Source: an optimization exercise on an open RTL-to-GDS flow (aim: small area). Production flows keep margins and buffers that such runs may drop. Where RTL was checked, it was by simulation tests only, not by an equivalence proof against the original. Some runs may be left out. An edit can pass the tests and still lose a function that they never use. The RTL of runs 3 and 6 was laid out without a check of its function.

Figure 1. Metal 3 (run 1).
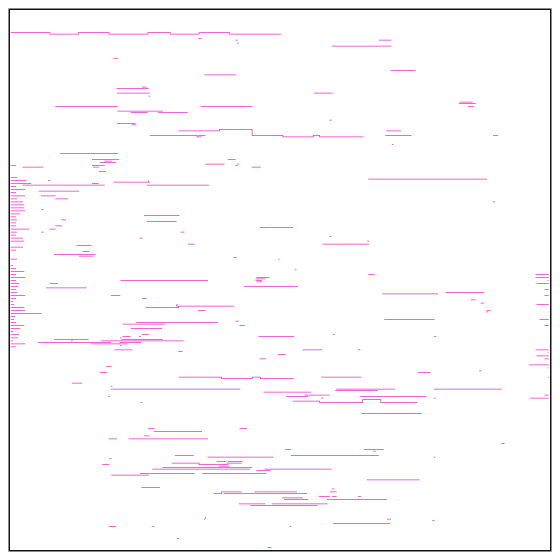
Figure 2. Pin map (run 1).
The bar under the picture is 50 um long. Pins as bars across the die edge, other pins in grey.
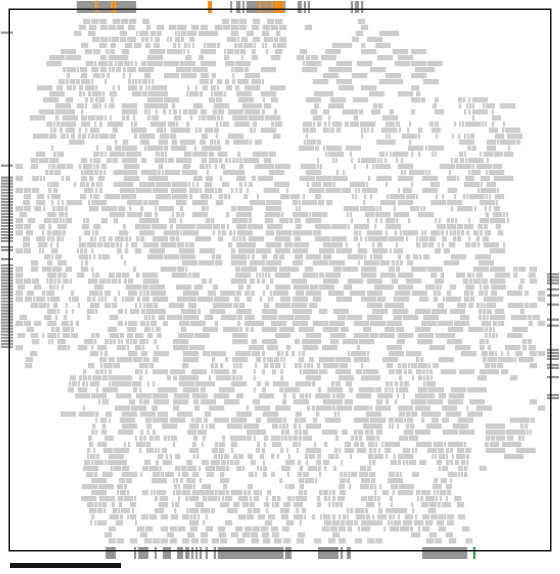
Figure 3. Met2 routing (run 1).
The bar under the picture is 50 um long.
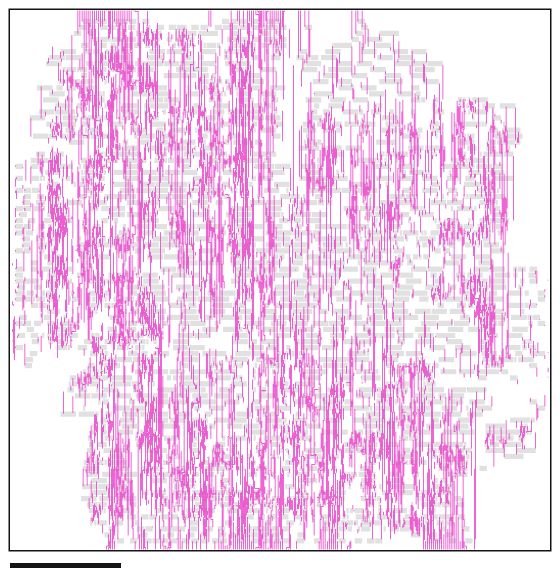
Figure 4. Clock network drawn from the DEF (run 1).
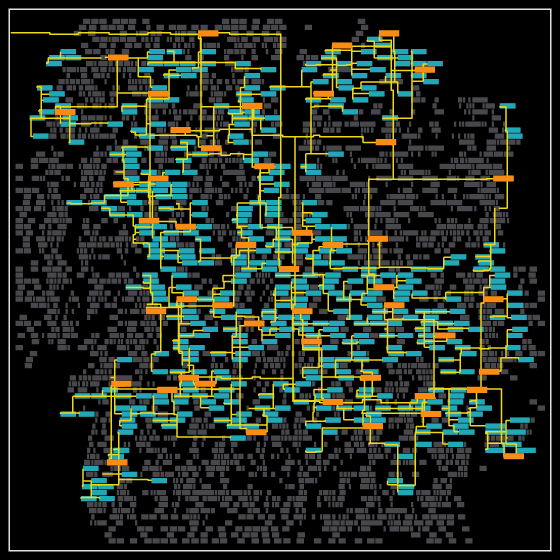
`run.sh`:
```
#!/bin/bash
# synth_recipe.tcl (not shown) runs the flow's synth.tcl, then flattens the netlist and writes it again
# the make line also repeats each setting of config.mk as NAME=value (left out here)
make -C /OpenROAD-flow-scripts/flow DESIGN_CONFIG=/design/flow/config.mk WORK_HOME=/design/flow/orfs CLKGATE_MAP_FILE= SYNTH_SCRIPT=/design/flow/synth_recipe.tcl finish
```
`config.mk`:
```
export PLATFORM = sky130hd
export DESIGN_NAME = linear_transfomation
export DESIGN_NICKNAME = linear_transfomation
export VERILOG_FILES = /design/flow/design.v
export SDC_FILE = /design/flow/constraint.sdc
export NUM_CORES = 4
export LEC_CHECK = 0
export ABC_AREA = 0
export CAP_MARGIN = 20
export CORE_MARGIN = 2
export CORE_UTILIZATION = 40
export PLACE_DENSITY = 0.6
export SLEW_MARGIN = 20
```
`constraint.sdc`:
```
create_clock -name core_clock -period 5.5 [get_ports {clock}]
set_input_delay 1.1000 -clock core_clock [delete_from_list [all_inputs] [get_ports {clock}]]
set_output_delay 1.1000 -clock core_clock [all_outputs]
set_load 0.01 [all_outputs]
```
`design.v`:
```
`timescale 1ns/1ps
module gen_delta #(
	parameter	X_DISPLACEMENT	= 16,
	parameter	DSIZE			= 16,
	parameter	DT_I			= 8,
	parameter	DT_D			= 4
)(
	input						clock			,
	input [DSIZE-1:0]			y_displacement	,
	output[DT_I+DT_D-1:0]		delta
);
localparam [DSIZE-1:0]	X_RECIPROCAL	= 2**DSIZE/X_DISPLACEMENT;  
reg [2*DSIZE-1:0]	slope;
always@(posedge clock)
	slope	<= y_displacement * X_RECIPROCAL;
reg [DT_I+DT_D-1:0]	delta_reg;		 
always@(posedge clock)
	if(|slope[2*DSIZE-1:DSIZE+DT_I+1])
			delta_reg	<= {(DT_I+DT_D){1'b1}};
	else 	delta_reg	<= {slope[DSIZE+:DT_I],slope[DSIZE-1-:DT_D]};
assign	delta	= delta_reg;
endmodule
`timescale 1ns/1ps
module gen_deltas_list #(
	parameter					DSIZE			= 16, 
    parameter					DT_I			= 8, 
	parameter					DT_D			= 4, 
	parameter [DSIZE-1:0]		M00				= 0,
	parameter [DSIZE-1:0]		M01         	= 16+M00,
	parameter [DSIZE-1:0]		M02         	= 16+M01,
	parameter [DSIZE-1:0]		M03         	= 16+M02,
	parameter [DSIZE-1:0]		M04         	= 16+M03,
	parameter [DSIZE-1:0]		M05         	= 16+M04,
	parameter [DSIZE-1:0]		M06         	= 16+M05,
	parameter [DSIZE-1:0]		M07         	= 16+M06,
	parameter [DSIZE-1:0]		M08         	= 16+M07,
	parameter [DSIZE-1:0]		M09         	= 16+M08,
	parameter [DSIZE-1:0]		M10         	= 16+M09,
	parameter [DSIZE-1:0]		M11         	= 16+M10,
	parameter [DSIZE-1:0]		M12         	= 16+M11,
	parameter [DSIZE-1:0]		M13         	= 16+M12,
	parameter [DSIZE-1:0]		M14         	= 16+M13,
	parameter [DSIZE-1:0]		M15         	= 16+M14,
	parameter [DSIZE-1:0]		M16         	= 16+M15
)(
	input					clock		,
	input					rst_n       ,
	input					cal_begin   ,
	output					cal_valid   ,
	input [DSIZE-1:0]		C00			, 
	input [DSIZE-1:0]		C01         , 
	input [DSIZE-1:0]		C02         , 
	input [DSIZE-1:0]		C03         , 
	input [DSIZE-1:0]		C04         , 
	input [DSIZE-1:0]		C05         , 
	input [DSIZE-1:0]		C06         , 
	input [DSIZE-1:0]		C07         , 
	input [DSIZE-1:0]		C08         , 
	input [DSIZE-1:0]		C09         , 
	input [DSIZE-1:0]		C10         , 
	input [DSIZE-1:0]		C11         , 
	input [DSIZE-1:0]		C12         , 
	input [DSIZE-1:0]		C13         , 
	input [DSIZE-1:0]		C14         , 
	input [DSIZE-1:0]		C15         ,
	input [DSIZE-1:0]		C16			,  
	output [DT_I+DT_D-1:0]			delta00 	,
	output [DT_I+DT_D-1:0]			delta01     ,
	output [DT_I+DT_D-1:0]			delta02     ,
	output [DT_I+DT_D-1:0]			delta03     ,
	output [DT_I+DT_D-1:0]			delta04     ,
	output [DT_I+DT_D-1:0]			delta05     ,
	output [DT_I+DT_D-1:0]			delta06     ,
	output [DT_I+DT_D-1:0]			delta07     ,
	output [DT_I+DT_D-1:0]			delta08     ,
	output [DT_I+DT_D-1:0]			delta09     ,
	output [DT_I+DT_D-1:0]			delta10     ,
	output [DT_I+DT_D-1:0]			delta11     ,
	output [DT_I+DT_D-1:0]			delta12     ,
	output [DT_I+DT_D-1:0]			delta13     ,
	output [DT_I+DT_D-1:0]			delta14     ,
	output [DT_I+DT_D-1:0]			delta15 
);
reg [3:0]	cstate,nstate;
localparam 	IDLE	= 4'd0	,
			LAT		= 4'd1  ,
			FSH		= 4'd2  ;
always@(posedge clock,negedge rst_n)
	if(~rst_n)	cstate	<= IDLE;
	else		cstate	<= nstate;
reg		cnt_fsh;
always@(*)
	case(cstate)
	IDLE:	nstate	= LAT;
	LAT: 	if(cnt_fsh)		nstate	= FSH;
			else			nstate	= LAT;
	FSH:	if(cal_begin)	nstate	= IDLE;  
			else			nstate	= FSH;
	default:				nstate	= IDLE;
	endcase
always@(posedge clock,negedge rst_n)begin:COUNTER
reg [2:0]	cnt;
	if(~rst_n)begin
		cnt_fsh	<= 1'b0;
		cnt		<= 3'd0;
	end else begin
		cnt_fsh	<= &cnt;
		case(nstate)
		LAT:	cnt	<= cnt + 1'b1;
		default:cnt	<= 3'd0;
		endcase
end end
reg		valid;
always@(posedge clock,negedge rst_n)
	if(~rst_n)	valid	<= 1'b0;
	else 
		case(nstate)
		FSH:	valid	<= 1'b1;
		default:valid	<= 1'b0;
		endcase
reg [DSIZE-1:0]		DC00		;
reg [DSIZE-1:0]		DC01        ;
reg [DSIZE-1:0]		DC02        ;
reg [DSIZE-1:0]		DC03        ;
reg [DSIZE-1:0]		DC04        ;
reg [DSIZE-1:0]		DC05        ;
reg [DSIZE-1:0]		DC06        ;
reg [DSIZE-1:0]		DC07        ;
reg [DSIZE-1:0]		DC08        ;
reg [DSIZE-1:0]		DC09        ;
reg [DSIZE-1:0]		DC10        ;
reg [DSIZE-1:0]		DC11        ;
reg [DSIZE-1:0]		DC12        ;
reg [DSIZE-1:0]		DC13        ;
reg [DSIZE-1:0]		DC14        ;
reg [DSIZE-1:0]		DC15        ;
always@(*)begin
	DC00	= C01	- C00	;	
	DC01    = C02	- C01   ;
	DC02    = C03	- C02   ;
	DC03    = C04	- C03   ;
	DC04    = C05	- C04   ;
	DC05    = C06	- C05   ;
	DC06    = C07	- C06   ;
	DC07    = C08	- C07   ;
	DC08    = C09	- C08   ;
	DC09    = C10	- C09   ;
	DC10    = C11	- C10   ;
	DC11    = C12	- C11   ;
	DC12    = C13	- C12   ;
	DC13    = C14	- C13   ;
	DC14    = C15	- C14   ;
	DC15    = C16	- C15   ;
end
gen_delta #(.X_DISPLACEMENT(M01-M00),.DSIZE(DSIZE),.DT_I(DT_I),.DT_D(DT_D))gen_delta_inst00(.clock(clock),.y_displacement(DC00),.delta(delta00));
gen_delta #(.X_DISPLACEMENT(M02-M01),.DSIZE(DSIZE),.DT_I(DT_I),.DT_D(DT_D))gen_delta_inst01(.clock(clock),.y_displacement(DC01),.delta(delta01));
gen_delta #(.X_DISPLACEMENT(M03-M02),.DSIZE(DSIZE),.DT_I(DT_I),.DT_D(DT_D))gen_delta_inst02(.clock(clock),.y_displacement(DC02),.delta(delta02));
gen_delta #(.X_DISPLACEMENT(M04-M03),.DSIZE(DSIZE),.DT_I(DT_I),.DT_D(DT_D))gen_delta_inst03(.clock(clock),.y_displacement(DC03),.delta(delta03));
gen_delta #(.X_DISPLACEMENT(M05-M04),.DSIZE(DSIZE),.DT_I(DT_I),.DT_D(DT_D))gen_delta_inst04(.clock(clock),.y_displacement(DC04),.delta(delta04));
gen_delta #(.X_DISPLACEMENT(M06-M05),.DSIZE(DSIZE),.DT_I(DT_I),.DT_D(DT_D))gen_delta_inst05(.clock(clock),.y_displacement(DC05),.delta(delta05));
gen_delta #(.X_DISPLACEMENT(M07-M06),.DSIZE(DSIZE),.DT_I(DT_I),.DT_D(DT_D))gen_delta_inst06(.clock(clock),.y_displacement(DC06),.delta(delta06));
gen_delta #(.X_DISPLACEMENT(M08-M07),.DSIZE(DSIZE),.DT_I(DT_I),.DT_D(DT_D))gen_delta_inst07(.clock(clock),.y_displacement(DC07),.delta(delta07));
gen_delta #(.X_DISPLACEMENT(M09-M08),.DSIZE(DSIZE),.DT_I(DT_I),.DT_D(DT_D))gen_delta_inst08(.clock(clock),.y_displacement(DC08),.delta(delta08));
gen_delta #(.X_DISPLACEMENT(M10-M09),.DSIZE(DSIZE),.DT_I(DT_I),.DT_D(DT_D))gen_delta_inst09(.clock(clock),.y_displacement(DC09),.delta(delta09));
gen_delta #(.X_DISPLACEMENT(M11-M10),.DSIZE(DSIZE),.DT_I(DT_I),.DT_D(DT_D))gen_delta_inst10(.clock(clock),.y_displacement(DC10),.delta(delta10));
gen_delta #(.X_DISPLACEMENT(M12-M11),.DSIZE(DSIZE),.DT_I(DT_I),.DT_D(DT_D))gen_delta_inst11(.clock(clock),.y_displacement(DC11),.delta(delta11));
gen_delta #(.X_DISPLACEMENT(M13-M12),.DSIZE(DSIZE),.DT_I(DT_I),.DT_D(DT_D))gen_delta_inst12(.clock(clock),.y_displacement(DC12),.delta(delta12));
gen_delta #(.X_DISPLACEMENT(M14-M13),.DSIZE(DSIZE),.DT_I(DT_I),.DT_D(DT_D))gen_delta_inst13(.clock(clock),.y_displacement(DC13),.delta(delta13));
gen_delta #(.X_DISPLACEMENT(M15-M14),.DSIZE(DSIZE),.DT_I(DT_I),.DT_D(DT_D))gen_delta_inst14(.clock(clock),.y_displacement(DC14),.delta(delta14));   
gen_delta #(.X_DISPLACEMENT(M16-M15),.DSIZE(DSIZE),.DT_I(DT_I),.DT_D(DT_D))gen_delta_inst15(.clock(clock),.y_displacement(DC15),.delta(delta15));   
assign	cal_valid	= !cal_begin && valid;
endmodule
`timescale 1ns/1ps
module linear_transfomation_func #(
	parameter	DSIZE		= 12,
	parameter	DT_I		= 8,
	parameter	DT_D		= 4
)(
	input					clock 		,
	input [DSIZE-1:0]		indata      ,
	output[DSIZE-1:0]		outdata     ,
	input [DT_I+DT_D-1:0]			delta00 	,
	input [DT_I+DT_D-1:0]			delta01     ,
	input [DT_I+DT_D-1:0]			delta02     ,
	input [DT_I+DT_D-1:0]			delta03     ,
	input [DT_I+DT_D-1:0]			delta04     ,
	input [DT_I+DT_D-1:0]			delta05     ,
	input [DT_I+DT_D-1:0]			delta06     ,
	input [DT_I+DT_D-1:0]			delta07     ,
	input [DT_I+DT_D-1:0]			delta08     ,
	input [DT_I+DT_D-1:0]			delta09     ,
	input [DT_I+DT_D-1:0]			delta10     ,
	input [DT_I+DT_D-1:0]			delta11     ,
	input [DT_I+DT_D-1:0]			delta12     ,
	input [DT_I+DT_D-1:0]			delta13     ,
	input [DT_I+DT_D-1:0]			delta14     ,
	input [DT_I+DT_D-1:0]			delta15     ,
	input [DSIZE-1:0]		M00			,
	input [DSIZE-1:0]		M01         ,
	input [DSIZE-1:0]		M02         ,
	input [DSIZE-1:0]		M03         ,
	input [DSIZE-1:0]		M04         ,
	input [DSIZE-1:0]		M05         ,
	input [DSIZE-1:0]		M06         ,
	input [DSIZE-1:0]		M07         ,
	input [DSIZE-1:0]		M08         ,
	input [DSIZE-1:0]		M09         ,
	input [DSIZE-1:0]		M10         ,
	input [DSIZE-1:0]		M11         ,
	input [DSIZE-1:0]		M12         ,
	input [DSIZE-1:0]		M13         ,
	input [DSIZE-1:0]		M14         ,
	input [DSIZE-1:0]		M15			,
	input [DSIZE-1:0]		C00			,
	input [DSIZE-1:0]		C01         ,
	input [DSIZE-1:0]		C02         ,
	input [DSIZE-1:0]		C03         ,
	input [DSIZE-1:0]		C04         ,
	input [DSIZE-1:0]		C05         ,
	input [DSIZE-1:0]		C06         ,
	input [DSIZE-1:0]		C07         ,
	input [DSIZE-1:0]		C08         ,
	input [DSIZE-1:0]		C09         ,
	input [DSIZE-1:0]		C10         ,
	input [DSIZE-1:0]		C11         ,
	input [DSIZE-1:0]		C12         ,
	input [DSIZE-1:0]		C13         ,
	input [DSIZE-1:0]		C14         ,
	input [DSIZE-1:0]		C15          
);
wire[15:0]		cmp;
assign	cmp[ 0]	=  indata > M00;
assign	cmp[ 1]	=  indata > M01;
assign	cmp[ 2]	=  indata > M02;
assign	cmp[ 3]	=  indata > M03;
assign	cmp[ 4]	=  indata > M04;
assign	cmp[ 5]	=  indata > M05;
assign	cmp[ 6]	=  indata > M06;
assign	cmp[ 7]	=  indata > M07;
assign	cmp[ 8]	=  indata > M08;
assign	cmp[ 9]	=  indata > M09;
assign	cmp[10]	=  indata > M10;
assign	cmp[11]	=  indata > M11;
assign	cmp[12]	=  indata > M12;
assign	cmp[13]	=  indata > M13;
assign	cmp[14]	=  indata > M14;
assign	cmp[15]	=  indata > M15;
reg[15:0]		cmp_lat1;
always@(posedge clock)	cmp_lat1	<= cmp;
reg[DSIZE-1:0]	indata_lat1;
always@(posedge clock)	indata_lat1	<= indata;
reg [DSIZE-1:0]	M_L_lat2;
reg [DSIZE-1:0]	M_H_lat2; 
always@(posedge clock)
	M_L_lat2 <= select(	cmp_lat1[7:0],
						M00	,
            			M01	,
            			M02	,
            			M03	,
            			M04	,
            			M05	,
            			M06	,
            			M07	);
always@(posedge clock)
	M_H_lat2 <= select(	cmp_lat1[15:8],
						M08	,
            			M09	,
            			M10	,
            			M11	,
            			M12	,
            			M13	,
            			M14	,
            			M15	);
reg [DT_I+DT_D-1:0]	D_L_lat2;
reg [DT_I+DT_D-1:0]	D_H_lat2;
always@(posedge clock)
	D_L_lat2 <= select(	cmp_lat1[7:0],
						delta00	,
            			delta01	,
            			delta02	,
            			delta03	,
            			delta04	,
            			delta05	,
            			delta06	,
            			delta07	);
always@(posedge clock)
	D_H_lat2 <= select(	cmp_lat1[15:8],
						delta08	,
            			delta09	,
            			delta10	,
            			delta11	,
            			delta12	,
            			delta13	,
            			delta14	,
            			delta15	);
reg 	h_l_lat2;
always@(posedge clock)
	if(|cmp_lat1[15:8])
			h_l_lat2	<= 1'b1;
	else	h_l_lat2	<= 1'b0;
reg [DSIZE-1:0]	indata_lat2;
always@(posedge clock)	indata_lat2	<= indata_lat1;
reg [DSIZE-1:0]	indata_H_lat2;
reg [DSIZE-1:0]	indata_L_lat2;
always@(posedge clock)
	indata_L_lat2 <= select(	cmp_lat1[7:0],
						C00	,
            			C01	,
            			C02	,
            			C03	,
            			C04	,
            			C05	,
            			C06	,
            			C07	);
always@(posedge clock)
	indata_H_lat2 <= select(	cmp_lat1[15:8],
						C08	,
            			C09	,
            			C10	,
            			C11	,
            			C12	,
            			C13	,
            			C14	,
            			C15	);
reg [DSIZE-1:0]		M_lat3;
reg [DT_I+DT_D-1:0]	D_lat3;
always@(posedge clock)	M_lat3	<= h_l_lat2? M_H_lat2 : M_L_lat2;
always@(posedge clock)	D_lat3	<= h_l_lat2? D_H_lat2 : D_L_lat2;
reg [DSIZE-1:0]	indata_lat3;
always@(posedge clock)	indata_lat3	<= indata_lat2;
reg [DSIZE-1:0]	Cdata_lat3;
always@(posedge clock)	Cdata_lat3	<= h_l_lat2? indata_H_lat2 : indata_L_lat2;
reg [DSIZE-1:0]	Sub_lat4;
always@(posedge clock)	Sub_lat4	<= indata_lat3 - M_lat3;
reg [DT_I+DT_D-1:0]	D_lat4;
always@(posedge clock)	D_lat4		<= D_lat3;
reg [DSIZE-1:0]	indata_lat4;
always@(posedge clock)	indata_lat4	<= Cdata_lat3; 
reg [DSIZE+DT_I+DT_D-1:0]	Mul_lat5;
always@(posedge clock)	Mul_lat5	<= Sub_lat4 * D_lat4;
reg [DSIZE-1:0]	indata_lat5;
always@(posedge clock)	indata_lat5	<= indata_lat4; 
reg [DSIZE:0]	odata_lat6;
always@(posedge clock)	odata_lat6	<= indata_lat5 + { Mul_lat5[DSIZE+DT_I+DT_D-1:DT_D+1], |Mul_lat5[DT_D:DT_D-2]};
function automatic [DSIZE-1:0] select;
	input [7:0]				key	;
	input [DSIZE-1:0]		S00	;
	input [DSIZE-1:0]		S01	;
	input [DSIZE-1:0]		S02	;
	input [DSIZE-1:0]		S03	;
	input [DSIZE-1:0]		S04	;
	input [DSIZE-1:0]		S05	;
	input [DSIZE-1:0]		S06	;
	input [DSIZE-1:0]		S07	;		
begin
	casex(key)
	8'b1111_1111:	select	= S07;
	8'b0111_1111:	select	= S06;
	8'b0011_1111:	select	= S05;
	8'b0001_1111:	select	= S04;
	8'b0000_1111:	select	= S03;
	8'b0000_0111:	select	= S02;
	8'b0000_0011:	select	= S01;
	8'b0000_0001:	select	= S00; 
	8'b0000_0000:	select	= S00;
	default:		select	= S00;
	endcase
end
endfunction
assign	outdata	= odata_lat6[DSIZE]? {DSIZE{1'b1}} : odata_lat6[DSIZE-1:0];
integer test_data;
always@(*)	test_data	= { Mul_lat5[DSIZE+DT_I+DT_D-1:DT_D+1], |Mul_lat5[DT_D:DT_D-2]};
endmodule
`timescale 1ns/1ps
module linear_transfomation #(
	parameter					DSIZE			= 12,
	parameter					DT_I			= 8, 
	parameter					DT_D			= 4,
	parameter [DSIZE-1:0]		M00				= 0,
	parameter [DSIZE-1:0]		M01         	= 256+M00,
	parameter [DSIZE-1:0]		M02         	= 256+M01,
	parameter [DSIZE-1:0]		M03         	= 256+M02,
	parameter [DSIZE-1:0]		M04         	= 256+M03,
	parameter [DSIZE-1:0]		M05         	= 256+M04,
	parameter [DSIZE-1:0]		M06         	= 256+M05,
	parameter [DSIZE-1:0]		M07         	= 256+M06,
	parameter [DSIZE-1:0]		M08         	= 256+M07,
	parameter [DSIZE-1:0]		M09         	= 256+M08,
	parameter [DSIZE-1:0]		M10         	= 256+M09,
	parameter [DSIZE-1:0]		M11         	= 256+M10,
	parameter [DSIZE-1:0]		M12         	= 256+M11,
	parameter [DSIZE-1:0]		M13         	= 256+M12,
	parameter [DSIZE-1:0]		M14         	= 256+M13,
	parameter [DSIZE-1:0]		M15         	= 256+M14,
	parameter [DSIZE-1:0]		M16         	= 256+M15-1
)(
	input					clock 		,	
	input					rst_n       ,
	input					cal_begin   ,
	output					cal_valid   ,
	input [DSIZE-1:0]		indata      ,
	output[DSIZE-1:0]		outdata     ,
	input [DSIZE-1:0]		C00			,
	input [DSIZE-1:0]		C01         ,
	input [DSIZE-1:0]		C02         ,
	input [DSIZE-1:0]		C03         ,
	input [DSIZE-1:0]		C04         ,
	input [DSIZE-1:0]		C05         ,
	input [DSIZE-1:0]		C06         ,
	input [DSIZE-1:0]		C07         ,
	input [DSIZE-1:0]		C08         ,
	input [DSIZE-1:0]		C09         ,
	input [DSIZE-1:0]		C10         ,
	input [DSIZE-1:0]		C11         ,
	input [DSIZE-1:0]		C12         ,
	input [DSIZE-1:0]		C13         ,
	input [DSIZE-1:0]		C14         ,
	input [DSIZE-1:0]		C15         ,
	input [DSIZE-1:0]		C16           
);
wire [DT_I+DT_D-1:0]			delta00 	;
wire [DT_I+DT_D-1:0]			delta01     ;
wire [DT_I+DT_D-1:0]			delta02     ;
wire [DT_I+DT_D-1:0]			delta03     ;
wire [DT_I+DT_D-1:0]			delta04     ;
wire [DT_I+DT_D-1:0]			delta05     ;
wire [DT_I+DT_D-1:0]			delta06     ;
wire [DT_I+DT_D-1:0]			delta07     ;
wire [DT_I+DT_D-1:0]			delta08     ;
wire [DT_I+DT_D-1:0]			delta09     ;
wire [DT_I+DT_D-1:0]			delta10     ;
wire [DT_I+DT_D-1:0]			delta11     ;
wire [DT_I+DT_D-1:0]			delta12     ;
wire [DT_I+DT_D-1:0]			delta13     ;
wire [DT_I+DT_D-1:0]			delta14     ;  
wire [DT_I+DT_D-1:0]			delta15     ;     
gen_deltas_list #(
	.DSIZE				(DSIZE		),				 
    .DT_I				(DT_I		),
	.DT_D				(DT_D		),
	.M00				(M00		),
	.M01         		(M01		),
	.M02         		(M02		),
	.M03         		(M03		),
	.M04         		(M04		),
	.M05         		(M05		),
	.M06         		(M06		),
	.M07         		(M07		),
	.M08         		(M08		),
	.M09         		(M09		),
	.M10         		(M10		),
	.M11         		(M11		),
	.M12         		(M12		),
	.M13         		(M13		),
	.M14         		(M14		),
	.M15         		(M15		),
	.M16         		(M16		)
)gen_deltas_list_inst(
 	.clock 		(clock 		),		
 	.rst_n      (rst_n      ), 
 	.cal_begin  (cal_begin  ), 
 	.cal_valid  (cal_valid  ), 
 	.C00		(C00		),			
 	.C01        (C01        ),
 	.C02        (C02        ),
 	.C03        (C03        ),
 	.C04        (C04        ),
 	.C05        (C05        ),
 	.C06        (C06        ),
 	.C07        (C07        ),
 	.C08        (C08        ),
 	.C09        (C09        ),
 	.C10        (C10        ),
 	.C11        (C11        ),
 	.C12        (C12        ),
 	.C13        (C13        ),
 	.C14        (C14        ),
 	.C15        (C15        ),
 	.C16        (C16        ),
 	.delta00	(delta00	), 	
 	.delta01    (delta01    ),
 	.delta02    (delta02    ),
 	.delta03    (delta03    ),
 	.delta04    (delta04    ),
 	.delta05    (delta05    ),
 	.delta06    (delta06    ),
 	.delta07    (delta07    ),
 	.delta08    (delta08    ),
 	.delta09    (delta09    ),
 	.delta10    (delta10    ),
 	.delta11    (delta11    ),
 	.delta12    (delta12    ),
 	.delta13    (delta13    ),
 	.delta14    (delta14    ),
 	.delta15    (delta15    )
);
linear_transfomation_func #(
	.DSIZE			(DSIZE	),	
	.DT_I			(DT_I	),
	.DT_D			(DT_D	)
)linear_transfomation_func_inst(
 	.clock 		(clock 		),		
 	.indata     (indata     ),
 	.outdata    (outdata    ),
 	.delta00 	(delta00	),	
 	.delta01    (delta01    ),
 	.delta02    (delta02    ),
 	.delta03    (delta03    ),
 	.delta04    (delta04    ),
 	.delta05    (delta05    ),
 	.delta06    (delta06    ),
 	.delta07    (delta07    ),
 	.delta08    (delta08    ),
 	.delta09    (delta09    ),
 	.delta10    (delta10    ),
 	.delta11    (delta11    ),
 	.delta12    (delta12    ),
 	.delta13    (delta13    ),
 	.delta14    (delta14    ),
 	.delta15    (delta15 	),
 	.M00		(M00		),			
 	.M01        (M01		),
 	.M02        (M02		),
 	.M03        (M03		),
 	.M04        (M04		),
 	.M05        (M05		),
 	.M06        (M06		),
 	.M07        (M07		),
 	.M08        (M08		),
 	.M09        (M09		),
 	.M10        (M10		),
 	.M11        (M11		),
 	.M12        (M12		),
 	.M13        (M13		),
 	.M14        (M14		),
 	.M15        (M15		),
 	.C00		(C00		),			
 	.C01        (C01        ),
 	.C02        (C02        ),
 	.C03        (C03        ),
 	.C04        (C04        ),
 	.C05        (C05        ),
 	.C06        (C06        ),
 	.C07        (C07        ),
 	.C08        (C08        ),
 	.C09        (C09        ),
 	.C10        (C10        ),
 	.C11        (C11        ),
 	.C12        (C12        ),
 	.C13        (C13        ),
 	.C14        (C14        ),
 	.C15        (C15        )
);
endmodule
```
==> out/metrics.cfg, run 1 <==
[outcome]
status = complete, no violations

[sta]
relSlewSlack_pct = 26.5
hold_viol = 0
worst_pin_slew_ns = 1.10
min_period_over_period_pct = 86.5
drv_slew = 0
max_freq_mhz = 210
period_needed_ns = 4.76

[cts]
cts_resized = 0
root_buffer = clkbuf_16
numCtsBuffers = 47
postCtsSetupBuffers = 0
cts_sinks = 458

[logic_synthesis]
ys_top_cells_by_count = dfxtp_1, inv_1, ha_1, nor2_1, a21oi_1
synth_top_family_by_area = adder cells
synth_warnings = 4
synth_compound_area_share_pct = 14.1
ys_seq_area_share_pct = 40.3
synth_cell_types = 72
synth-edff-count = 0
synth_adder_area_share_pct = 17.4

[setup_path]
crit_end = linear_transfomation_func_inst.Mul_lat5[15]
rr_endpoint = linear_transfomation_func_inst.Mul_lat5[15]
crit_cells = 16
crit_chain = nand2_1 > fa_1 > inv_1 > fa_1 > fa_1 > fa_1 > inv_1 > fa_1 > inv_1 > ha_1 > nor3_1 > o211ai_1 > a41oi_1 > o21bai_1 > a21oi_1 > xnor2_1
start_kind = register
critPathArrivalTime_ns = 5.27
cp-startpoint = linear_transfomation_func_inst.D_lat4[4]

[layout]
multi_input_area_um2 = 12400
drive_gt1_share_pct = 7.02
regArea_um2 = 9200
regMostFlops = linear_transfomation_func_inst.cmp_lat1
reg_top3 = linear_transfomation_func_inst.cmp_lat1 x16, linear_transfomation_func_inst.Mul_lat5 x15, linear_transfomation_func_inst.odata_lat6 x13
final_common_cell = dfxtp_1
post-route-util_pct = 48.8
nFillCells = 5268
final_cell_mix = dfxtp_1, inv_1, clkdlybuf4s50_1

[route]
first_pass_iters = 5
avgRoutedWirePerCell_um = 18.2
via_per_inst = 5.03
ant_nets = 0
route.met3.wl_mm = 2.62

[floorplan]
core_um2 = 56500
io_pins = 232

[placed_design]
place_area_um2 = 25900
pre_cts_slack_ns = 0.720
hpwl_mm = 50.9

[grt]
grt.met3_usage_pct = 2.81
grt_pass1_vias = 17360
grt_usage_pct = 21.0
busiest_layer = met2
antenna_found_initial = 0
grt_pass1_wl_mm = 96.9
grt_max_degree = 33

[min_path]
hold_depth = 0

Back to the opening pictures, Figure 1:
- main direction: horizontal
- share of all routed wire: 4.2%
- longest straight run: 58.0 um
- wire length on this layer: 2620 um
- nets with wire on the layer: 197

Back to the opening pictures, Figure 2:
- rst_n: green (pins 1; direction input; edge bottom)
- C16: orange (pins 12; direction input; edge top)
- all pins by edge: 97 bottom, 62 top, 55 left, 18 right
Die W: 243 um
port bufs: 231

Back to the opening pictures, Figure 3:
- main direction: vertical
- wire length on this layer: 29.4 mm
- longest straight run: 78.2 um
- nets with wire on the layer: 2619

Back to the opening pictures, Figure 4:
- clock-net drivers: orange (count 47)
- clock wires: yellow (length 5320 um)
- flip-flops: cyan (count 458)
- routed clock nets: 48
Setup Skew: 0.0171 ns
Worst-Skew Late Latency: 0.59 ns

==> run 1: kinds of logic (layout without fill, tap and decap cells) <==
| kind of cell | count (synthesis) | count (layout) |
|---|---|---|
| AND/OR/NAND/NOR | 620 | 620 |
| AO/OA/AOI/OAI | 500 | 500 |
| flip-flops | 458 | 458 |
| buffers and inverters | 333 | 599 |
| adder cells (fa/ha/maj) | 283 | 283 |
| XOR/XNOR | 125 | 125 |
| multiplexers | 94 | 94 |
==> run 1: stage by stage <==
stage | cells
final | 3435
after floorplan | 2413
after global placement | 3349
after detailed placement | 3349
after global routing | 3435
after CTS | 3435
==> run 1: cell type report <==
| class | instances | share of cell area, % |
|---|---|---|
| clock buffer | 61 | 4.82 |
| clock inverter | 25 | 1.14 |
| inverter | 269 | 3.66 |
| multi-input combinational | 1622 | 44.8 |
| sequential | 458 | 33.4 |
| tap | 756 | 3.43 |
| timing repair buffer | 244 | 8.74 |
Figure 5. Clock tree branches (run 1).
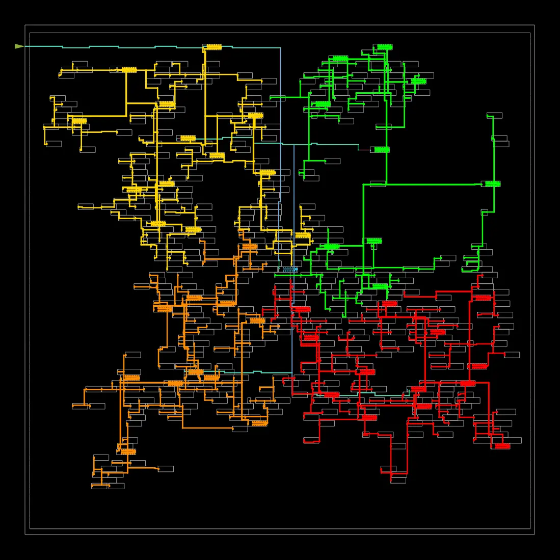

==> run 2: a larger rewrite; changed files in full <==
==> design.v <==
`timescale 1ns/1ps
module linear_transfomation (
	input			clock,
	input			rst_n,
	input			cal_begin,
	output			cal_valid,
	input  [11:0]	indata,
	output [11:0]	outdata,
	input  [11:0]	C00, C01, C02, C03, C04, C05, C06, C07, C08,
	input  [11:0]	C09, C10, C11, C12, C13, C14, C15, C16
);
reg  [3:0]	cnt;		 
wire		ready = cnt[3] & cnt[0];
always @(posedge clock, negedge rst_n)
	if (~rst_n)			cnt <= 4'd0;
	else if (ready)		cnt <= cal_begin ? 4'd0 : 4'd9;
	else				cnt <= cnt + 4'd1;
assign cal_valid = ready & ~cal_begin;
reg [11:0]	x1;
always @(posedge clock) x1 <= indata;
wire		lo_zero	= ~|x1[7:0];
wire		full	= lo_zero & |x1[11:8];
wire [3:0]	s		= x1[11:8] - {3'd0, full};
wire [2:0]	j		= s[3:1];
wire [3:0]	e		= {1'b0, j} + {3'd0, s[0]};
reg [11:0]	codd, ceven;
always @(*) begin
	case (j)
	3'd0: codd = C01;
	3'd1: codd = C03;
	3'd2: codd = C05;
	3'd3: codd = C07;
	3'd4: codd = C09;
	3'd5: codd = C11;
	3'd6: codd = C13;
	default: codd = C15;
	endcase
	case (e)
	4'd0: ceven = C00;
	4'd1: ceven = C02;
	4'd2: ceven = C04;
	4'd3: ceven = C06;
	4'd4: ceven = C08;
	4'd5: ceven = C10;
	4'd6: ceven = C12;
	4'd7: ceven = C14;
	default: ceven = C16;
	endcase
end
wire [11:0]	c_lo	= s[0] ? codd  : ceven;
wire [11:0]	c_hi	= s[0] ? ceven : codd;
wire [11:0]	dc		= c_hi - c_lo;
wire [7:0]	d		= dc[11:4];
wire [15:0]	p		= full ? {d, 8'd0} : x1[7:0] * d;
wire [11:0]	a		= {p[15:5], |p[4:2]};
reg [11:0]	y2, y3, y4, y5, y6;
always @(posedge clock) begin
	y2 <= c_lo + a;
	y3 <= y2;
	y4 <= y3;
	y5 <= y4;
	y6 <= y5;
end
assign outdata = y6;
endmodule
Figure 6. Clock tree branches (run 2).
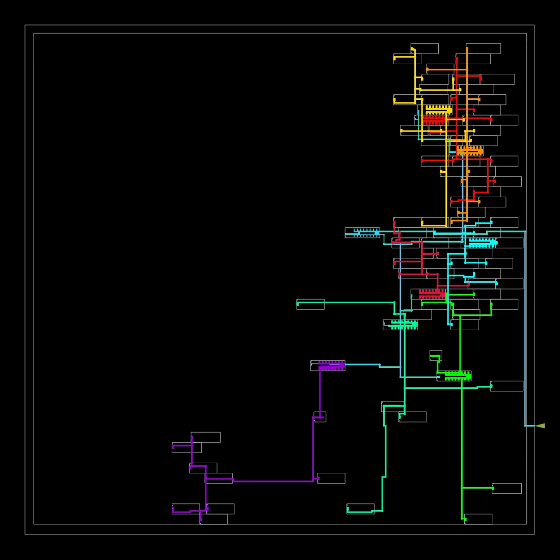
# H-tree levels: 3
CTS sink cnt: 76
total CTS buffers: 9
clk root buf: clkbuf_16
Seq cells: 76

Figure 7. Clock network drawn from the DEF (run 2).
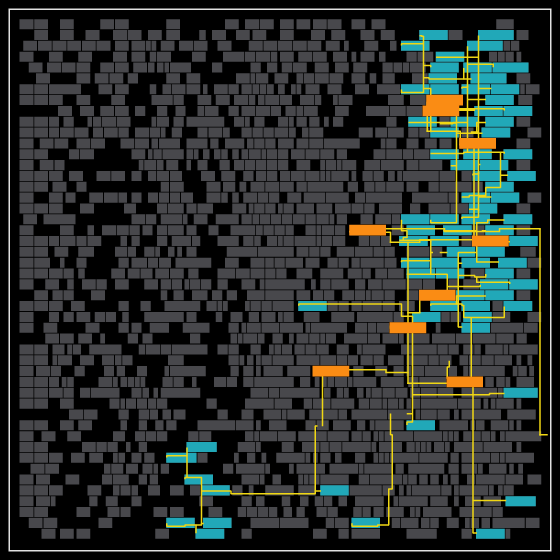
- clock-net drivers: orange (count 9)
- clock wires: yellow (length 1040 um)
- flip-flops: cyan (count 76)
- routed clock nets: 10
Setup Skew: 0.0109 ns
Worst-Skew Late Latency: 0.34 ns

==> out/metrics.cfg, run 2 <==
[sta]
worst_pin_slew_ns = 0.643  ; was 1.10 ns
drv_slew = 0  ; unchanged
finalWorstSetupSlack_ns = -4.50  ; was 0.741 ns
relSlewSlack_pct = 56.7  ; was 26.5%
final-setup-viol-count = 12  ; was 0

[route]
route.met3.wl_mm = 1.52  ; was 2.62 mm
first_pass_iters = 5  ; unchanged
via_per_inst = 5.27  ; was 5.03
ant_nets = 0  ; unchanged
avgRoutedWirePerCell_um = 19.3  ; was 18.2 um

[grt]
grt.met3_usage_pct = 5.80  ; was 2.81%
grt_max_degree = 36  ; was 33
busiest_layer = met2  ; unchanged
antenna_found_initial = 3  ; was 0
grt_pass1_vias = 8039  ; was 17360
grt_usage_pct = 29.1  ; was 21.0%

[setup_path]
critPathArrivalTime_ns = 10.25  ; was 5.27 ns
start_kind = register  ; unchanged
crit_cells = 52  ; was 16

[layout]
final_cell_mix = clkdlybuf4s50_1, buf_4, dfxtp_1  ; was dfxtp_1, inv_1, clkdlybuf4s50_1

[logic_synthesis]
synth_warnings = 1  ; was 4
ys_top_cells_by_count = inv_1, dfxtp_1, ha_1, mux2i_1, nand2_1  ; was dfxtp_1, inv_1, ha_1, nor2_1, a21oi_1
ys_seq_area_share_pct = 22.3  ; was 40.3%
synth_compound_area_share_pct = 18.3  ; was 14.1%
synth_top_family_by_area = adder cells  ; unchanged

[outcome]
violations = negative setup slack
status = complete, but fails checks  ; was complete, no violations

[floorplan]
fp.dieW_um = 135  ; was 243 um
core_um2 = 17100  ; was 56500 um2

[min_path]
hold_depth = 0  ; unchanged

[placed_design]
port-buffer-count = 231  ; unchanged

Figure 8. Met2 routing (run 2).
The bar under the picture is 50 um long.
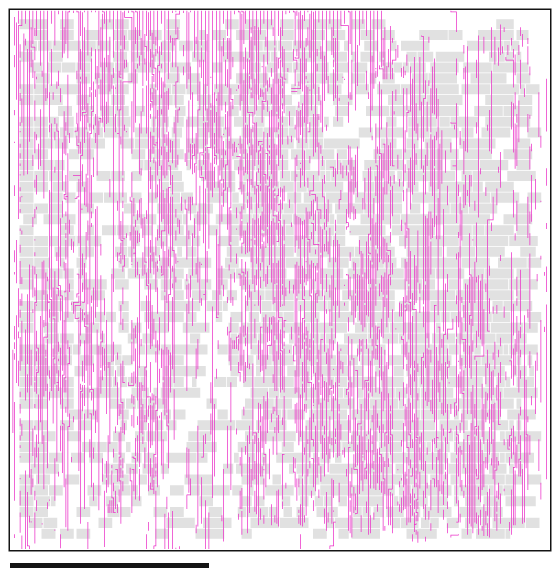
- share of all routed wire: 52%
- nets with wire on the layer: 1383
- wire length on this layer: 14700 um
- main direction: vertical
- longest straight run: 68.0 um
met2 GRT Util: 52.7%
vias: 7720

run 2: final cells by class:
| class | count | share of cell area, % |
|---|---|---|
| inverter | 79 | 2.51 |
| antenna | 3 | 0.0596 |
| tap | 225 | 2.24 |
| clock buffer | 9 | 1.79 |
| multi-input combinational | 590 | 46.7 |
| sequential | 76 | 12.3 |
| timing repair buffer | 475 | 33.9 |
| clock inverter | 7 | 0.537 |
run 2: worst register-to-register path: cells and delay by family, from the launching register on:
family          cells  cell delay [ns]
fa+ha+maj           9             3.26
flops               1             0.32
mux                 2             0.31
compound gates     18             3.06
xor+xnor            4             0.77
simple gates        9             1.19
buf+inv            10             0.98
run 2: stage by stage:
step                      util (%)  std cells  instance area [um2]
after global placement        63.3       1365                10800
after global routing          73.5       1464                12600
final                         73.5       1464                12600
after CTS                     69.2       1442                11900
after floorplan                  -        772                 7220
after detailed placement      63.3       1365                10800
run 2: what timing repair did:
item	4_1_cts	5_1_grt
pin swaps	62	104
endpoints found under the setup margin	12	12
resized for setup	68	121
buffers inserted	64	33
Figure 9. Pin map (run 2).
The bar under the picture is 50 um long. Pins as bars across the die edge, other pins in grey.
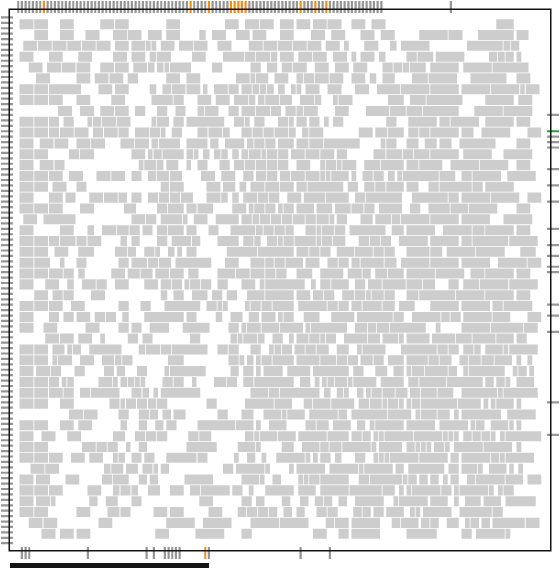

==> run 3: changes to the inputs <==
--- a/design.v
+++ b/design.v
@@ -16,11 +16,9 @@
 	else if (ready)		cnt <= cal_begin ? 4'd0 : 4'd9;
 	else				cnt <= cnt + 4'd1;
 assign cal_valid = ready & ~cal_begin;
-reg [11:0]	x1;
-always @(posedge clock) x1 <= indata;
-wire		lo_zero	= ~|x1[7:0];
-wire		full	= lo_zero & |x1[11:8];
-wire [3:0]	s		= x1[11:8] - {3'd0, full};
+wire [11:0]	x		= indata;
+wire		full	= ~|x[7:0] & |x[11:8];
+wire [3:0]	s		= x[11:8] - {3'd0, full};
 wire [2:0]	j		= s[3:1];
 wire [3:0]	e		= {1'b0, j} + {3'd0, s[0]};
 reg [11:0]	codd, ceven;
@@ -50,13 +48,25 @@
 wire [11:0]	c_lo	= s[0] ? codd  : ceven;
 wire [11:0]	c_hi	= s[0] ? ceven : codd;
 wire [11:0]	dc		= c_hi - c_lo;
-wire [7:0]	d		= dc[11:4];
-wire [15:0]	p		= full ? {d, 8'd0} : x1[7:0] * d;
+reg [11:0]	c1;
+reg [7:0]	d1, u1;
+reg			full1;
+always @(posedge clock) begin
+	c1		<= c_lo;
+	d1		<= dc[11:4];
+	u1		<= x[7:0];
+	full1	<= full;
+end
+wire [15:0]	p		= full1 ? {d1, 8'd0} : u1 * d1;
 wire [11:0]	a		= {p[15:5], |p[4:2]};
-reg [11:0]	y2, y3, y4, y5, y6;
+reg [11:0]	c2, a2;
 always @(posedge clock) begin
-	y2 <= c_lo + a;
-	y3 <= y2;
+	c2 <= c1;
+	a2 <= a;
+end
+reg [11:0]	y3, y4, y5, y6;
+always @(posedge clock) begin
+	y3 <= c2 + a2;
 	y4 <= y3;
 	y5 <= y4;
 	y6 <= y5;
Figure 10. Pin map (run 3).
The bar under the picture is 50 um long. Pins as bars across the die edge, other pins in grey.
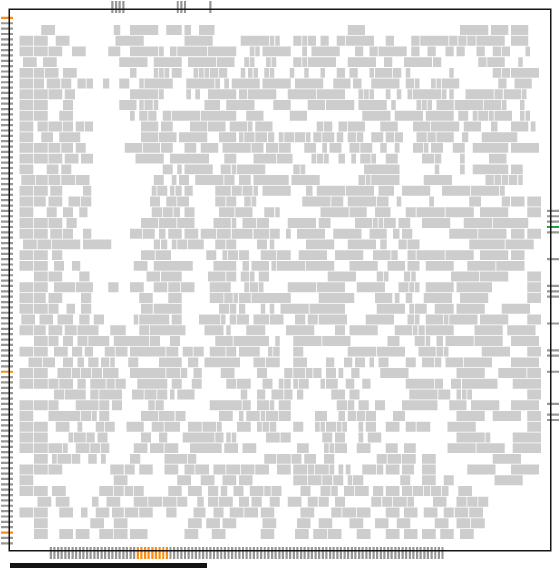
- rst_n: green (pins 1; direction input; edge right)
- C16: orange (pins 12; direction input; edge 9 bottom, 3 left)
- all pins by edge: 109 bottom, 99 left, 16 right, 8 top

Figure 11. Clock tree branches (run 3).
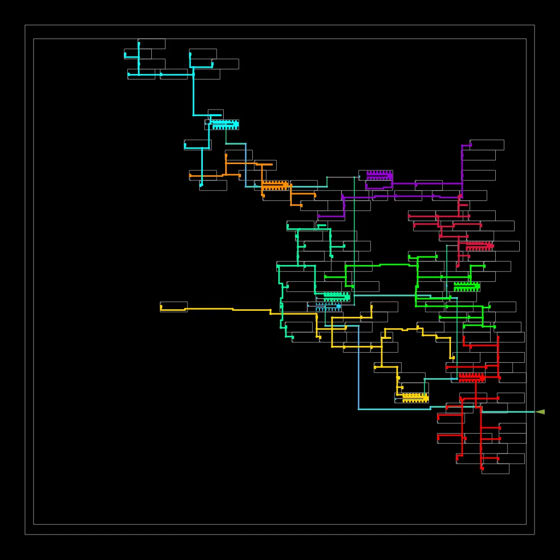
Seq cells: 105
CTS sink cnt: 105

Figure 12. Clock network drawn from the DEF (run 3).
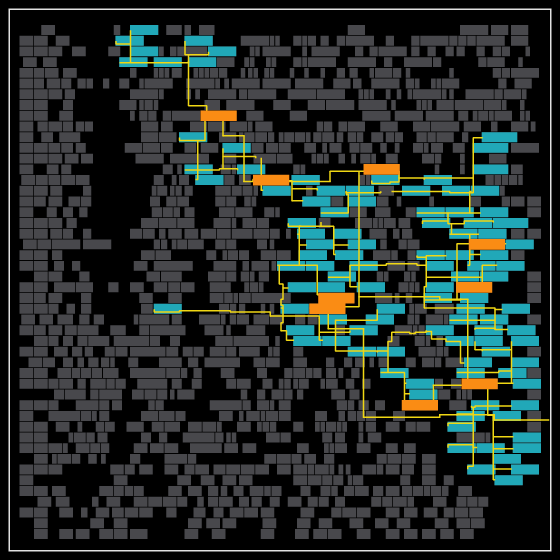
Setup Skew: 0.0164 ns
Worst-Skew Late Latency: 0.35 ns

==> out/metrics.cfg, run 3 <==
[layout]
drive_gt1_share_pct = 17.9  ; was 35.8%
nFillCells = 1403  ; was 1183
final_common_cell = clkdlybuf4s50_1  ; unchanged

[logic_synthesis]
ys_top_cells_by_count = dfxtp_1, inv_1, ha_1, nand2_1, a22oi_1  ; was inv_1, dfxtp_1, ha_1, mux2i_1, nand2_1

[cts]
root_buffer = clkbuf_16  ; unchanged
cts_resized = 47  ; was 68

[sta]
max_freq_mhz = 182  ; was 100 MHz
drv_slew = 0  ; unchanged
hold_viol = 0  ; unchanged
worst_pin_slew_ns = 0.674  ; was 0.643 ns
min_period_over_period_pct = 100  ; was 182%
relSlewSlack_pct = 55.0  ; was 56.7%
finalWorstSetupSlack_ns = -0.00841  ; was -4.50 ns
final-setup-viol-count = 1  ; was 12

[route]
first_pass_iters = 5  ; unchanged
via_per_inst = 5.30  ; was 5.27
ant_nets = 0  ; unchanged

[floorplan]
core_um2 = 17300  ; was 17100 um2
io_pins = 232  ; unchanged

[min_path]
hold_depth = 0  ; unchanged

[setup_path]
crit_end = d1[7]  ; was y2[11]
critPathArrivalTime_ns = 5.77  ; was 10.25 ns
start_kind = input port  ; was register

[outcome]
status = complete, but fails checks  ; unchanged
violations = negative setup slack  ; unchanged

[placed_design]
port-buffer-count = 231  ; unchanged
dp_cells = 1268  ; was 1365

[grt]
grt_pass1_vias = 7224  ; was 8039
antenna_found_initial = 4  ; was 3
grt_pass1_wl_mm = 35.7  ; was 41.1 mm
grt_max_degree = 26  ; was 36

[run 3: final cells by class]
| type | instances | area, um2 | share of cell area (%) |
|---|---|---|---|
| Multi-Input combinational cell | 554 | 4910 | 45.0 |
| Sequential cell | 105 | 2120 | 19.4 |
| Inverter | 67 | 256 | 2.35 |
| Antenna cell | 5 | 12.5 | 0.115 |
| Clock buffer | 10 | 239 | 2.19 |
| Tap cell | 225 | 282 | 2.58 |
| Timing Repair Buffer | 325 | 3020 | 27.7 |
| Clock inverter | 6 | 65.1 | 0.596 |
[run 3: metal layers]
metal,global-route usage (%),vias up,wire length [um]
li1,-,3313,-
met1,30.3,3266,9380
met2,43.1,260,11300
met3,3.74,30,1230
met4,9.51,0,571
met5,0,-,0
[run 3: metrics by stage]
| step | instance area (um2) | setup TNS [ns] | util, % |
|---|---|---|---|
| 3_3_place_gp | 10300 | -3.88 | 59.7 |
| 5_1_grt | 10900 | -0.948 | 63.1 |
| 4_1_cts | 10900 | 0 | 62.8 |
| 2_1_floorplan | 7240 | -2.18 | - |
| 3_5_place_dp | 10300 | -5.77 | 59.7 |
| 6_report | 10900 | -0.00841 | 63.1 |
Figure 13. Met2 routing (run 3).
The bar under the picture is 50 um long.
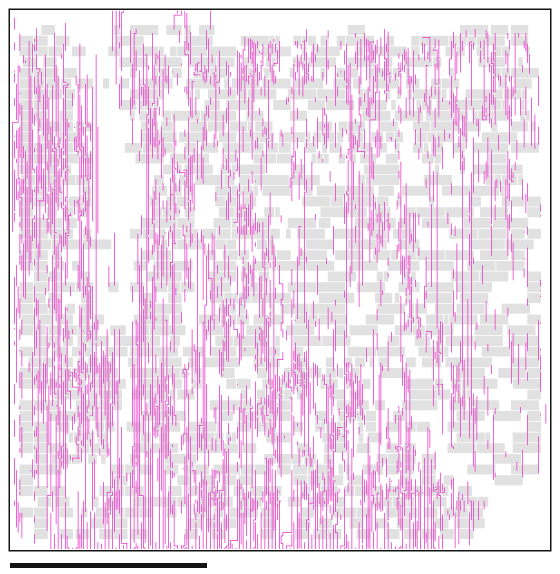

==> run 4: changes to the inputs <==
--- a/design.v
+++ b/design.v
@@ -16,7 +16,8 @@
 	else if (ready)		cnt <= cal_begin ? 4'd0 : 4'd9;
 	else				cnt <= cnt + 4'd1;
 assign cal_valid = ready & ~cal_begin;
-wire [11:0]	x		= indata;
+reg [11:0]	x;
+always @(posedge clock) x <= indata;
 wire		full	= ~|x[7:0] & |x[11:8];
 wire [3:0]	s		= x[11:8] - {3'd0, full};
 wire [2:0]	j		= s[3:1];
@@ -64,10 +65,9 @@
 	c2 <= c1;
 	a2 <= a;
 end
-reg [11:0]	y3, y4, y5, y6;
+reg [11:0]	y4, y5, y6;
 always @(posedge clock) begin
-	y3 <= c2 + a2;
-	y4 <= y3;
+	y4 <= c2 + a2;
 	y5 <= y4;
 	y6 <= y5;
 end
==> flow/run.sh (new file) <==
#!/bin/bash
# Standard layout, with the port buffers made from the smallest buffer cell.
export BUFFER_PORTS_ARGS="-buffer_cell sky130_fd_sc_hd__buf_1"
bash standard.sh > standard.log 2>&1
==> standard.sh (new file) <==
#!/bin/bash
# synth_recipe.tcl (not shown) runs the flow's synth.tcl, then flattens the netlist and writes it again
# the make line also repeats each setting of config.mk as NAME=value (left out here)
make -C /OpenROAD-flow-scripts/flow DESIGN_CONFIG=/design/flow/config.mk WORK_HOME=/design/flow/orfs CLKGATE_MAP_FILE= SYNTH_SCRIPT=/design/flow/synth_recipe.tcl "${@:-finish}"
removed: run.sh
Figure 14. Met2 routing (run 4).
The bar under the picture is 50 um long.
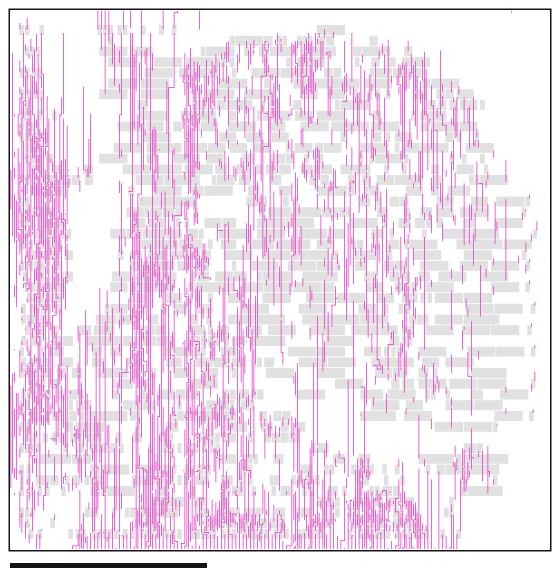
- wire length on this layer: 10000 um
- longest straight run: 73.6 um
- nets with wire on the layer: 1097
- share of all routed wire: 50%
- main direction: vertical
met2 GRT Util: 38.6%
vias: 6479
Total Wirelength: 20.0 mm

Figure 15. Clock tree branches (run 4).
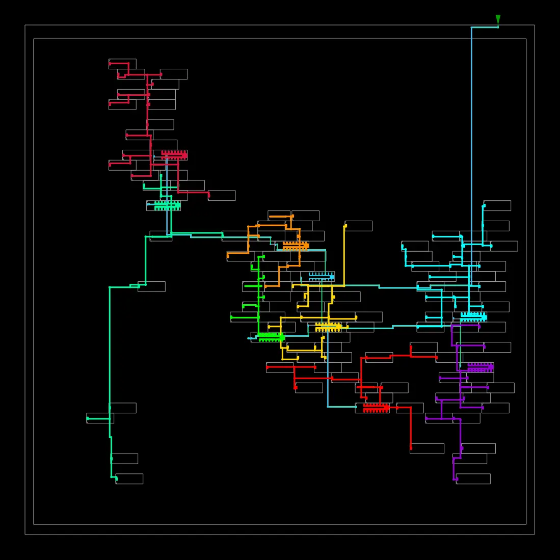

Figure 16. Metal 3 (run 4).
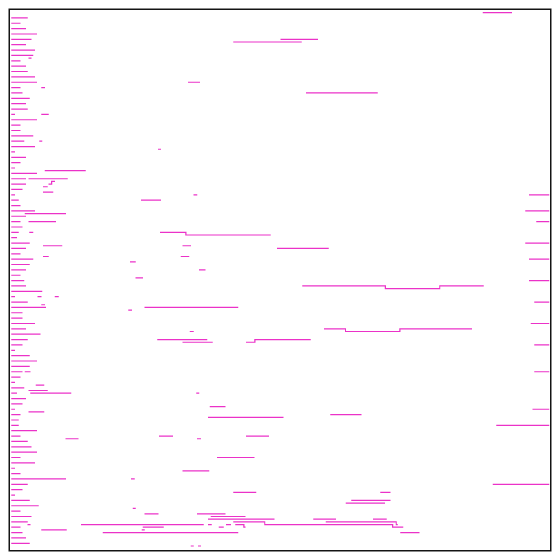
grt met3 use: 3.74%

==> out/metrics.cfg, run 4 <==
[outcome]
status = complete, no violations  ; was complete, but fails checks

[layout]
drive_gt1_share_pct = 8.50  ; was 17.9%
post-route-util_pct = 50.3  ; was 63.1%
final_cell_mix = buf_1, dfxtp_1, inv_1  ; was clkdlybuf4s50_1, dfxtp_1, buf_4
final_area_um2 = 8700  ; was 10900 um2
layout.cells.non_filler = 1226  ; was 1297
final_common_cell = buf_1  ; was clkdlybuf4s50_1
nFillCells = 1687  ; was 1403

[grt]
grt_max_degree = 26  ; unchanged
grt_usage_pct = 21.9  ; was 24.6%
antenna_found_initial = 1  ; was 4

[sta]
max_freq_mhz = 195  ; was 182 MHz
final-setup-viol-count = 0  ; was 1
relSlewSlack_pct = 50.5  ; was 55.0%
skew_ns = 0.0115  ; was 0.0164 ns
drv_slew = 0  ; unchanged
min_period_over_period_pct = 93.3  ; was 100%
worst_pin_slew_ns = 0.724  ; was 0.674 ns
setup_tns_ns = 0  ; was -0.00841 ns
period_needed_ns = 5.13  ; was 5.51 ns

[setup_path]
start_kind = register  ; was input port
critPathArrivalTime_ns = 5.37  ; was 5.77 ns

[placed_design]
port-buffer-count = 231  ; unchanged
hpwl_mm = 16.7  ; was 19.2 mm
dp_cells = 1206  ; was 1268
pre_cts_slack_ns = 0.0689  ; was -0.880 ns

[logic_synthesis]
synth_top_family_by_area = adder cells  ; unchanged
ys_top_cells_by_count = dfxtp_1, inv_1, ha_1, nand2_1, a22oi_1  ; unchanged
synth-edff-count = 0  ; unchanged
synth_adder_area_share_pct = 21.3  ; unchanged
synth_warnings = 1  ; unchanged
synth_compound_area_share_pct = 19.3  ; unchanged

[route]
avgRoutedWirePerCell_um = 16.3  ; was 17.3 um
first_pass_iters = 5  ; unchanged
via_per_inst = 5.28  ; was 5.30

[cts]
cts_sinks = 105  ; unchanged
clock_latency_ns = 0.35  ; about the same
htree_num_levels = 3  ; unchanged

[floorplan]
core_um2 = 17300  ; unchanged
io_pins = 232  ; unchanged
fp.dieW_um = 137  ; unchanged

## run 4: cell type report
class / count / area [um2] / area share (%)
Multi-Input combinational cell: 554 / 4650 / 53.5
Sequential cell: 105 / 2120 / 24.4
Timing Repair Buffer: 258 / 1070 / 12.3
Tap cell: 225 / 282 / 3.24
Inverter: 67 / 251 / 2.89
Clock buffer: 9 / 225 / 2.59
Clock inverter: 7 / 91.3 / 1.05
Antenna cell: 1 / 2.50 / 0.0288
## run 4: layer usage
metal / track usage [%] / vias to the layer above / share of wire, %
li1: - / 3186 / -
met1: 26.4 / 3009 / 42
met2: 38.6 / 249 / 50
met3: 3.74 / 35 / 5.2
met4: 8.93 / 0 / 3.3
met5: 0 / - / 0
## run 4: final timing paths
path	slack [ns]	startpoint	cells past startpoint	to
max	0.37	x[0]	25	d1[7]
min	0.32	c1[6]	0	c2[6]
max reg2reg	0.37	x[0]	25	d1[7]
min reg2reg	0.32	c1[6]	0	c2[6]
max in group asynchronous	4.75	rst_n	1	cnt[1]
min in group asynchronous	0.56	rst_n	1	cnt[0]
## run 4: what timing repair did
action,in CTS,in global routing
buffers inserted,0,3
endpoints found under the hold margin,0,0
hold buffers,0,0
endpoints found under the setup margin,0,7
gates resized for setup,0,14
Figure 17. Pin map (run 4).
The bar under the picture is 50 um long. Pins as bars across the die edge, other pins in grey.
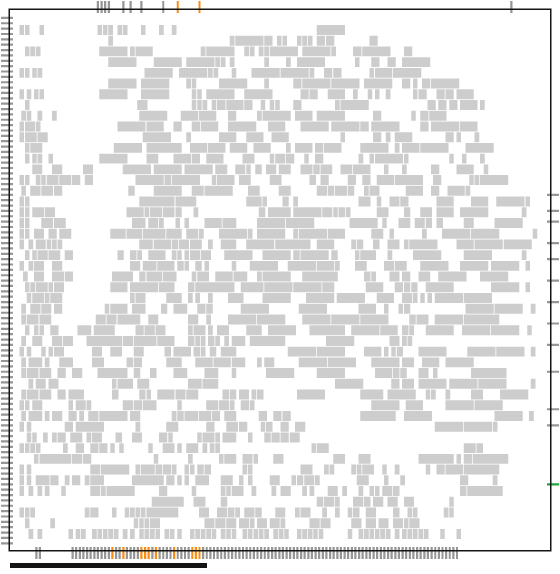

==> run 5: changes to the inputs <==
--- a/config.mk
+++ b/config.mk
@@ -8,6 +8,6 @@
 export ABC_AREA = 0
 export CAP_MARGIN = 20
 export CORE_MARGIN = 2
-export CORE_UTILIZATION = 40
-export PLACE_DENSITY = 0.6
+export CORE_UTILIZATION = 65
+export PLACE_DENSITY = 0.75
 export SLEW_MARGIN = 20
Figure 18. Pin map (run 5).
The bar under the picture is 20 um long. Pins as bars across the die edge, other pins in grey.
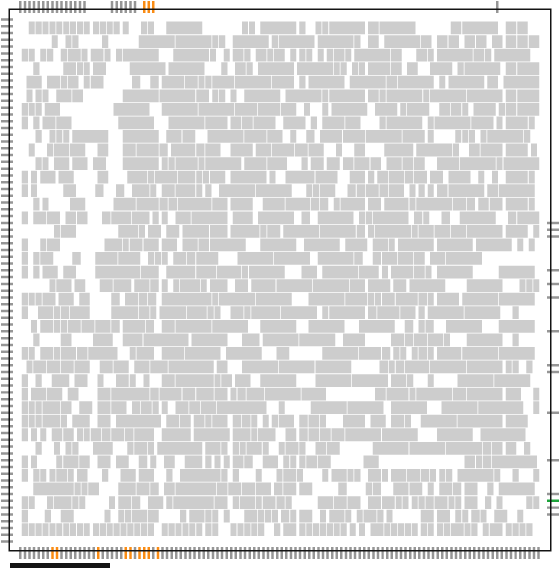
- rst_n: green (pins 1; direction input; edge right)
- C16: orange (pins 12; direction input; edge 9 bottom, 3 top)

Figure 19. Met2 routing (run 5).
The bar under the picture is 20 um long.
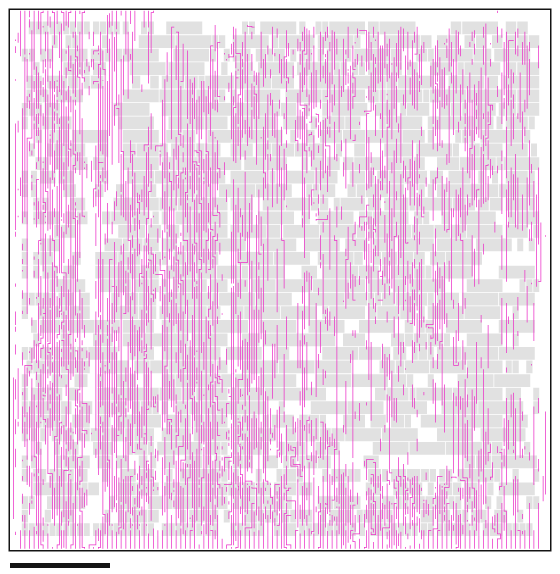
Total Wirelength: 21.4 mm
met2 GRT Util: 61.5%
vias: 7002

Figure 20. Clock tree branches (run 5).
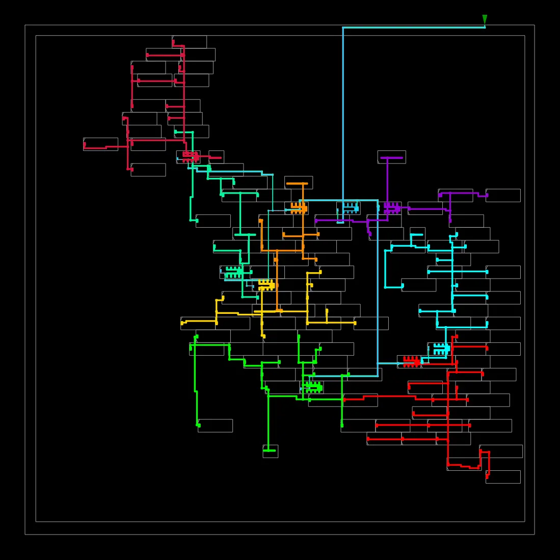
clk root buf: clkbuf_8

==> out/metrics.cfg, run 5 <==
[outcome]
status = complete, no violations  ; unchanged

[logic_synthesis]
synth_compound_area_share_pct = 19.3  ; unchanged
synth_top_family_by_area = adder cells  ; unchanged

[grt]
antenna_found_initial = 0  ; was 1
grt_util_met1_pct = 42.4  ; was 26.4%

[route]
highest_layer = met4  ; unchanged
avgRoutedWirePerCell_um = 18.7  ; was 16.3 um
wl_met1_mm = 7.95  ; was 8.33 mm
wl_met2_mm = 10.5  ; was 10.0 mm
via_per_inst = 6.13  ; was 5.28

[layout]
nFillCells = 690  ; was 1687
layout.cells.non_filler = 1143  ; was 1226
multi_input_area_um2 = 4770  ; was 4650 um2
post-route-util_pct = 80.3  ; was 50.3%

[sta]
setup_tns_ns = 0  ; unchanged
max_freq_mhz = 186  ; was 195 MHz
skew_ns = 0.0197  ; was 0.0115 ns
worst_pin_slew_ns = 0.936  ; was 0.724 ns
period_needed_ns = 5.39  ; was 5.13 ns
finalWorstSetupSlack_ns = 0.114  ; was 0.367 ns

[cts]
htree_num_levels = 3  ; unchanged
clock_latency_ns = 0.37  ; was 0.35 ns
numCtsBuffers = 9  ; unchanged
cts_sinks = 105  ; unchanged

[floorplan]
io_pins = 232  ; unchanged
fp.dieW_um = 108  ; was 137 um

[setup_path]
start_kind = register  ; unchanged
critPathArrivalTime_ns = 5.65  ; was 5.37 ns

==> run 5: cell count changes in the layout (fill, tap and decap cells not counted), sizes merged <==
cell / delta
buf: +3
clkinv: +1
diode: -1
inv: -1
==> run 5: what timing repair did <==
action,CTS,global route
pin swaps,1,15
endpoints found under the setup margin,6,7
cloned,0,1
resized for setup,6,31
buffers inserted,1,8
==> run 5: cell type report <==
cell class	count	area share [%]
clock buffer	9	1.44
sequential	105	24.6
tap	140	2.03
inverter	67	2.92
multi-input combinational	554	55.3
clock inverter	7	1.06
timing repair buffer	261	12.6
==> run 5: logic make-up after synthesis <==
family	Yosys count
AOI/OAI and AO/OA	183
buffers and inverters	97
and+or+nand+nor	209
xor gates and xnor gates	32
DFF	105
muxes	32
adders and majority gates	98
==> run 5: path summary, 6_finish.rpt <==
check	slack, ns	cells past startpoint	end
worst min register to register	0.33	0	y5[4]
worst max register to register	0.11	24	d1[7]
min in group asynchronous	0.52	1	cnt[3]
max in group asynchronous	4.80	1	cnt[0]
worst max-delay path	0.11	24	d1[7]
worst min-delay path	0.33	0	y5[4]
Figure 21. Metal 3 (run 5).
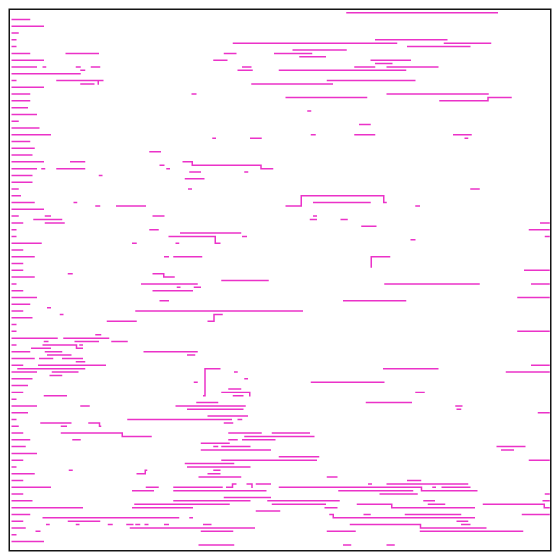

==> run 6: changes to the inputs <==
--- a/design.v
+++ b/design.v
@@ -58,16 +58,13 @@
 	u1		<= x[7:0];
 	full1	<= full;
 end
-wire [15:0]	p		= full1 ? {d1, 8'd0} : u1 * d1;
-wire [11:0]	a		= {p[15:5], |p[4:2]};
-reg [11:0]	c2, a2;
+wire [15:0]	m		= u1 * d1 + {d1 & {8{full1}}, 8'd0}
+					+ {c1[11:1], c1[0], c1[0], c1[0], 2'b00};
+wire [4:0]	pl		= u1[4:0] * d1[4:0];
+reg [11:0]	y3, y4, y5, y6;
 always @(posedge clock) begin
-	c2 <= c1;
-	a2 <= a;
-end
-reg [11:0]	y4, y5, y6;
-always @(posedge clock) begin
-	y4 <= c2 + a2;
+	y3 <= {m[15:5], c1[0] ^ (|pl[4:2])};
+	y4 <= y3;
 	y5 <= y4;
 	y6 <= y5;
 end
--- a/config.mk
+++ b/config.mk
@@ -8,6 +8,6 @@
 export ABC_AREA = 0
 export CAP_MARGIN = 20
 export CORE_MARGIN = 2
-export CORE_UTILIZATION = 65
-export PLACE_DENSITY = 0.75
+export CORE_UTILIZATION = 40
+export PLACE_DENSITY = 0.6
 export SLEW_MARGIN = 20
Figure 22. Metal 3 (run 6).
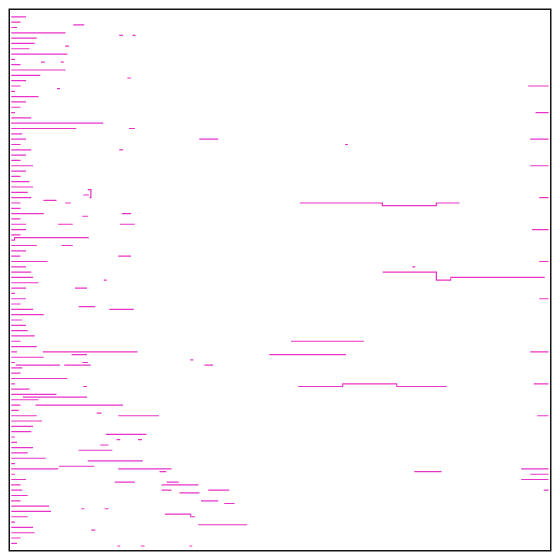
- share of all routed wire: 4.7%
- longest straight run: 23.9 um
- main direction: horizontal
- nets with wire on the layer: 157
- wire length on this layer: 971 um

Figure 23. Clock network drawn from the DEF (run 6).
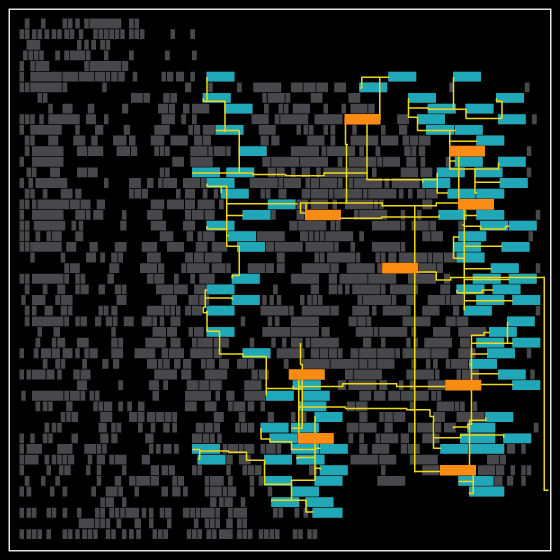
- clock wires: yellow (length 1150 um)
- clock-net drivers: orange (count 9)
- flip-flops: cyan (count 93)
- routed clock nets: 10

Figure 24. Pin map (run 6).
The bar under the picture is 50 um long. Pins as bars across the die edge, other pins in grey.
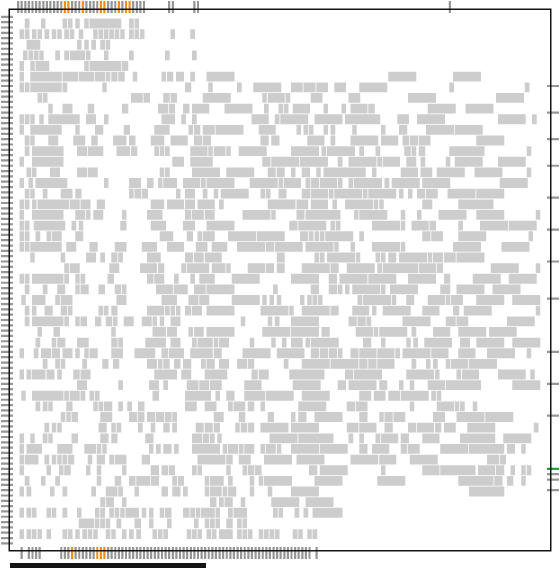
Die W: 138 um
Die Ht: 138 um

==> out/metrics.cfg, run 6 <==
[setup_path]
crit_end = d1[7]  ; unchanged
rr_endpoint = d1[7]  ; unchanged
reg2regPathDepth = 20  ; was 24
cp-startpoint = x[0]  ; was x[11]
crit_cells = 20  ; was 24
start_kind = register  ; unchanged
crit_chain = nor4_1 > nand2_1 > a21oi_1 > ha_2 > xnor2_2 > clkinv_1 > ha_2 > ha_2 > mux4_2 > a22o_1 > a21oi_1 > mux2_2 > ha_1 > a21o_1 > a21oi_1 > nand4bb_1 > a41oi_2 > o31ai_2 > o41ai_2 > xnor2_1  ; was or2_2 > o311a_4 > ha_4 > xor2_4 > ha_4 > ha_4 > or3b_2 > nand3b_1 > a22oi_2 > nor3_2 > buf_4 > a22o_1 > a221oi_1 > nand4_1 > o21ai_2 > mux2_2 > ha_1 > nand2_1 > nor2_2 > nand2_1 > o32ai_4 > nand2_1 > a311oi_2 > xnor2_1
reg2reg_from = x[0]  ; was x[11]
reg2reg_setup_slack_ns = 0.44  ; was 0.11 ns
critPathArrivalTime_ns = 5.29  ; was 5.65 ns

[logic_synthesis]
synth_adder_area_share_pct = 24.9  ; was 21.3%
ys_seq_area_share_pct = 26.2  ; was 30.0%
synth_compound_area_share_pct = 12.9  ; was 19.3%
synth_cell_types = 64  ; was 66
synth-edff-count = 0  ; unchanged
ys_top_cells_by_count = inv_1, nand2_1, dfxtp_1, fa_1, ha_1  ; was dfxtp_1, inv_1, ha_1, nand2_1, a22oi_1

[placed_design]
place_area_um2 = 8410  ; was 8150 um2
dp_cells = 1234  ; was 1117
port-buffer-count = 231  ; unchanged
pre_cts_slack_ns = 0.207  ; was -0.258 ns
hpwl_mm = 17.6  ; was 17.0 mm

[floorplan]
io_pins = 232  ; unchanged
core_um2 = 17800  ; was 10700 um2

[layout]
final_area_um2 = 8720  ; was 8620 um2
final_cell_mix = buf_1, inv_1, nand2_1  ; was buf_1, dfxtp_1, inv_1
antenna_cells = 0  ; unchanged
drive_gt1_share_pct = 8.33  ; was 9.67%
final_common_cell = buf_1  ; unchanged
post-route-util_pct = 49.0  ; was 80.3%

[cts]
root_buffer = clkbuf_16  ; was clkbuf_8
holdBufCountCts = 0  ; unchanged
cts_sinks = 93  ; was 105
postCtsSetupBuffers = 0  ; was 1
clock_latency_ns = 0.34  ; was 0.37 ns
htree_num_levels = 3  ; unchanged

[outcome]
status = complete, no violations  ; unchanged

[route]
avgRoutedWirePerCell_um = 16.6  ; was 18.7 um
via_per_inst = 5.07  ; was 6.13
ant_nets = 0  ; unchanged
wl_mm = 20.7  ; was 21.4 mm

[min_path]
worstHoldStart = y4[2]  ; was y4[4]
hold_end = y5[2]  ; was y5[4]
hold_depth = 0  ; unchanged

[sta]
period_needed_ns = 5.06  ; was 5.39 ns
final-setup-viol-count = 0  ; unchanged
drv_slew = 0  ; unchanged
finalWorstSetupSlack_ns = 0.442  ; was 0.114 ns
min_period_over_period_pct = 92.0  ; was 97.9%
max_freq_mhz = 198  ; was 186 MHz
skew_ns = 0.0101  ; was 0.0197 ns

[grt]
grt_usage_pct = 21.9  ; was 35.8%
grt_pass1_wl_mm = 33.5  ; was 32.5 mm
grt_pass1_vias = 6639  ; was 6881
antenna_found_initial = 0  ; unchanged

-- run 6: cell types whose count changed after synthesis, sizes merged, moves of 12 or more --
cell    before  now
inv         66   97
nand2       58   95
mux4         4   16
dfxtp      101   89
a221oi      22    3
a22oi       53   11
fa          37   57
a21oi       18   36
-- run 6: layout make-up --
cell class	count	area [um2]	share of cell area (%)
flip-flops and latches	93	1880	21.6
inverters	98	368	4.22
well taps	229	287	3.29
repair buffers	254	1040	11.9
clock buffers	11	233	2.67
clock inverters	5	65.1	0.746
multi-input cells	560	4840	55.6
-- run 6: cell families (layout without fill, tap and decap cells) --
group	Yosys count	after routing
adder cells (fa/ha/maj)	109	109
AO/OA/AOI/OAI	142	142
AND/OR/NAND/NOR	229	229
buffers and inverters	124	368
flip-flops	93	93
XOR/XNOR	35	35
multiplexers	45	45
-- run 6: layer usage --
| layer | global-route usage, % | wire [um] |
|---|---|---|
| met1 | 24.9 | 8110 |
| met2 | 40.6 | 10800 |
| met3 | 3.36 | 970 |
| met4 | 9.72 | 796 |
| met5 | 0 | 0 |
Figure 25. Clock tree branches (run 6).
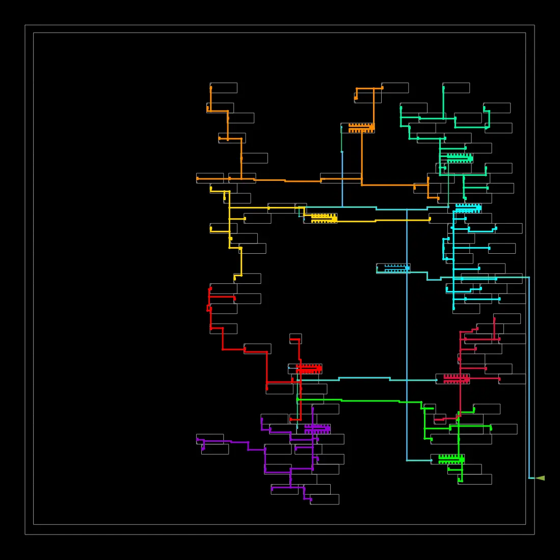

==> run 7: changes to the inputs <==
--- a/design.v
+++ b/design.v
@@ -58,13 +58,16 @@
 	u1		<= x[7:0];
 	full1	<= full;
 end
-wire [15:0]	m		= u1 * d1 + {d1 & {8{full1}}, 8'd0}
-					+ {c1[11:1], c1[0], c1[0], c1[0], 2'b00};
-wire [4:0]	pl		= u1[4:0] * d1[4:0];
-reg [11:0]	y3, y4, y5, y6;
+wire [15:0]	p		= full1 ? {d1, 8'd0} : u1 * d1;
+wire [11:0]	a		= {p[15:5], |p[4:2]};
+reg [11:0]	c2, a2;
 always @(posedge clock) begin
-	y3 <= {m[15:5], c1[0] ^ (|pl[4:2])};
-	y4 <= y3;
+	c2 <= c1;
+	a2 <= a;
+end
+reg [11:0]	y4, y5, y6;
+always @(posedge clock) begin
+	y4 <= c2 + a2;
 	y5 <= y4;
 	y6 <= y5;
 end
==> flow/run.sh (replaced) <==
#!/bin/bash
# Standard layout, with the port buffers made from the smallest buffer cell,
# a clock tree of small buffers without dummy loads, and power (area)
# recovery on paths with positive slack.
export BUFFER_PORTS_ARGS="-buffer_cell sky130_fd_sc_hd__buf_1"
export CTS_ARGS="-sink_clustering_enable -repair_clock_nets -dont_use_dummy_load -buf_list {sky130_fd_sc_hd__clkbuf_4 sky130_fd_sc_hd__clkbuf_8}"
export RECOVER_POWER=100
bash standard.sh > standard.log 2>&1
Figure 26. Clock tree branches (run 7).
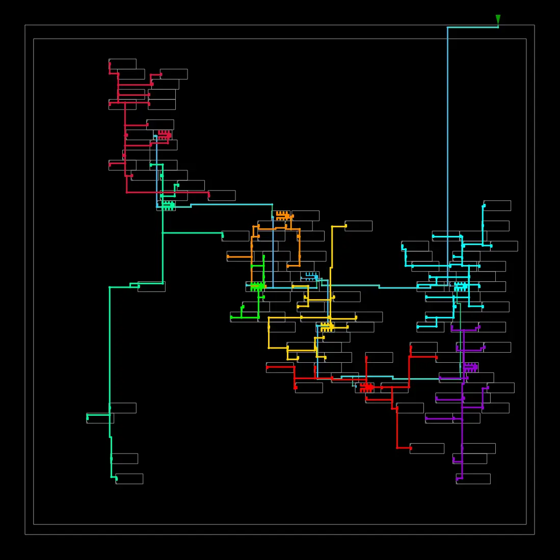

Figure 27. Pin map (run 7).
The bar under the picture is 50 um long. Pins as bars across the die edge, other pins in grey.
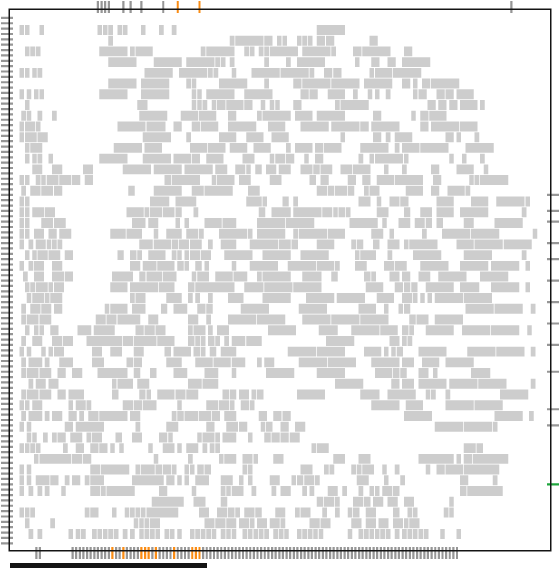
- rst_n: green (pins 1; direction input; edge right)
- C16: orange (pins 12; direction input; edge 10 bottom, 2 top)
- all pins by edge: 109 bottom, 99 left, 13 right, 11 top

==> out/metrics.cfg, run 7 <==
[route]
first_pass_iters = 7  ; was 4
highest_layer = met4  ; unchanged
route.met3.wl_mm = 1.08  ; was 970 um
avgRoutedWirePerCell_um = 16.4  ; was 16.6 um
wl_met2_mm = 9.87  ; was 10.8 mm
via_per_inst = 5.28  ; was 5.07
vias = 6438  ; was 6343

[sta]
max_freq_mhz = 195  ; was 198 MHz
period_needed_ns = 5.13  ; was 5.06 ns
finalWorstSetupSlack_ns = 0.372  ; was 0.442 ns
min_period_over_period_pct = 93.2  ; was 92.0%
setup_tns_ns = 0  ; unchanged

[setup_path]
critPathArrivalTime_ns = 5.38  ; was 5.29 ns
reg2reg_setup_slack_ns = 0.37  ; was 0.44 ns
start_kind = register  ; unchanged
reg2reg_from = x[0]  ; unchanged
reg2regPathDepth = 25  ; was 20

[grt]
antenna_found_initial = 1  ; was 0
met2_usage_pct = 38.2  ; was 40.6%
grt_util_met1_pct = 26.3  ; was 24.9%
grt_pass1_wl_mm = 31.6  ; was 33.5 mm
grt_pass1_vias = 6381  ; was 6639
grt_usage_pct = 21.7  ; was 21.9%

[placed_design]
pre_cts_slack_ns = 0.0689  ; was 0.207 ns
place_area_um2 = 8280  ; was 8410 um2
port-buffer-count = 231  ; unchanged
hpwl_mm = 16.7  ; was 17.6 mm

[outcome]
status = complete, no violations  ; unchanged

[logic_synthesis]
synth-edff-count = 0  ; unchanged
synth_compound_area_share_pct = 19.3  ; was 12.9%
synth_warnings = 1  ; unchanged
synth_cell_types = 66  ; was 64
ys_top_cells_by_count = dfxtp_1, inv_1, ha_1, nand2_1, a22oi_1  ; was inv_1, nand2_1, dfxtp_1, fa_1, ha_1

[layout]
layout.cells.non_filler = 1219  ; was 1250
final_area_um2 = 8500  ; was 8720 um2
final_cell_mix = buf_1, dfxtp_1, inv_1  ; was buf_1, inv_1, nand2_1
drive_gt1_share_pct = 7.85  ; was 8.33%
post-route-util_pct = 49.2  ; was 49.0%

[min_path]
hold_depth = 0  ; unchanged
hold_end = c2[6]  ; was y5[2]
worstHoldStart = c1[6]  ; was y4[2]

[floorplan]
io_pins = 232  ; unchanged
fp.dieW_um = 137  ; was 138 um
core_um2 = 17300  ; was 17800 um2
die_h_um = 137  ; was 138 um

[cts]
cts_resized = 0  ; unchanged
postCtsSetupBuffers = 0  ; unchanged
clock_latency_ns = 0.38  ; was 0.34 ns
numCtsBuffers = 9  ; unchanged

Figure 28. Metal 3 (run 7).
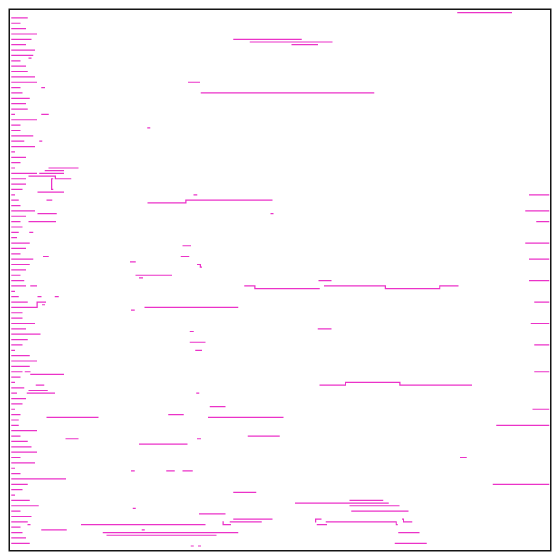
- longest straight run: 43.7 um
- nets with wire on the layer: 172
- wire length on this layer: 1080 um
- main direction: horizontal
- share of all routed wire: 5.4%
grt met3 use: 3.41%
Total Wirelength: 20.0 mm

run 7: critical path: stages (launching register included):
cell and delay, ns:
dfxtp_1 0.33, nor4_2 0.28, buf_4 0.16, o311a_1 0.21, ha_2 0.22, xor2_2 0.17, ha_2 0.22, ha_4 0.17
or3b_2 0.45, nand3b_1 0.13, a22oi_2 0.11, nor3_2 0.18, buf_4 0.17, a22o_1 0.14, a221oi_1 0.04, nand4_1 0.14
o21ai_0 0.11, mux2_2 0.30, ha_1 0.33, nand2_1 0.07, nor2_1 0.14, nand2_1 0.10, o32ai_4 0.38, nand2_1 0.12
a311oi_2 0.23, xnor2_1 0.10
run 7: logic make-up after synthesis:
family,after synthesis
AND/OR/NAND/NOR,209
AO/OA/AOI/OAI,183
flip-flops,105
adder cells (fa/ha/maj),98
buffers and inverters,97
XOR/XNOR,32
multiplexers,32
run 7: area by class of cell:
cell class | count | area, um2
Timing Repair Buffer | 258 | 1070
Multi-Input combinational cell | 554 | 4650
Inverter | 67 | 251
Tap cell | 225 | 282
Fill cell | 1707 | 8790
Sequential cell | 105 | 2120
Clock buffer | 9 | 124
Antenna cell | 1 | 2.50
Figure 29. Met2 routing (run 7).
The bar under the picture is 50 um long.
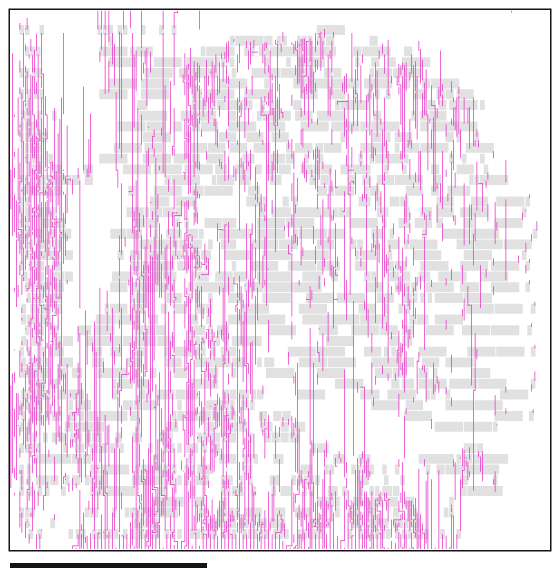

==> run 8: changes to the inputs <==
==> flow/run.sh (replaced) <==
#!/bin/bash
# Standard layout, with the port buffers made from the smallest buffer cell,
# a clock tree of small buffers without dummy loads, and power (area)
# recovery on paths with positive slack.
export BUFFER_PORTS_ARGS="-buffer_cell sky130_fd_sc_hd__buf_1"
export CTS_ARGS="-sink_clustering_enable -repair_clock_nets -dont_use_dummy_load -sink_clustering_size 30 -buf_list {sky130_fd_sc_hd__clkbuf_4 sky130_fd_sc_hd__clkbuf_8}"
export RECOVER_POWER=100
bash standard.sh > standard.log 2>&1
--- a/config.mk
+++ b/config.mk
@@ -9,5 +9,6 @@
 export CAP_MARGIN = 20
 export CORE_MARGIN = 2
 export CORE_UTILIZATION = 40
+export GPL_TIMING_DRIVEN = 0
 export PLACE_DENSITY = 0.6
 export SLEW_MARGIN = 20
Figure 30. Met2 routing (run 8).
The bar under the picture is 50 um long.
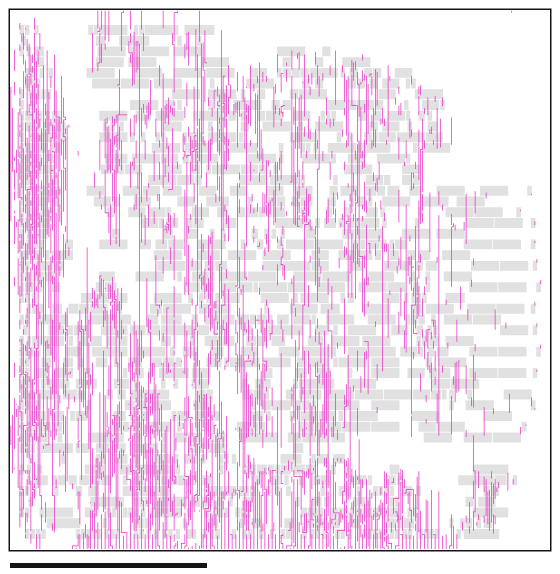
vias: 6520
Total Wirelength: 19.9 mm
met2 GRT Util: 38.8%

Figure 31. Clock tree branches (run 8).
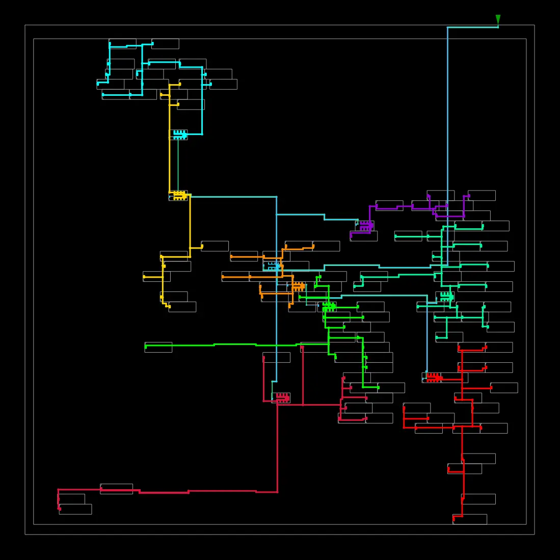

Figure 32. Metal 3 (run 8).
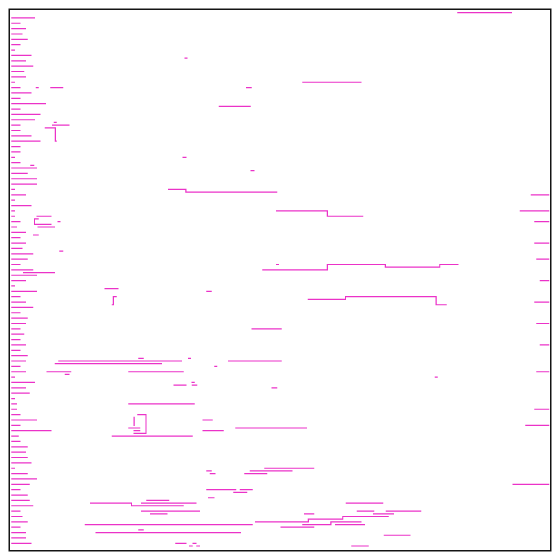
- longest straight run: 42.3 um
- nets with wire on the layer: 170
- share of all routed wire: 5.5%

==> out/metrics.cfg, run 8 <==
[setup_path]
cp_slowest_cell = or3b_4  ; was or3b_2
reg2reg_setup_slack_ns = 0.13  ; was 0.37 ns
reg2regPathDepth = 25  ; unchanged
slowest_delay_ns = 0.39  ; was 0.45 ns
cp-startpoint = x[11]  ; was x[0]
crit_end = d1[6]  ; was d1[7]
crit_top_cell = ha_4  ; was nand2_1

[sta]
period_needed_ns = 5.37  ; was 5.13 ns
max_freq_mhz = 186  ; was 195 MHz
finalWorstSetupSlack_ns = 0.135  ; was 0.372 ns
final-setup-viol-count = 0  ; unchanged
hold_viol = 0  ; unchanged
worst_pin_slew_ns = 1.07  ; was 0.738 ns
relSlewSlack_pct = 28.6  ; was 49.5%

[logic_synthesis]
synth_compound_area_share_pct = 19.3  ; unchanged
synth-edff-count = 0  ; unchanged
synth_cell_types = 66  ; unchanged
synth_adder_area_share_pct = 21.3  ; unchanged

[cts]
numCtsBuffers = 9  ; unchanged
cts_sinks = 105  ; unchanged
cts_resized = 53  ; was 0
clock_latency_ns = 0.38  ; about the same

[route]
first_pass_iters = 8  ; was 7
route.met3.wl_mm = 1.10  ; was 1.08 mm

[floorplan]
core_um2 = 17300  ; unchanged
fp.dieW_um = 137  ; unchanged

[placed_design]
place_area_um2 = 8240  ; was 8280 um2
pre_cts_slack_ns = -1.14  ; was 0.0689 ns

[grt]
grt_pass1_wl_mm = 31.0  ; was 31.6 mm
grt_pass1_vias = 6548  ; was 6381
grt_max_degree = 22  ; was 26

[min_path]
worstHoldStart = y4[8]  ; was c1[6]

[outcome]
status = complete, no violations  ; unchanged

==> run 8: layout make-up <==
| class | instances | area (um2) |
|---|---|---|
| fillers | 1711 | 8430 |
| clock buffers | 9 | 124 |
| repair buffers | 256 | 1050 |
| inverters | 67 | 251 |
| flip-flops and latches | 105 | 2130 |
| well taps | 225 | 282 |
| multi-input cells | 554 | 4850 |
| plain buffers | 26 | 173 |
==> run 8: metrics by stage <==
step / std cells / hold slack [ns] / TNS (ns) / util (%)
floorplan: 756 / 0.310 / -0.000428 / -
global placement: 1212 / 0.310 / -7.31 / 47.6
detailed placement: 1212 / 0.312 / -7.12 / 47.6
CTS: 1233 / 0.285 / 0 / 50.2
global route: 1242 / 0.281 / -0.0653 / 51.2
finish: 1242 / 0.283 / 0 / 51.2
==> run 8: critical path, delay by kind of cell, from the launching register on <==
family	cells	cell delay (ns)
flip-flops	1	0.36
AND/OR/NAND/NOR	5	1.11
adder cells (fa/ha/maj)	4	0.91
multiplexers	1	0.10
AO/OA/AOI/OAI	10	2.06
XOR/XNOR	1	0.16
buffers and inverters	4	0.54
Figure 33. Pin map (run 8).
The bar under the picture is 50 um long. Pins as bars across the die edge, other pins in grey.
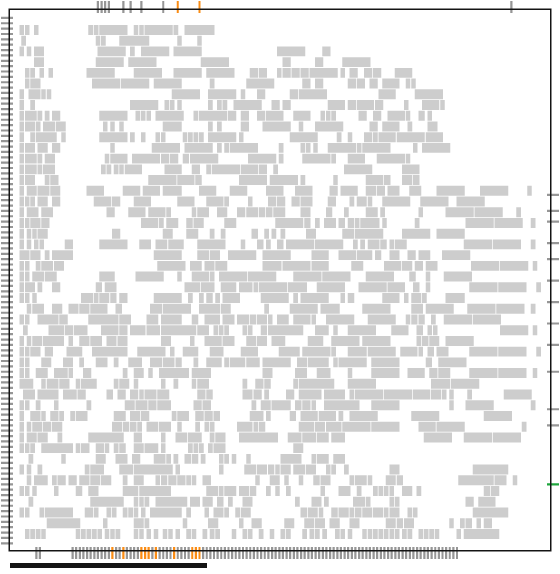

==> run 9: changes to the inputs <==
--- a/config.mk
+++ b/config.mk
@@ -8,7 +8,7 @@
 export ABC_AREA = 0
 export CAP_MARGIN = 20
 export CORE_MARGIN = 2
-export CORE_UTILIZATION = 40
+export CORE_UTILIZATION = 55
 export GPL_TIMING_DRIVEN = 0
-export PLACE_DENSITY = 0.6
+export PLACE_DENSITY = 0.7
 export SLEW_MARGIN = 20
Figure 34. Pin map (run 9).
The bar under the picture is 20 um long. Pins as bars across the die edge, other pins in grey.
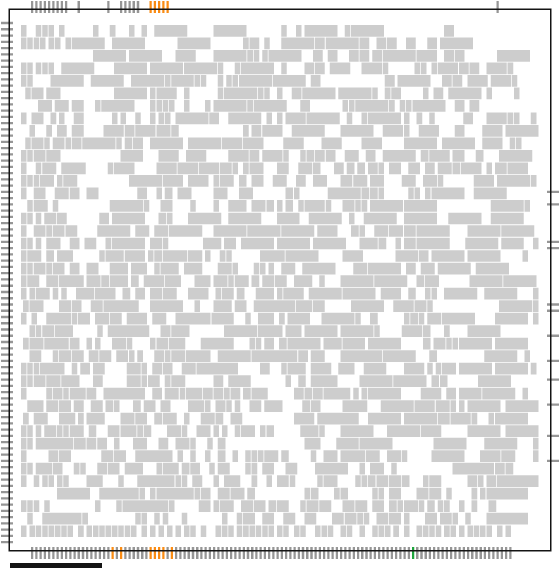
- rst_n: green (pins 1; direction input; edge bottom)
- C16: orange (pins 12; direction input; edge 7 bottom, 5 top)

Figure 35. Met2 routing (run 9).
The bar under the picture is 20 um long.
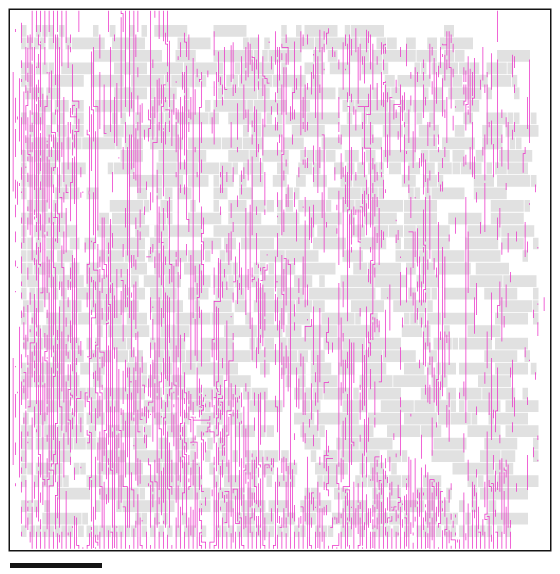
- main direction: vertical
- longest straight run: 56.4 um
- share of all routed wire: 49%
- nets with wire on the layer: 1117

==> out/metrics.cfg, run 9 <==
[outcome]
status = complete, no violations  ; unchanged

[grt]
grt_max_degree = 21  ; was 22
grt_usage_pct = 28.2  ; was 21.3%
antenna_found_initial = 2  ; was 0
grt_pass1_wl_mm = 31.1  ; was 31.0 mm
met2_usage_pct = 47.8  ; was 38.8%

[route]
avgRoutedWirePerCell_um = 16.4  ; was 16.0 um
highest_layer = met4  ; unchanged

[floorplan]
core_um2 = 12600  ; was 17300 um2
io_pins = 232  ; unchanged

[cts]
root_buffer = clkbuf_8  ; unchanged
htree_num_levels = 3  ; unchanged
holdBufCountCts = 0  ; unchanged
cts_resized = 48  ; was 53

[placed_design]
pre_cts_slack_ns = -0.986  ; was -1.14 ns

[setup_path]
crit_end = d1[6]  ; unchanged
reg2reg_setup_slack_ns = 0.16  ; was 0.13 ns
critPathArrivalTime_ns = 5.59  ; was 5.60 ns
cp-startpoint = x[11]  ; unchanged
slowest_delay_ns = 0.38  ; was 0.39 ns
crit_family = compound AO/OA/AOI/OAI gates  ; unchanged
cp_slowest_cell = o311a_4  ; was or3b_4

[layout]
final_area_um2 = 8820  ; was 8860 um2
layout.cells.non_filler = 1189  ; was 1242
nFillCells = 1057  ; was 1711
final_common_cell = buf_1  ; unchanged

[sta]
setup_tns_ns = 0  ; unchanged
final-setup-viol-count = 0  ; unchanged
skew_ns = 0.0324  ; was 0.0468 ns
min_period_over_period_pct = 97.1  ; was 97.6%
period_needed_ns = 5.34  ; was 5.37 ns

[logic_synthesis]
synth_cell_types = 66  ; unchanged

[min_path]
hold_end = c2[6]  ; was y5[8]

Figure 36. Clock network drawn from the DEF (run 9).
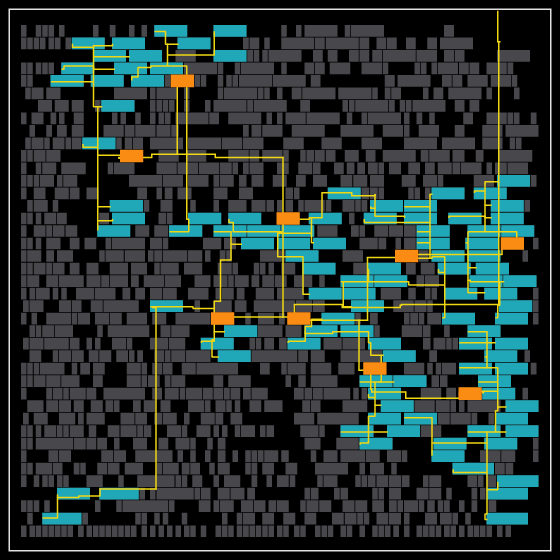
- clock wires: yellow (length 1100 um)
- flip-flops: cyan (count 105)
- clock-net drivers: orange (count 9)
- routed clock nets: 10
Worst-Skew Late Latency: 0.38 ns

run 9: changes by cell type in the layout (fill, tap and decap cells not counted), sizes merged:
cell and change:
buf -4, clkbuf +2, diode +2
run 9: logic make-up after synthesis:
| group | share of synthesized area, % |
|---|---|
| simple gates | 14.7 |
| xor+xnor | 3.96 |
| buf+inv | 5.38 |
| compound gates | 19.3 |
| fa+ha+maj | 21.3 |
| mux | 5.43 |
| flops | 30.0 |
run 9: final cells by class:
cell class / instances / area (um2) / share of cell area, %
Antenna cell: 2 / 5.00 / 0.0568
Inverter: 67 / 254 / 2.88
Timing Repair Buffer: 253 / 1040 / 11.8
Multi-Input combinational cell: 554 / 4870 / 55.2
Buffer: 27 / 181 / 2.06
Sequential cell: 105 / 2130 / 24.2
Tap cell: 172 / 215 / 2.44
Clock buffer: 9 / 124 / 1.40
Figure 37. Metal 3 (run 9).
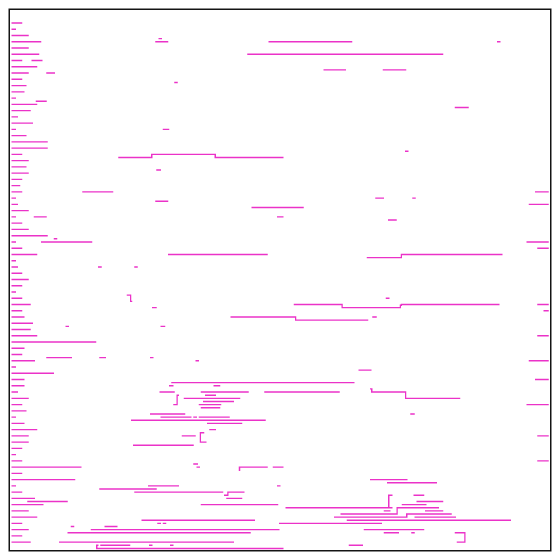

==> run 10: changes to the inputs <==
==> design.v (replaced) <==
`timescale 1ns/1ps
module linear_transfomation (
	input			clock,
	input			rst_n,
	input			cal_begin,
	output			cal_valid,
	input  [11:0]	indata,
	output [11:0]	outdata,
	input  [11:0]	C00, C01, C02, C03, C04, C05, C06, C07, C08,
	input  [11:0]	C09, C10, C11, C12, C13, C14, C15, C16
);
reg  [3:0]	cnt;		 
wire		ready = cnt[3] & cnt[0];
always @(posedge clock, negedge rst_n)
	if (~rst_n)			cnt <= 4'd0;
	else if (ready)		cnt <= cal_begin ? 4'd0 : 4'd9;
	else				cnt <= cnt + 4'd1;
assign cal_valid = ready & ~cal_begin;
reg [11:0]	x;
always @(posedge clock) x <= indata;
wire		full	= ~|x[7:0] & |x[11:8];
wire [3:0]	s		= x[11:8] - {3'd0, full};
wire [2:0]	j		= s[3:1];
wire [3:0]	e		= {1'b0, j} + {3'd0, s[0]};
wire [11:0]	o01		= j[0] ? C03 : C01;
wire [11:0]	o23		= j[0] ? C07 : C05;
wire [11:0]	o45		= j[0] ? C11 : C09;
wire [11:0]	o67		= j[0] ? C15 : C13;
wire [11:0]	o03		= j[1] ? o23 : o01;
wire [11:0]	o47		= j[1] ? o67 : o45;
wire [11:0]	codd	= j[2] ? o47 : o03;
wire [11:0]	e01		= e[0] ? C02 : C00;
wire [11:0]	e23		= e[0] ? C06 : C04;
wire [11:0]	e45		= e[0] ? C10 : C08;
wire [11:0]	e67		= e[0] ? C14 : C12;
wire [11:0]	e03		= e[1] ? e23 : e01;
wire [11:0]	e47		= e[1] ? e67 : e45;
wire [11:0]	ceven	= e[3] ? C16 : e[2] ? e47 : e03;
wire [11:0]	c_lo	= s[0] ? codd  : ceven;
wire [11:0]	t		= codd + ~ceven + {11'd0, ~s[0]};
wire [11:0]	dc		= t ^ {12{s[0]}};
reg [11:0]	c1;
reg [7:0]	d1, u1;
reg			full1;
always @(posedge clock) begin
	c1		<= c_lo;
	d1		<= dc[11:4];
	u1		<= x[7:0];
	full1	<= full;
end
wire [15:0]	p		= full1 ? {d1, 8'd0} : u1 * d1;
wire [11:0]	a		= {p[15:5], |p[4:2]};
reg [11:0]	y3, y4, y5, y6;
always @(posedge clock) begin
	y3 <= c1 + a;
	y4 <= y3;
	y5 <= y4;
	y6 <= y5;
end
assign outdata = y6;
endmodule
==> flow/run.sh (replaced) <==
#!/bin/bash
# Standard layout, with the port buffers made from the smallest buffer cell,
# a clock tree of small buffers without dummy loads, and power (area)
# recovery on paths with positive slack.
export BUFFER_PORTS_ARGS="-buffer_cell sky130_fd_sc_hd__buf_1"
export CTS_ARGS="-sink_clustering_enable -repair_clock_nets -dont_use_dummy_load -buf_list {sky130_fd_sc_hd__clkbuf_4 sky130_fd_sc_hd__clkbuf_8}"
export RECOVER_POWER=100
bash standard.sh > standard.log 2>&1
--- a/config.mk
+++ b/config.mk
@@ -9,6 +9,5 @@
 export CAP_MARGIN = 20
 export CORE_MARGIN = 2
 export CORE_UTILIZATION = 55
-export GPL_TIMING_DRIVEN = 0
 export PLACE_DENSITY = 0.7
 export SLEW_MARGIN = 20
Figure 38. Metal 3 (run 10).
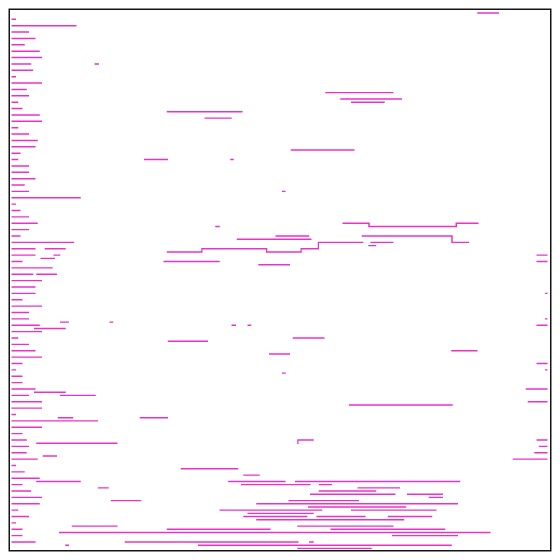
Total Wirelength: 18.2 mm
vias: 5598
grt met3 use: 7.33%

Figure 39. Clock network drawn from the DEF (run 10).
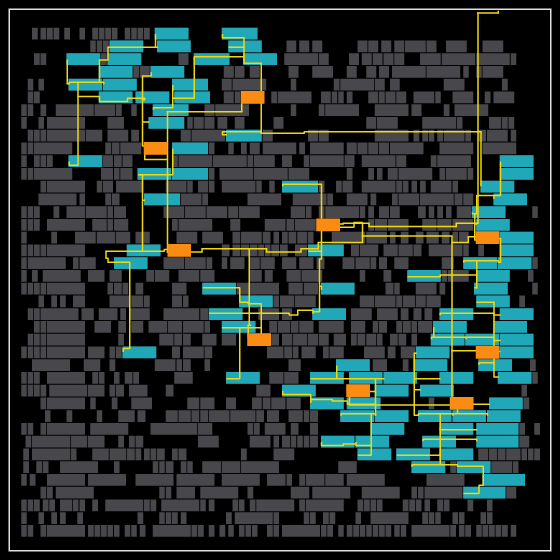
- clock-net drivers: orange (count 9)
- flip-flops: cyan (count 93)
- clock wires: yellow (length 1040 um)
- flops lie: widely spread
Setup Skew: 0.0310 ns
Worst-Skew Late Latency: 0.37 ns

==> out/metrics.cfg, run 10 <==
[layout]
nClkBuffers = 9  ; unchanged
multi_input_area_um2 = 4620  ; was 4870 um2
final_area_um2 = 8020  ; was 8820 um2
multi_input_gates = 454  ; was 554
seq_cell_count = 93  ; was 105
area_dominant_class = multi-input combinational cells  ; unchanged

[sta]
hold_viol = 0  ; unchanged
setup_tns_ns = 0  ; unchanged
worst_pin_slew_ns = 0.928  ; was 0.990 ns

[route]
via_per_inst = 5.45  ; was 5.54
first_pass_iters = 5  ; was 6
route.met3.wl_mm = 1.35  ; was 1.30 mm
highest_layer = met4  ; unchanged

[setup_path]
crit_end = y3[11]  ; was d1[6]
slowest_delay_ns = 0.54  ; was 0.38 ns
crit_cells = 21  ; was 27
critPathArrivalTime_ns = 5.50  ; was 5.59 ns

[cts]
root_buffer = clkbuf_8  ; unchanged
numCtsBuffers = 9  ; unchanged

[grt]
grt_pass1_vias = 5813  ; was 6496
grt_util_met1_pct = 35.3  ; was 33.4%

[floorplan]
io_pins = 232  ; unchanged

[logic_synthesis]
synthSimpleGateAreaFrac_pct = 11.3  ; was 14.7%

[placed_design]
pre_cts_slack_ns = 0.0632  ; was -0.986 ns

[outcome]
status = complete, no violations  ; unchanged

Figure 40. Met2 routing (run 10).
The bar under the picture is 20 um long.
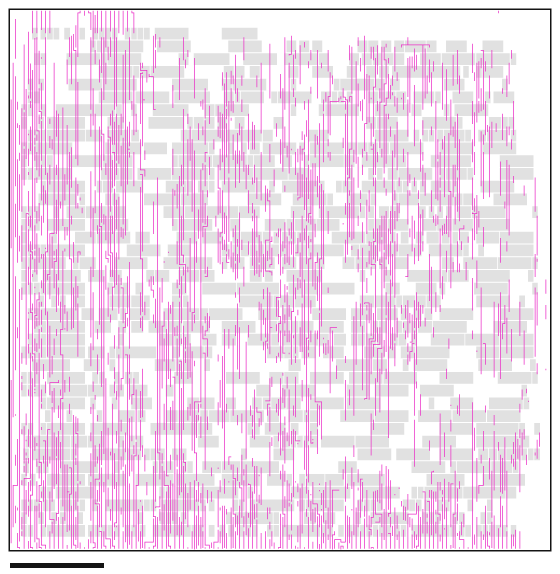
- wire length on this layer: 9040 um
- share of all routed wire: 50%
- longest straight run: 75.5 um
- main direction: vertical
met2 GRT Util: 49.9%

[run 10: stage by stage]
| stage | hold slack [ns] |
|---|---|
| floorplan | 0.310 |
| global placement | 0.311 |
| detailed placement | 0.312 |
| CTS | 0.315 |
| global route | 0.327 |
| finish | 0.319 |
[run 10: how the worst min path moves through the flow]
stage / start / end / slack, ns / cells after the start
2_1_floorplan: y3[0] / y4[0] / 0.31 / 0
3_3_place_gp: y3[3] / y4[3] / 0.31 / 0
3_5_place_dp: y5[11] / y6[11] / 0.31 / 0
4_1_cts: y4[9] / y5[9] / 0.31 / 0
5_1_grt: y3[7] / y4[7] / 0.33 / 0
6_report: y3[6] / y4[6] / 0.32 / 0
[run 10: what timing repair did]
item                                    CTS  global route
hold buffers                              0             0
endpoints found under the setup margin    0             2
gates resized for setup                   0            23
Figure 41. Clock tree branches (run 10).
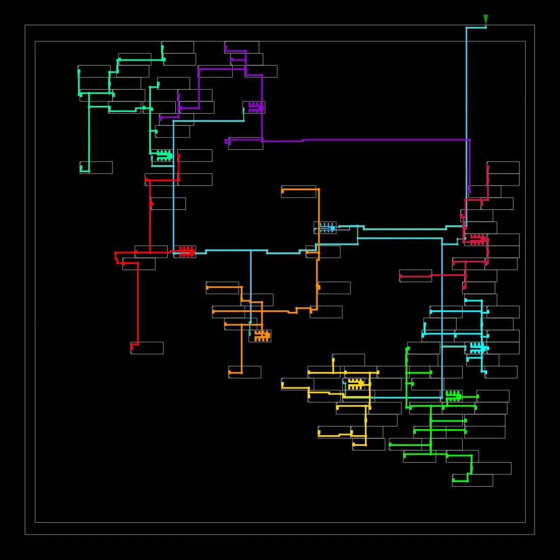

==> run 11: changes to the inputs <==
--- a/config.mk
+++ b/config.mk
@@ -8,6 +8,6 @@
 export ABC_AREA = 0
 export CAP_MARGIN = 20
 export CORE_MARGIN = 2
-export CORE_UTILIZATION = 55
-export PLACE_DENSITY = 0.7
+export CORE_UTILIZATION = 70
+export PLACE_DENSITY = 0.8
 export SLEW_MARGIN = 20
Figure 42. Clock tree branches (run 11).
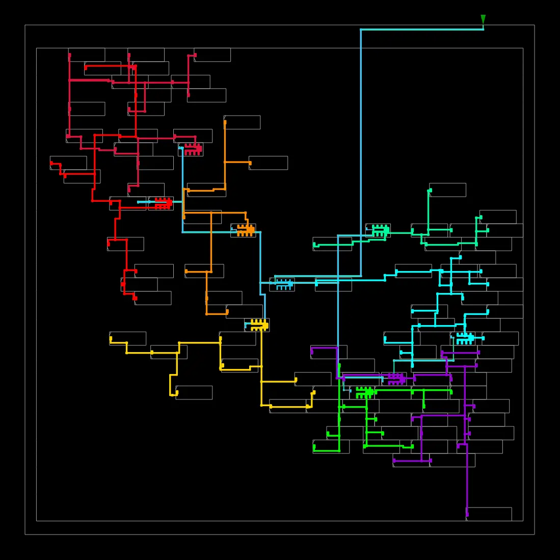
Seq cells: 93
CTS sink cnt: 93

Figure 43. Met2 routing (run 11).
The bar under the picture is 20 um long.
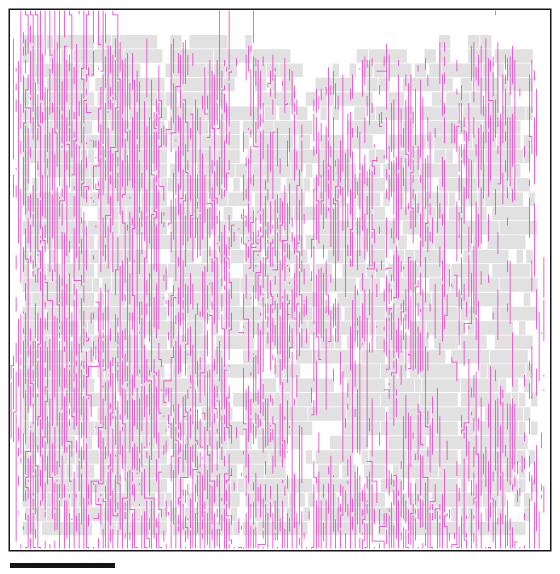
vias: 6120
met2 GRT Util: 67.9%
Total Wirelength: 21.2 mm

==> out/metrics.cfg, run 11 <==
[outcome]
status = complete, no violations  ; unchanged

[route]
route.met3.wl_mm = 2.48  ; was 1.35 mm
wl_met1_mm = 7.51  ; was 7.30 mm
via_per_inst = 6.16  ; was 5.45

[logic_synthesis]
synth_compound_area_share_pct = 8.61  ; unchanged
synth_xor_area_share_pct = 5.13  ; unchanged
ys_seq_area_share_pct = 27.7  ; unchanged
synth_top_family_by_area = adder cells  ; unchanged
synth_cell_types = 47  ; unchanged

[floorplan]
io_pins = 232  ; unchanged

[cts]
holdBufCountCts = 0  ; unchanged
numCtsBuffers = 9  ; unchanged

[sta]
skew_ns = 0.0309  ; was 0.0310 ns
max_freq_mhz = 189  ; was 192 MHz
relSlewSlack_pct = 34.4  ; was 37.8%
hold_slack_ns = 0.296  ; was 0.319 ns
final-setup-viol-count = 0  ; unchanged
hold_viol = 0  ; unchanged

[layout]
antenna_cells = 5  ; was 1
final_common_cell = buf_1  ; unchanged
nFillCells = 513  ; was 974
area_dominant_class = multi-input combinational cells  ; unchanged
final_cell_mix = buf_1, dfxtp_1, inv_1  ; unchanged

[placed_design]
place_area_um2 = 7800  ; was 7850 um2

[grt]
antenna_found_initial = 4  ; was 0
grt_max_degree = 31  ; unchanged

[setup_path]
reg2reg_from = u1[5]  ; unchanged

[min_path]
worstHoldStart = y3[1]  ; was y3[6]
hold_depth = 0  ; unchanged

Figure 44. Pin map (run 11).
The bar under the picture is 20 um long. Pins as bars across the die edge, other pins in grey.
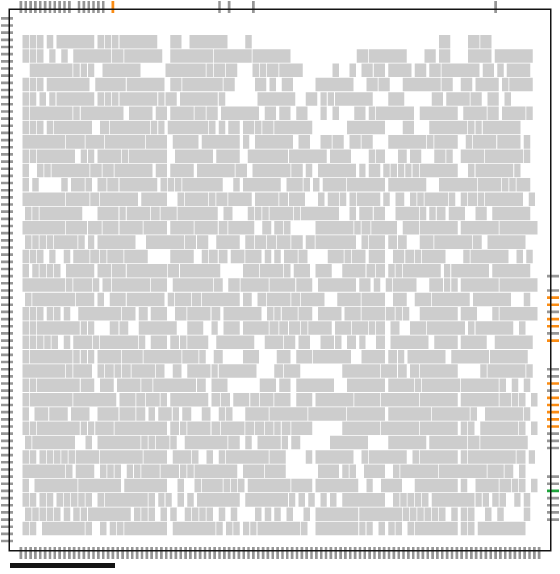
- rst_n: green (pins 1; direction input; edge right)
- C16: orange (pins 12; direction input; edge 11 right, 1 top)
- all pins by edge: 108 bottom, 74 left, 28 right, 22 top
Die Ht: 103 um
Die W: 103 um

-- run 11: cell types whose count changed in the layout (fill, tap and decap cells not counted), sizes merged --
cell,change
clkbuf,+1
diode,+4
-- run 11: worst max-delay path, cell delays in order, from the launching register on --
cell and delay (ns):
dfxtp_2 0.42, nand2_1 0.10, fa_1 0.51, fa_1 0.54, inv_1 0.05, fa_1 0.48, inv_1 0.05, fa_1 0.47
inv_1 0.04, ha_1 0.20, or3_1 0.42, a21oi_2 0.23, o21ai_0 0.16, xnor2_1 0.15, o21ai_1 0.19, ha_1 0.27
a21o_1 0.20, a21oi_1 0.15, o21bai_1 0.08, a41oi_1 0.22, xnor2_1 0.16, xnor2_1 0.13
-- run 11: per-layer routing --
metal / track usage [%] / vias to the layer above
met1: 50.2 / 2908
met3: 12.7 / 94
met4: 20.4 / 2
li1: - / 2659
met5: 0 / -
met2: 67.9 / 457

==> gallery <==
Clock network drawn from the DEF.
image #1
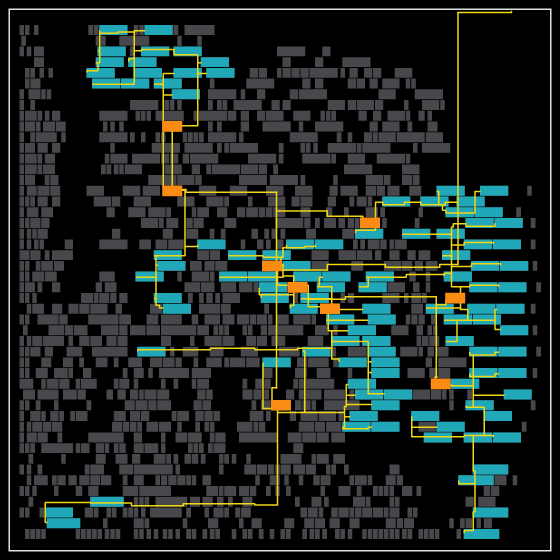
image #2
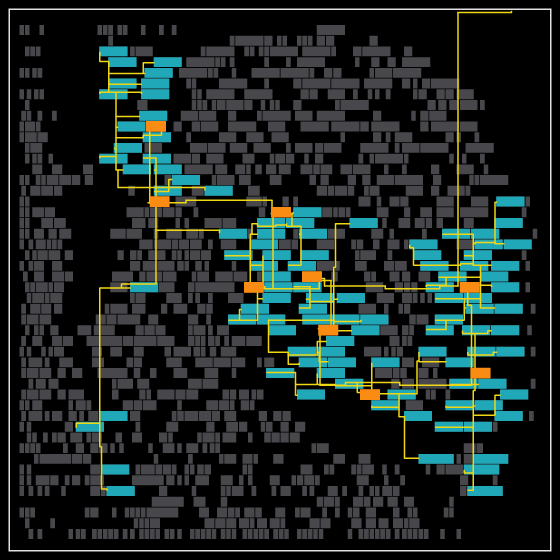
image #3
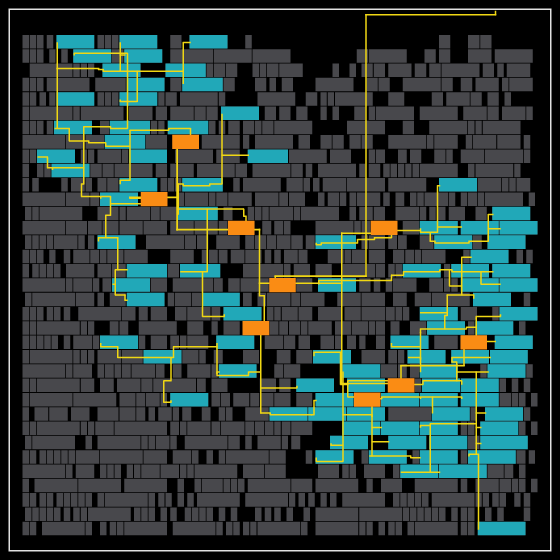
image #4
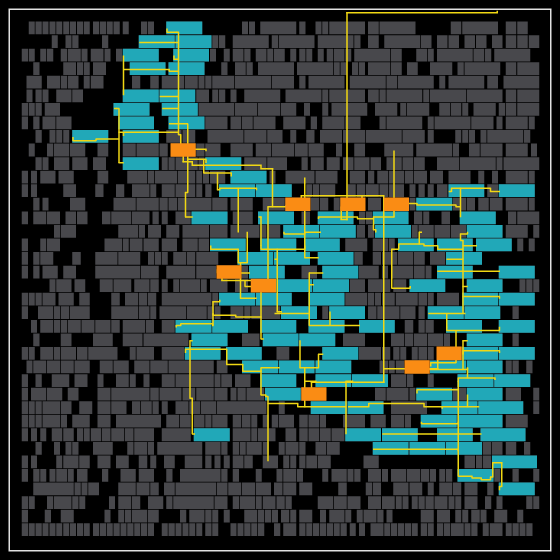
- run 11 = image #3
- run 5 = image #4
- run 8 = image #1
- run 7 = image #2


## Gallery

Metal 3.
panel A
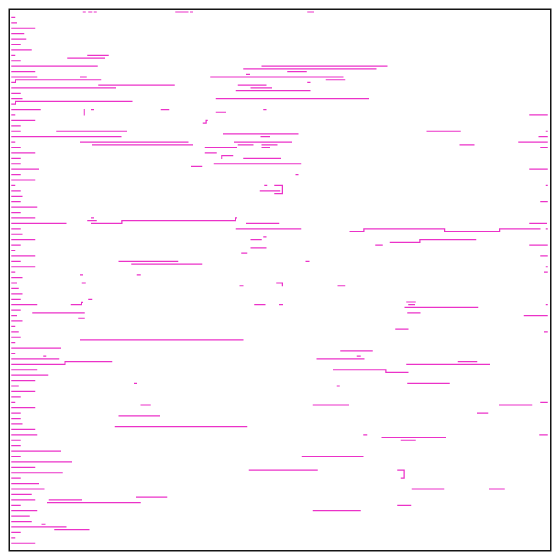
panel B
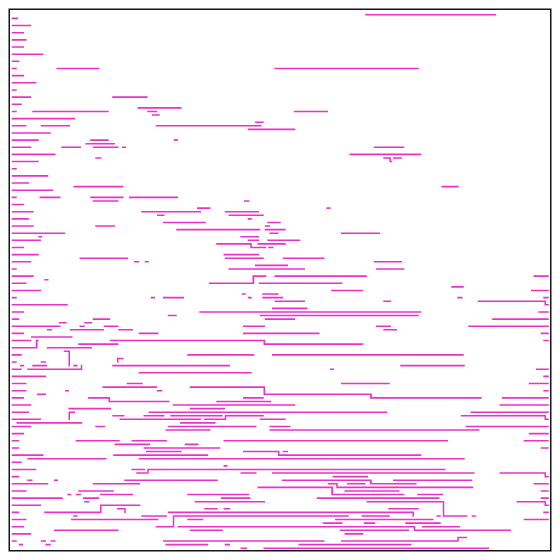
panel C
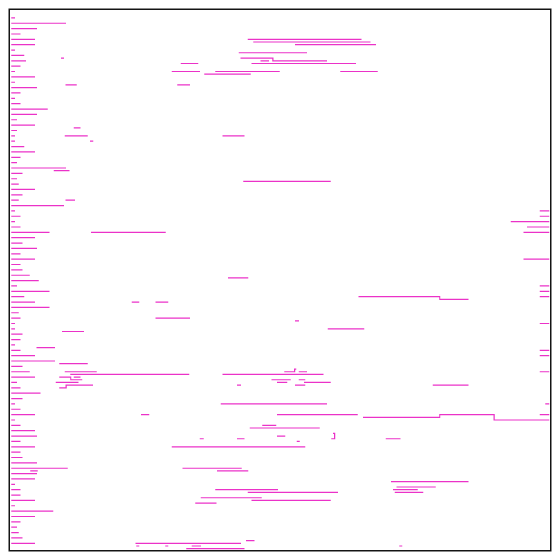
Panel C comes from run 3.
Panel B comes from run 11.
Panel A comes from run 2.

separate check: timing with driven ports:
In the flow no input, the clock included, has a driving cell. The finished layouts below were timed again as built, in two steps.
Step 1 (the two cells are an assumption about what drives the block):
set clk [get_ports {clock}]
set_driving_cell -lib_cell sky130_fd_sc_hd__clkbuf_16 $clk
set_driving_cell -lib_cell sky130_fd_sc_hd__buf_2 [delete_from_list [all_inputs] $clk]
Step 2 also shifts input and output timing later by t, the mid clock arrival at the registers, as if the neighbouring blocks saw the same clock.
a / b / c = ideal / step 1 / step 2; a / b = the first two.
run	t (ns)	setup WS [ns]	worst setup path after step 2	clock arrival spread, ns	worst register clock-pin slew, ns
run 1	0.637	0.741 / 0.741 / 0.741	register to register	0.019 / 0.020	0.06 / 0.06
run 2	0.370	-4.497 / -4.497 / -4.497	register to register	0.012 / 0.011	0.07 / 0.07
run 3	0.376	-0.008 / 0.009 / -0.367	input to register	0.016 / 0.016	0.08 / 0.08
run 4	0.386	0.367 / 0.367 / 0.367	register to register	0.012 / 0.011	0.08 / 0.08
run 5	0.393	0.114 / 0.114 / 0.114	register to register	0.019 / 0.020	0.12 / 0.12
run 6	0.373	0.442 / 0.442 / 0.442	register to register	0.011 / 0.011	0.07 / 0.07
run 7	0.388	0.372 / 0.372 / 0.372	register to register	0.051 / 0.050	0.11 / 0.11
run 8	0.397	0.135 / 0.135 / 0.135	register to register	0.047 / 0.046	0.11 / 0.11
run 9	0.397	0.160 / 0.160 / 0.160	register to register	0.033 / 0.032	0.10 / 0.10
run 10	0.390	0.282 / 0.282 / 0.282	register to register	0.031 / 0.031	0.09 / 0.09
run 11	0.382	0.220 / 0.220 / 0.220	register to register	0.032 / 0.032	0.10 / 0.10
For run 3, which loses most, drivers alone change the setup slack by +0.017 ns; drivers and shift together by -0.359 ns.
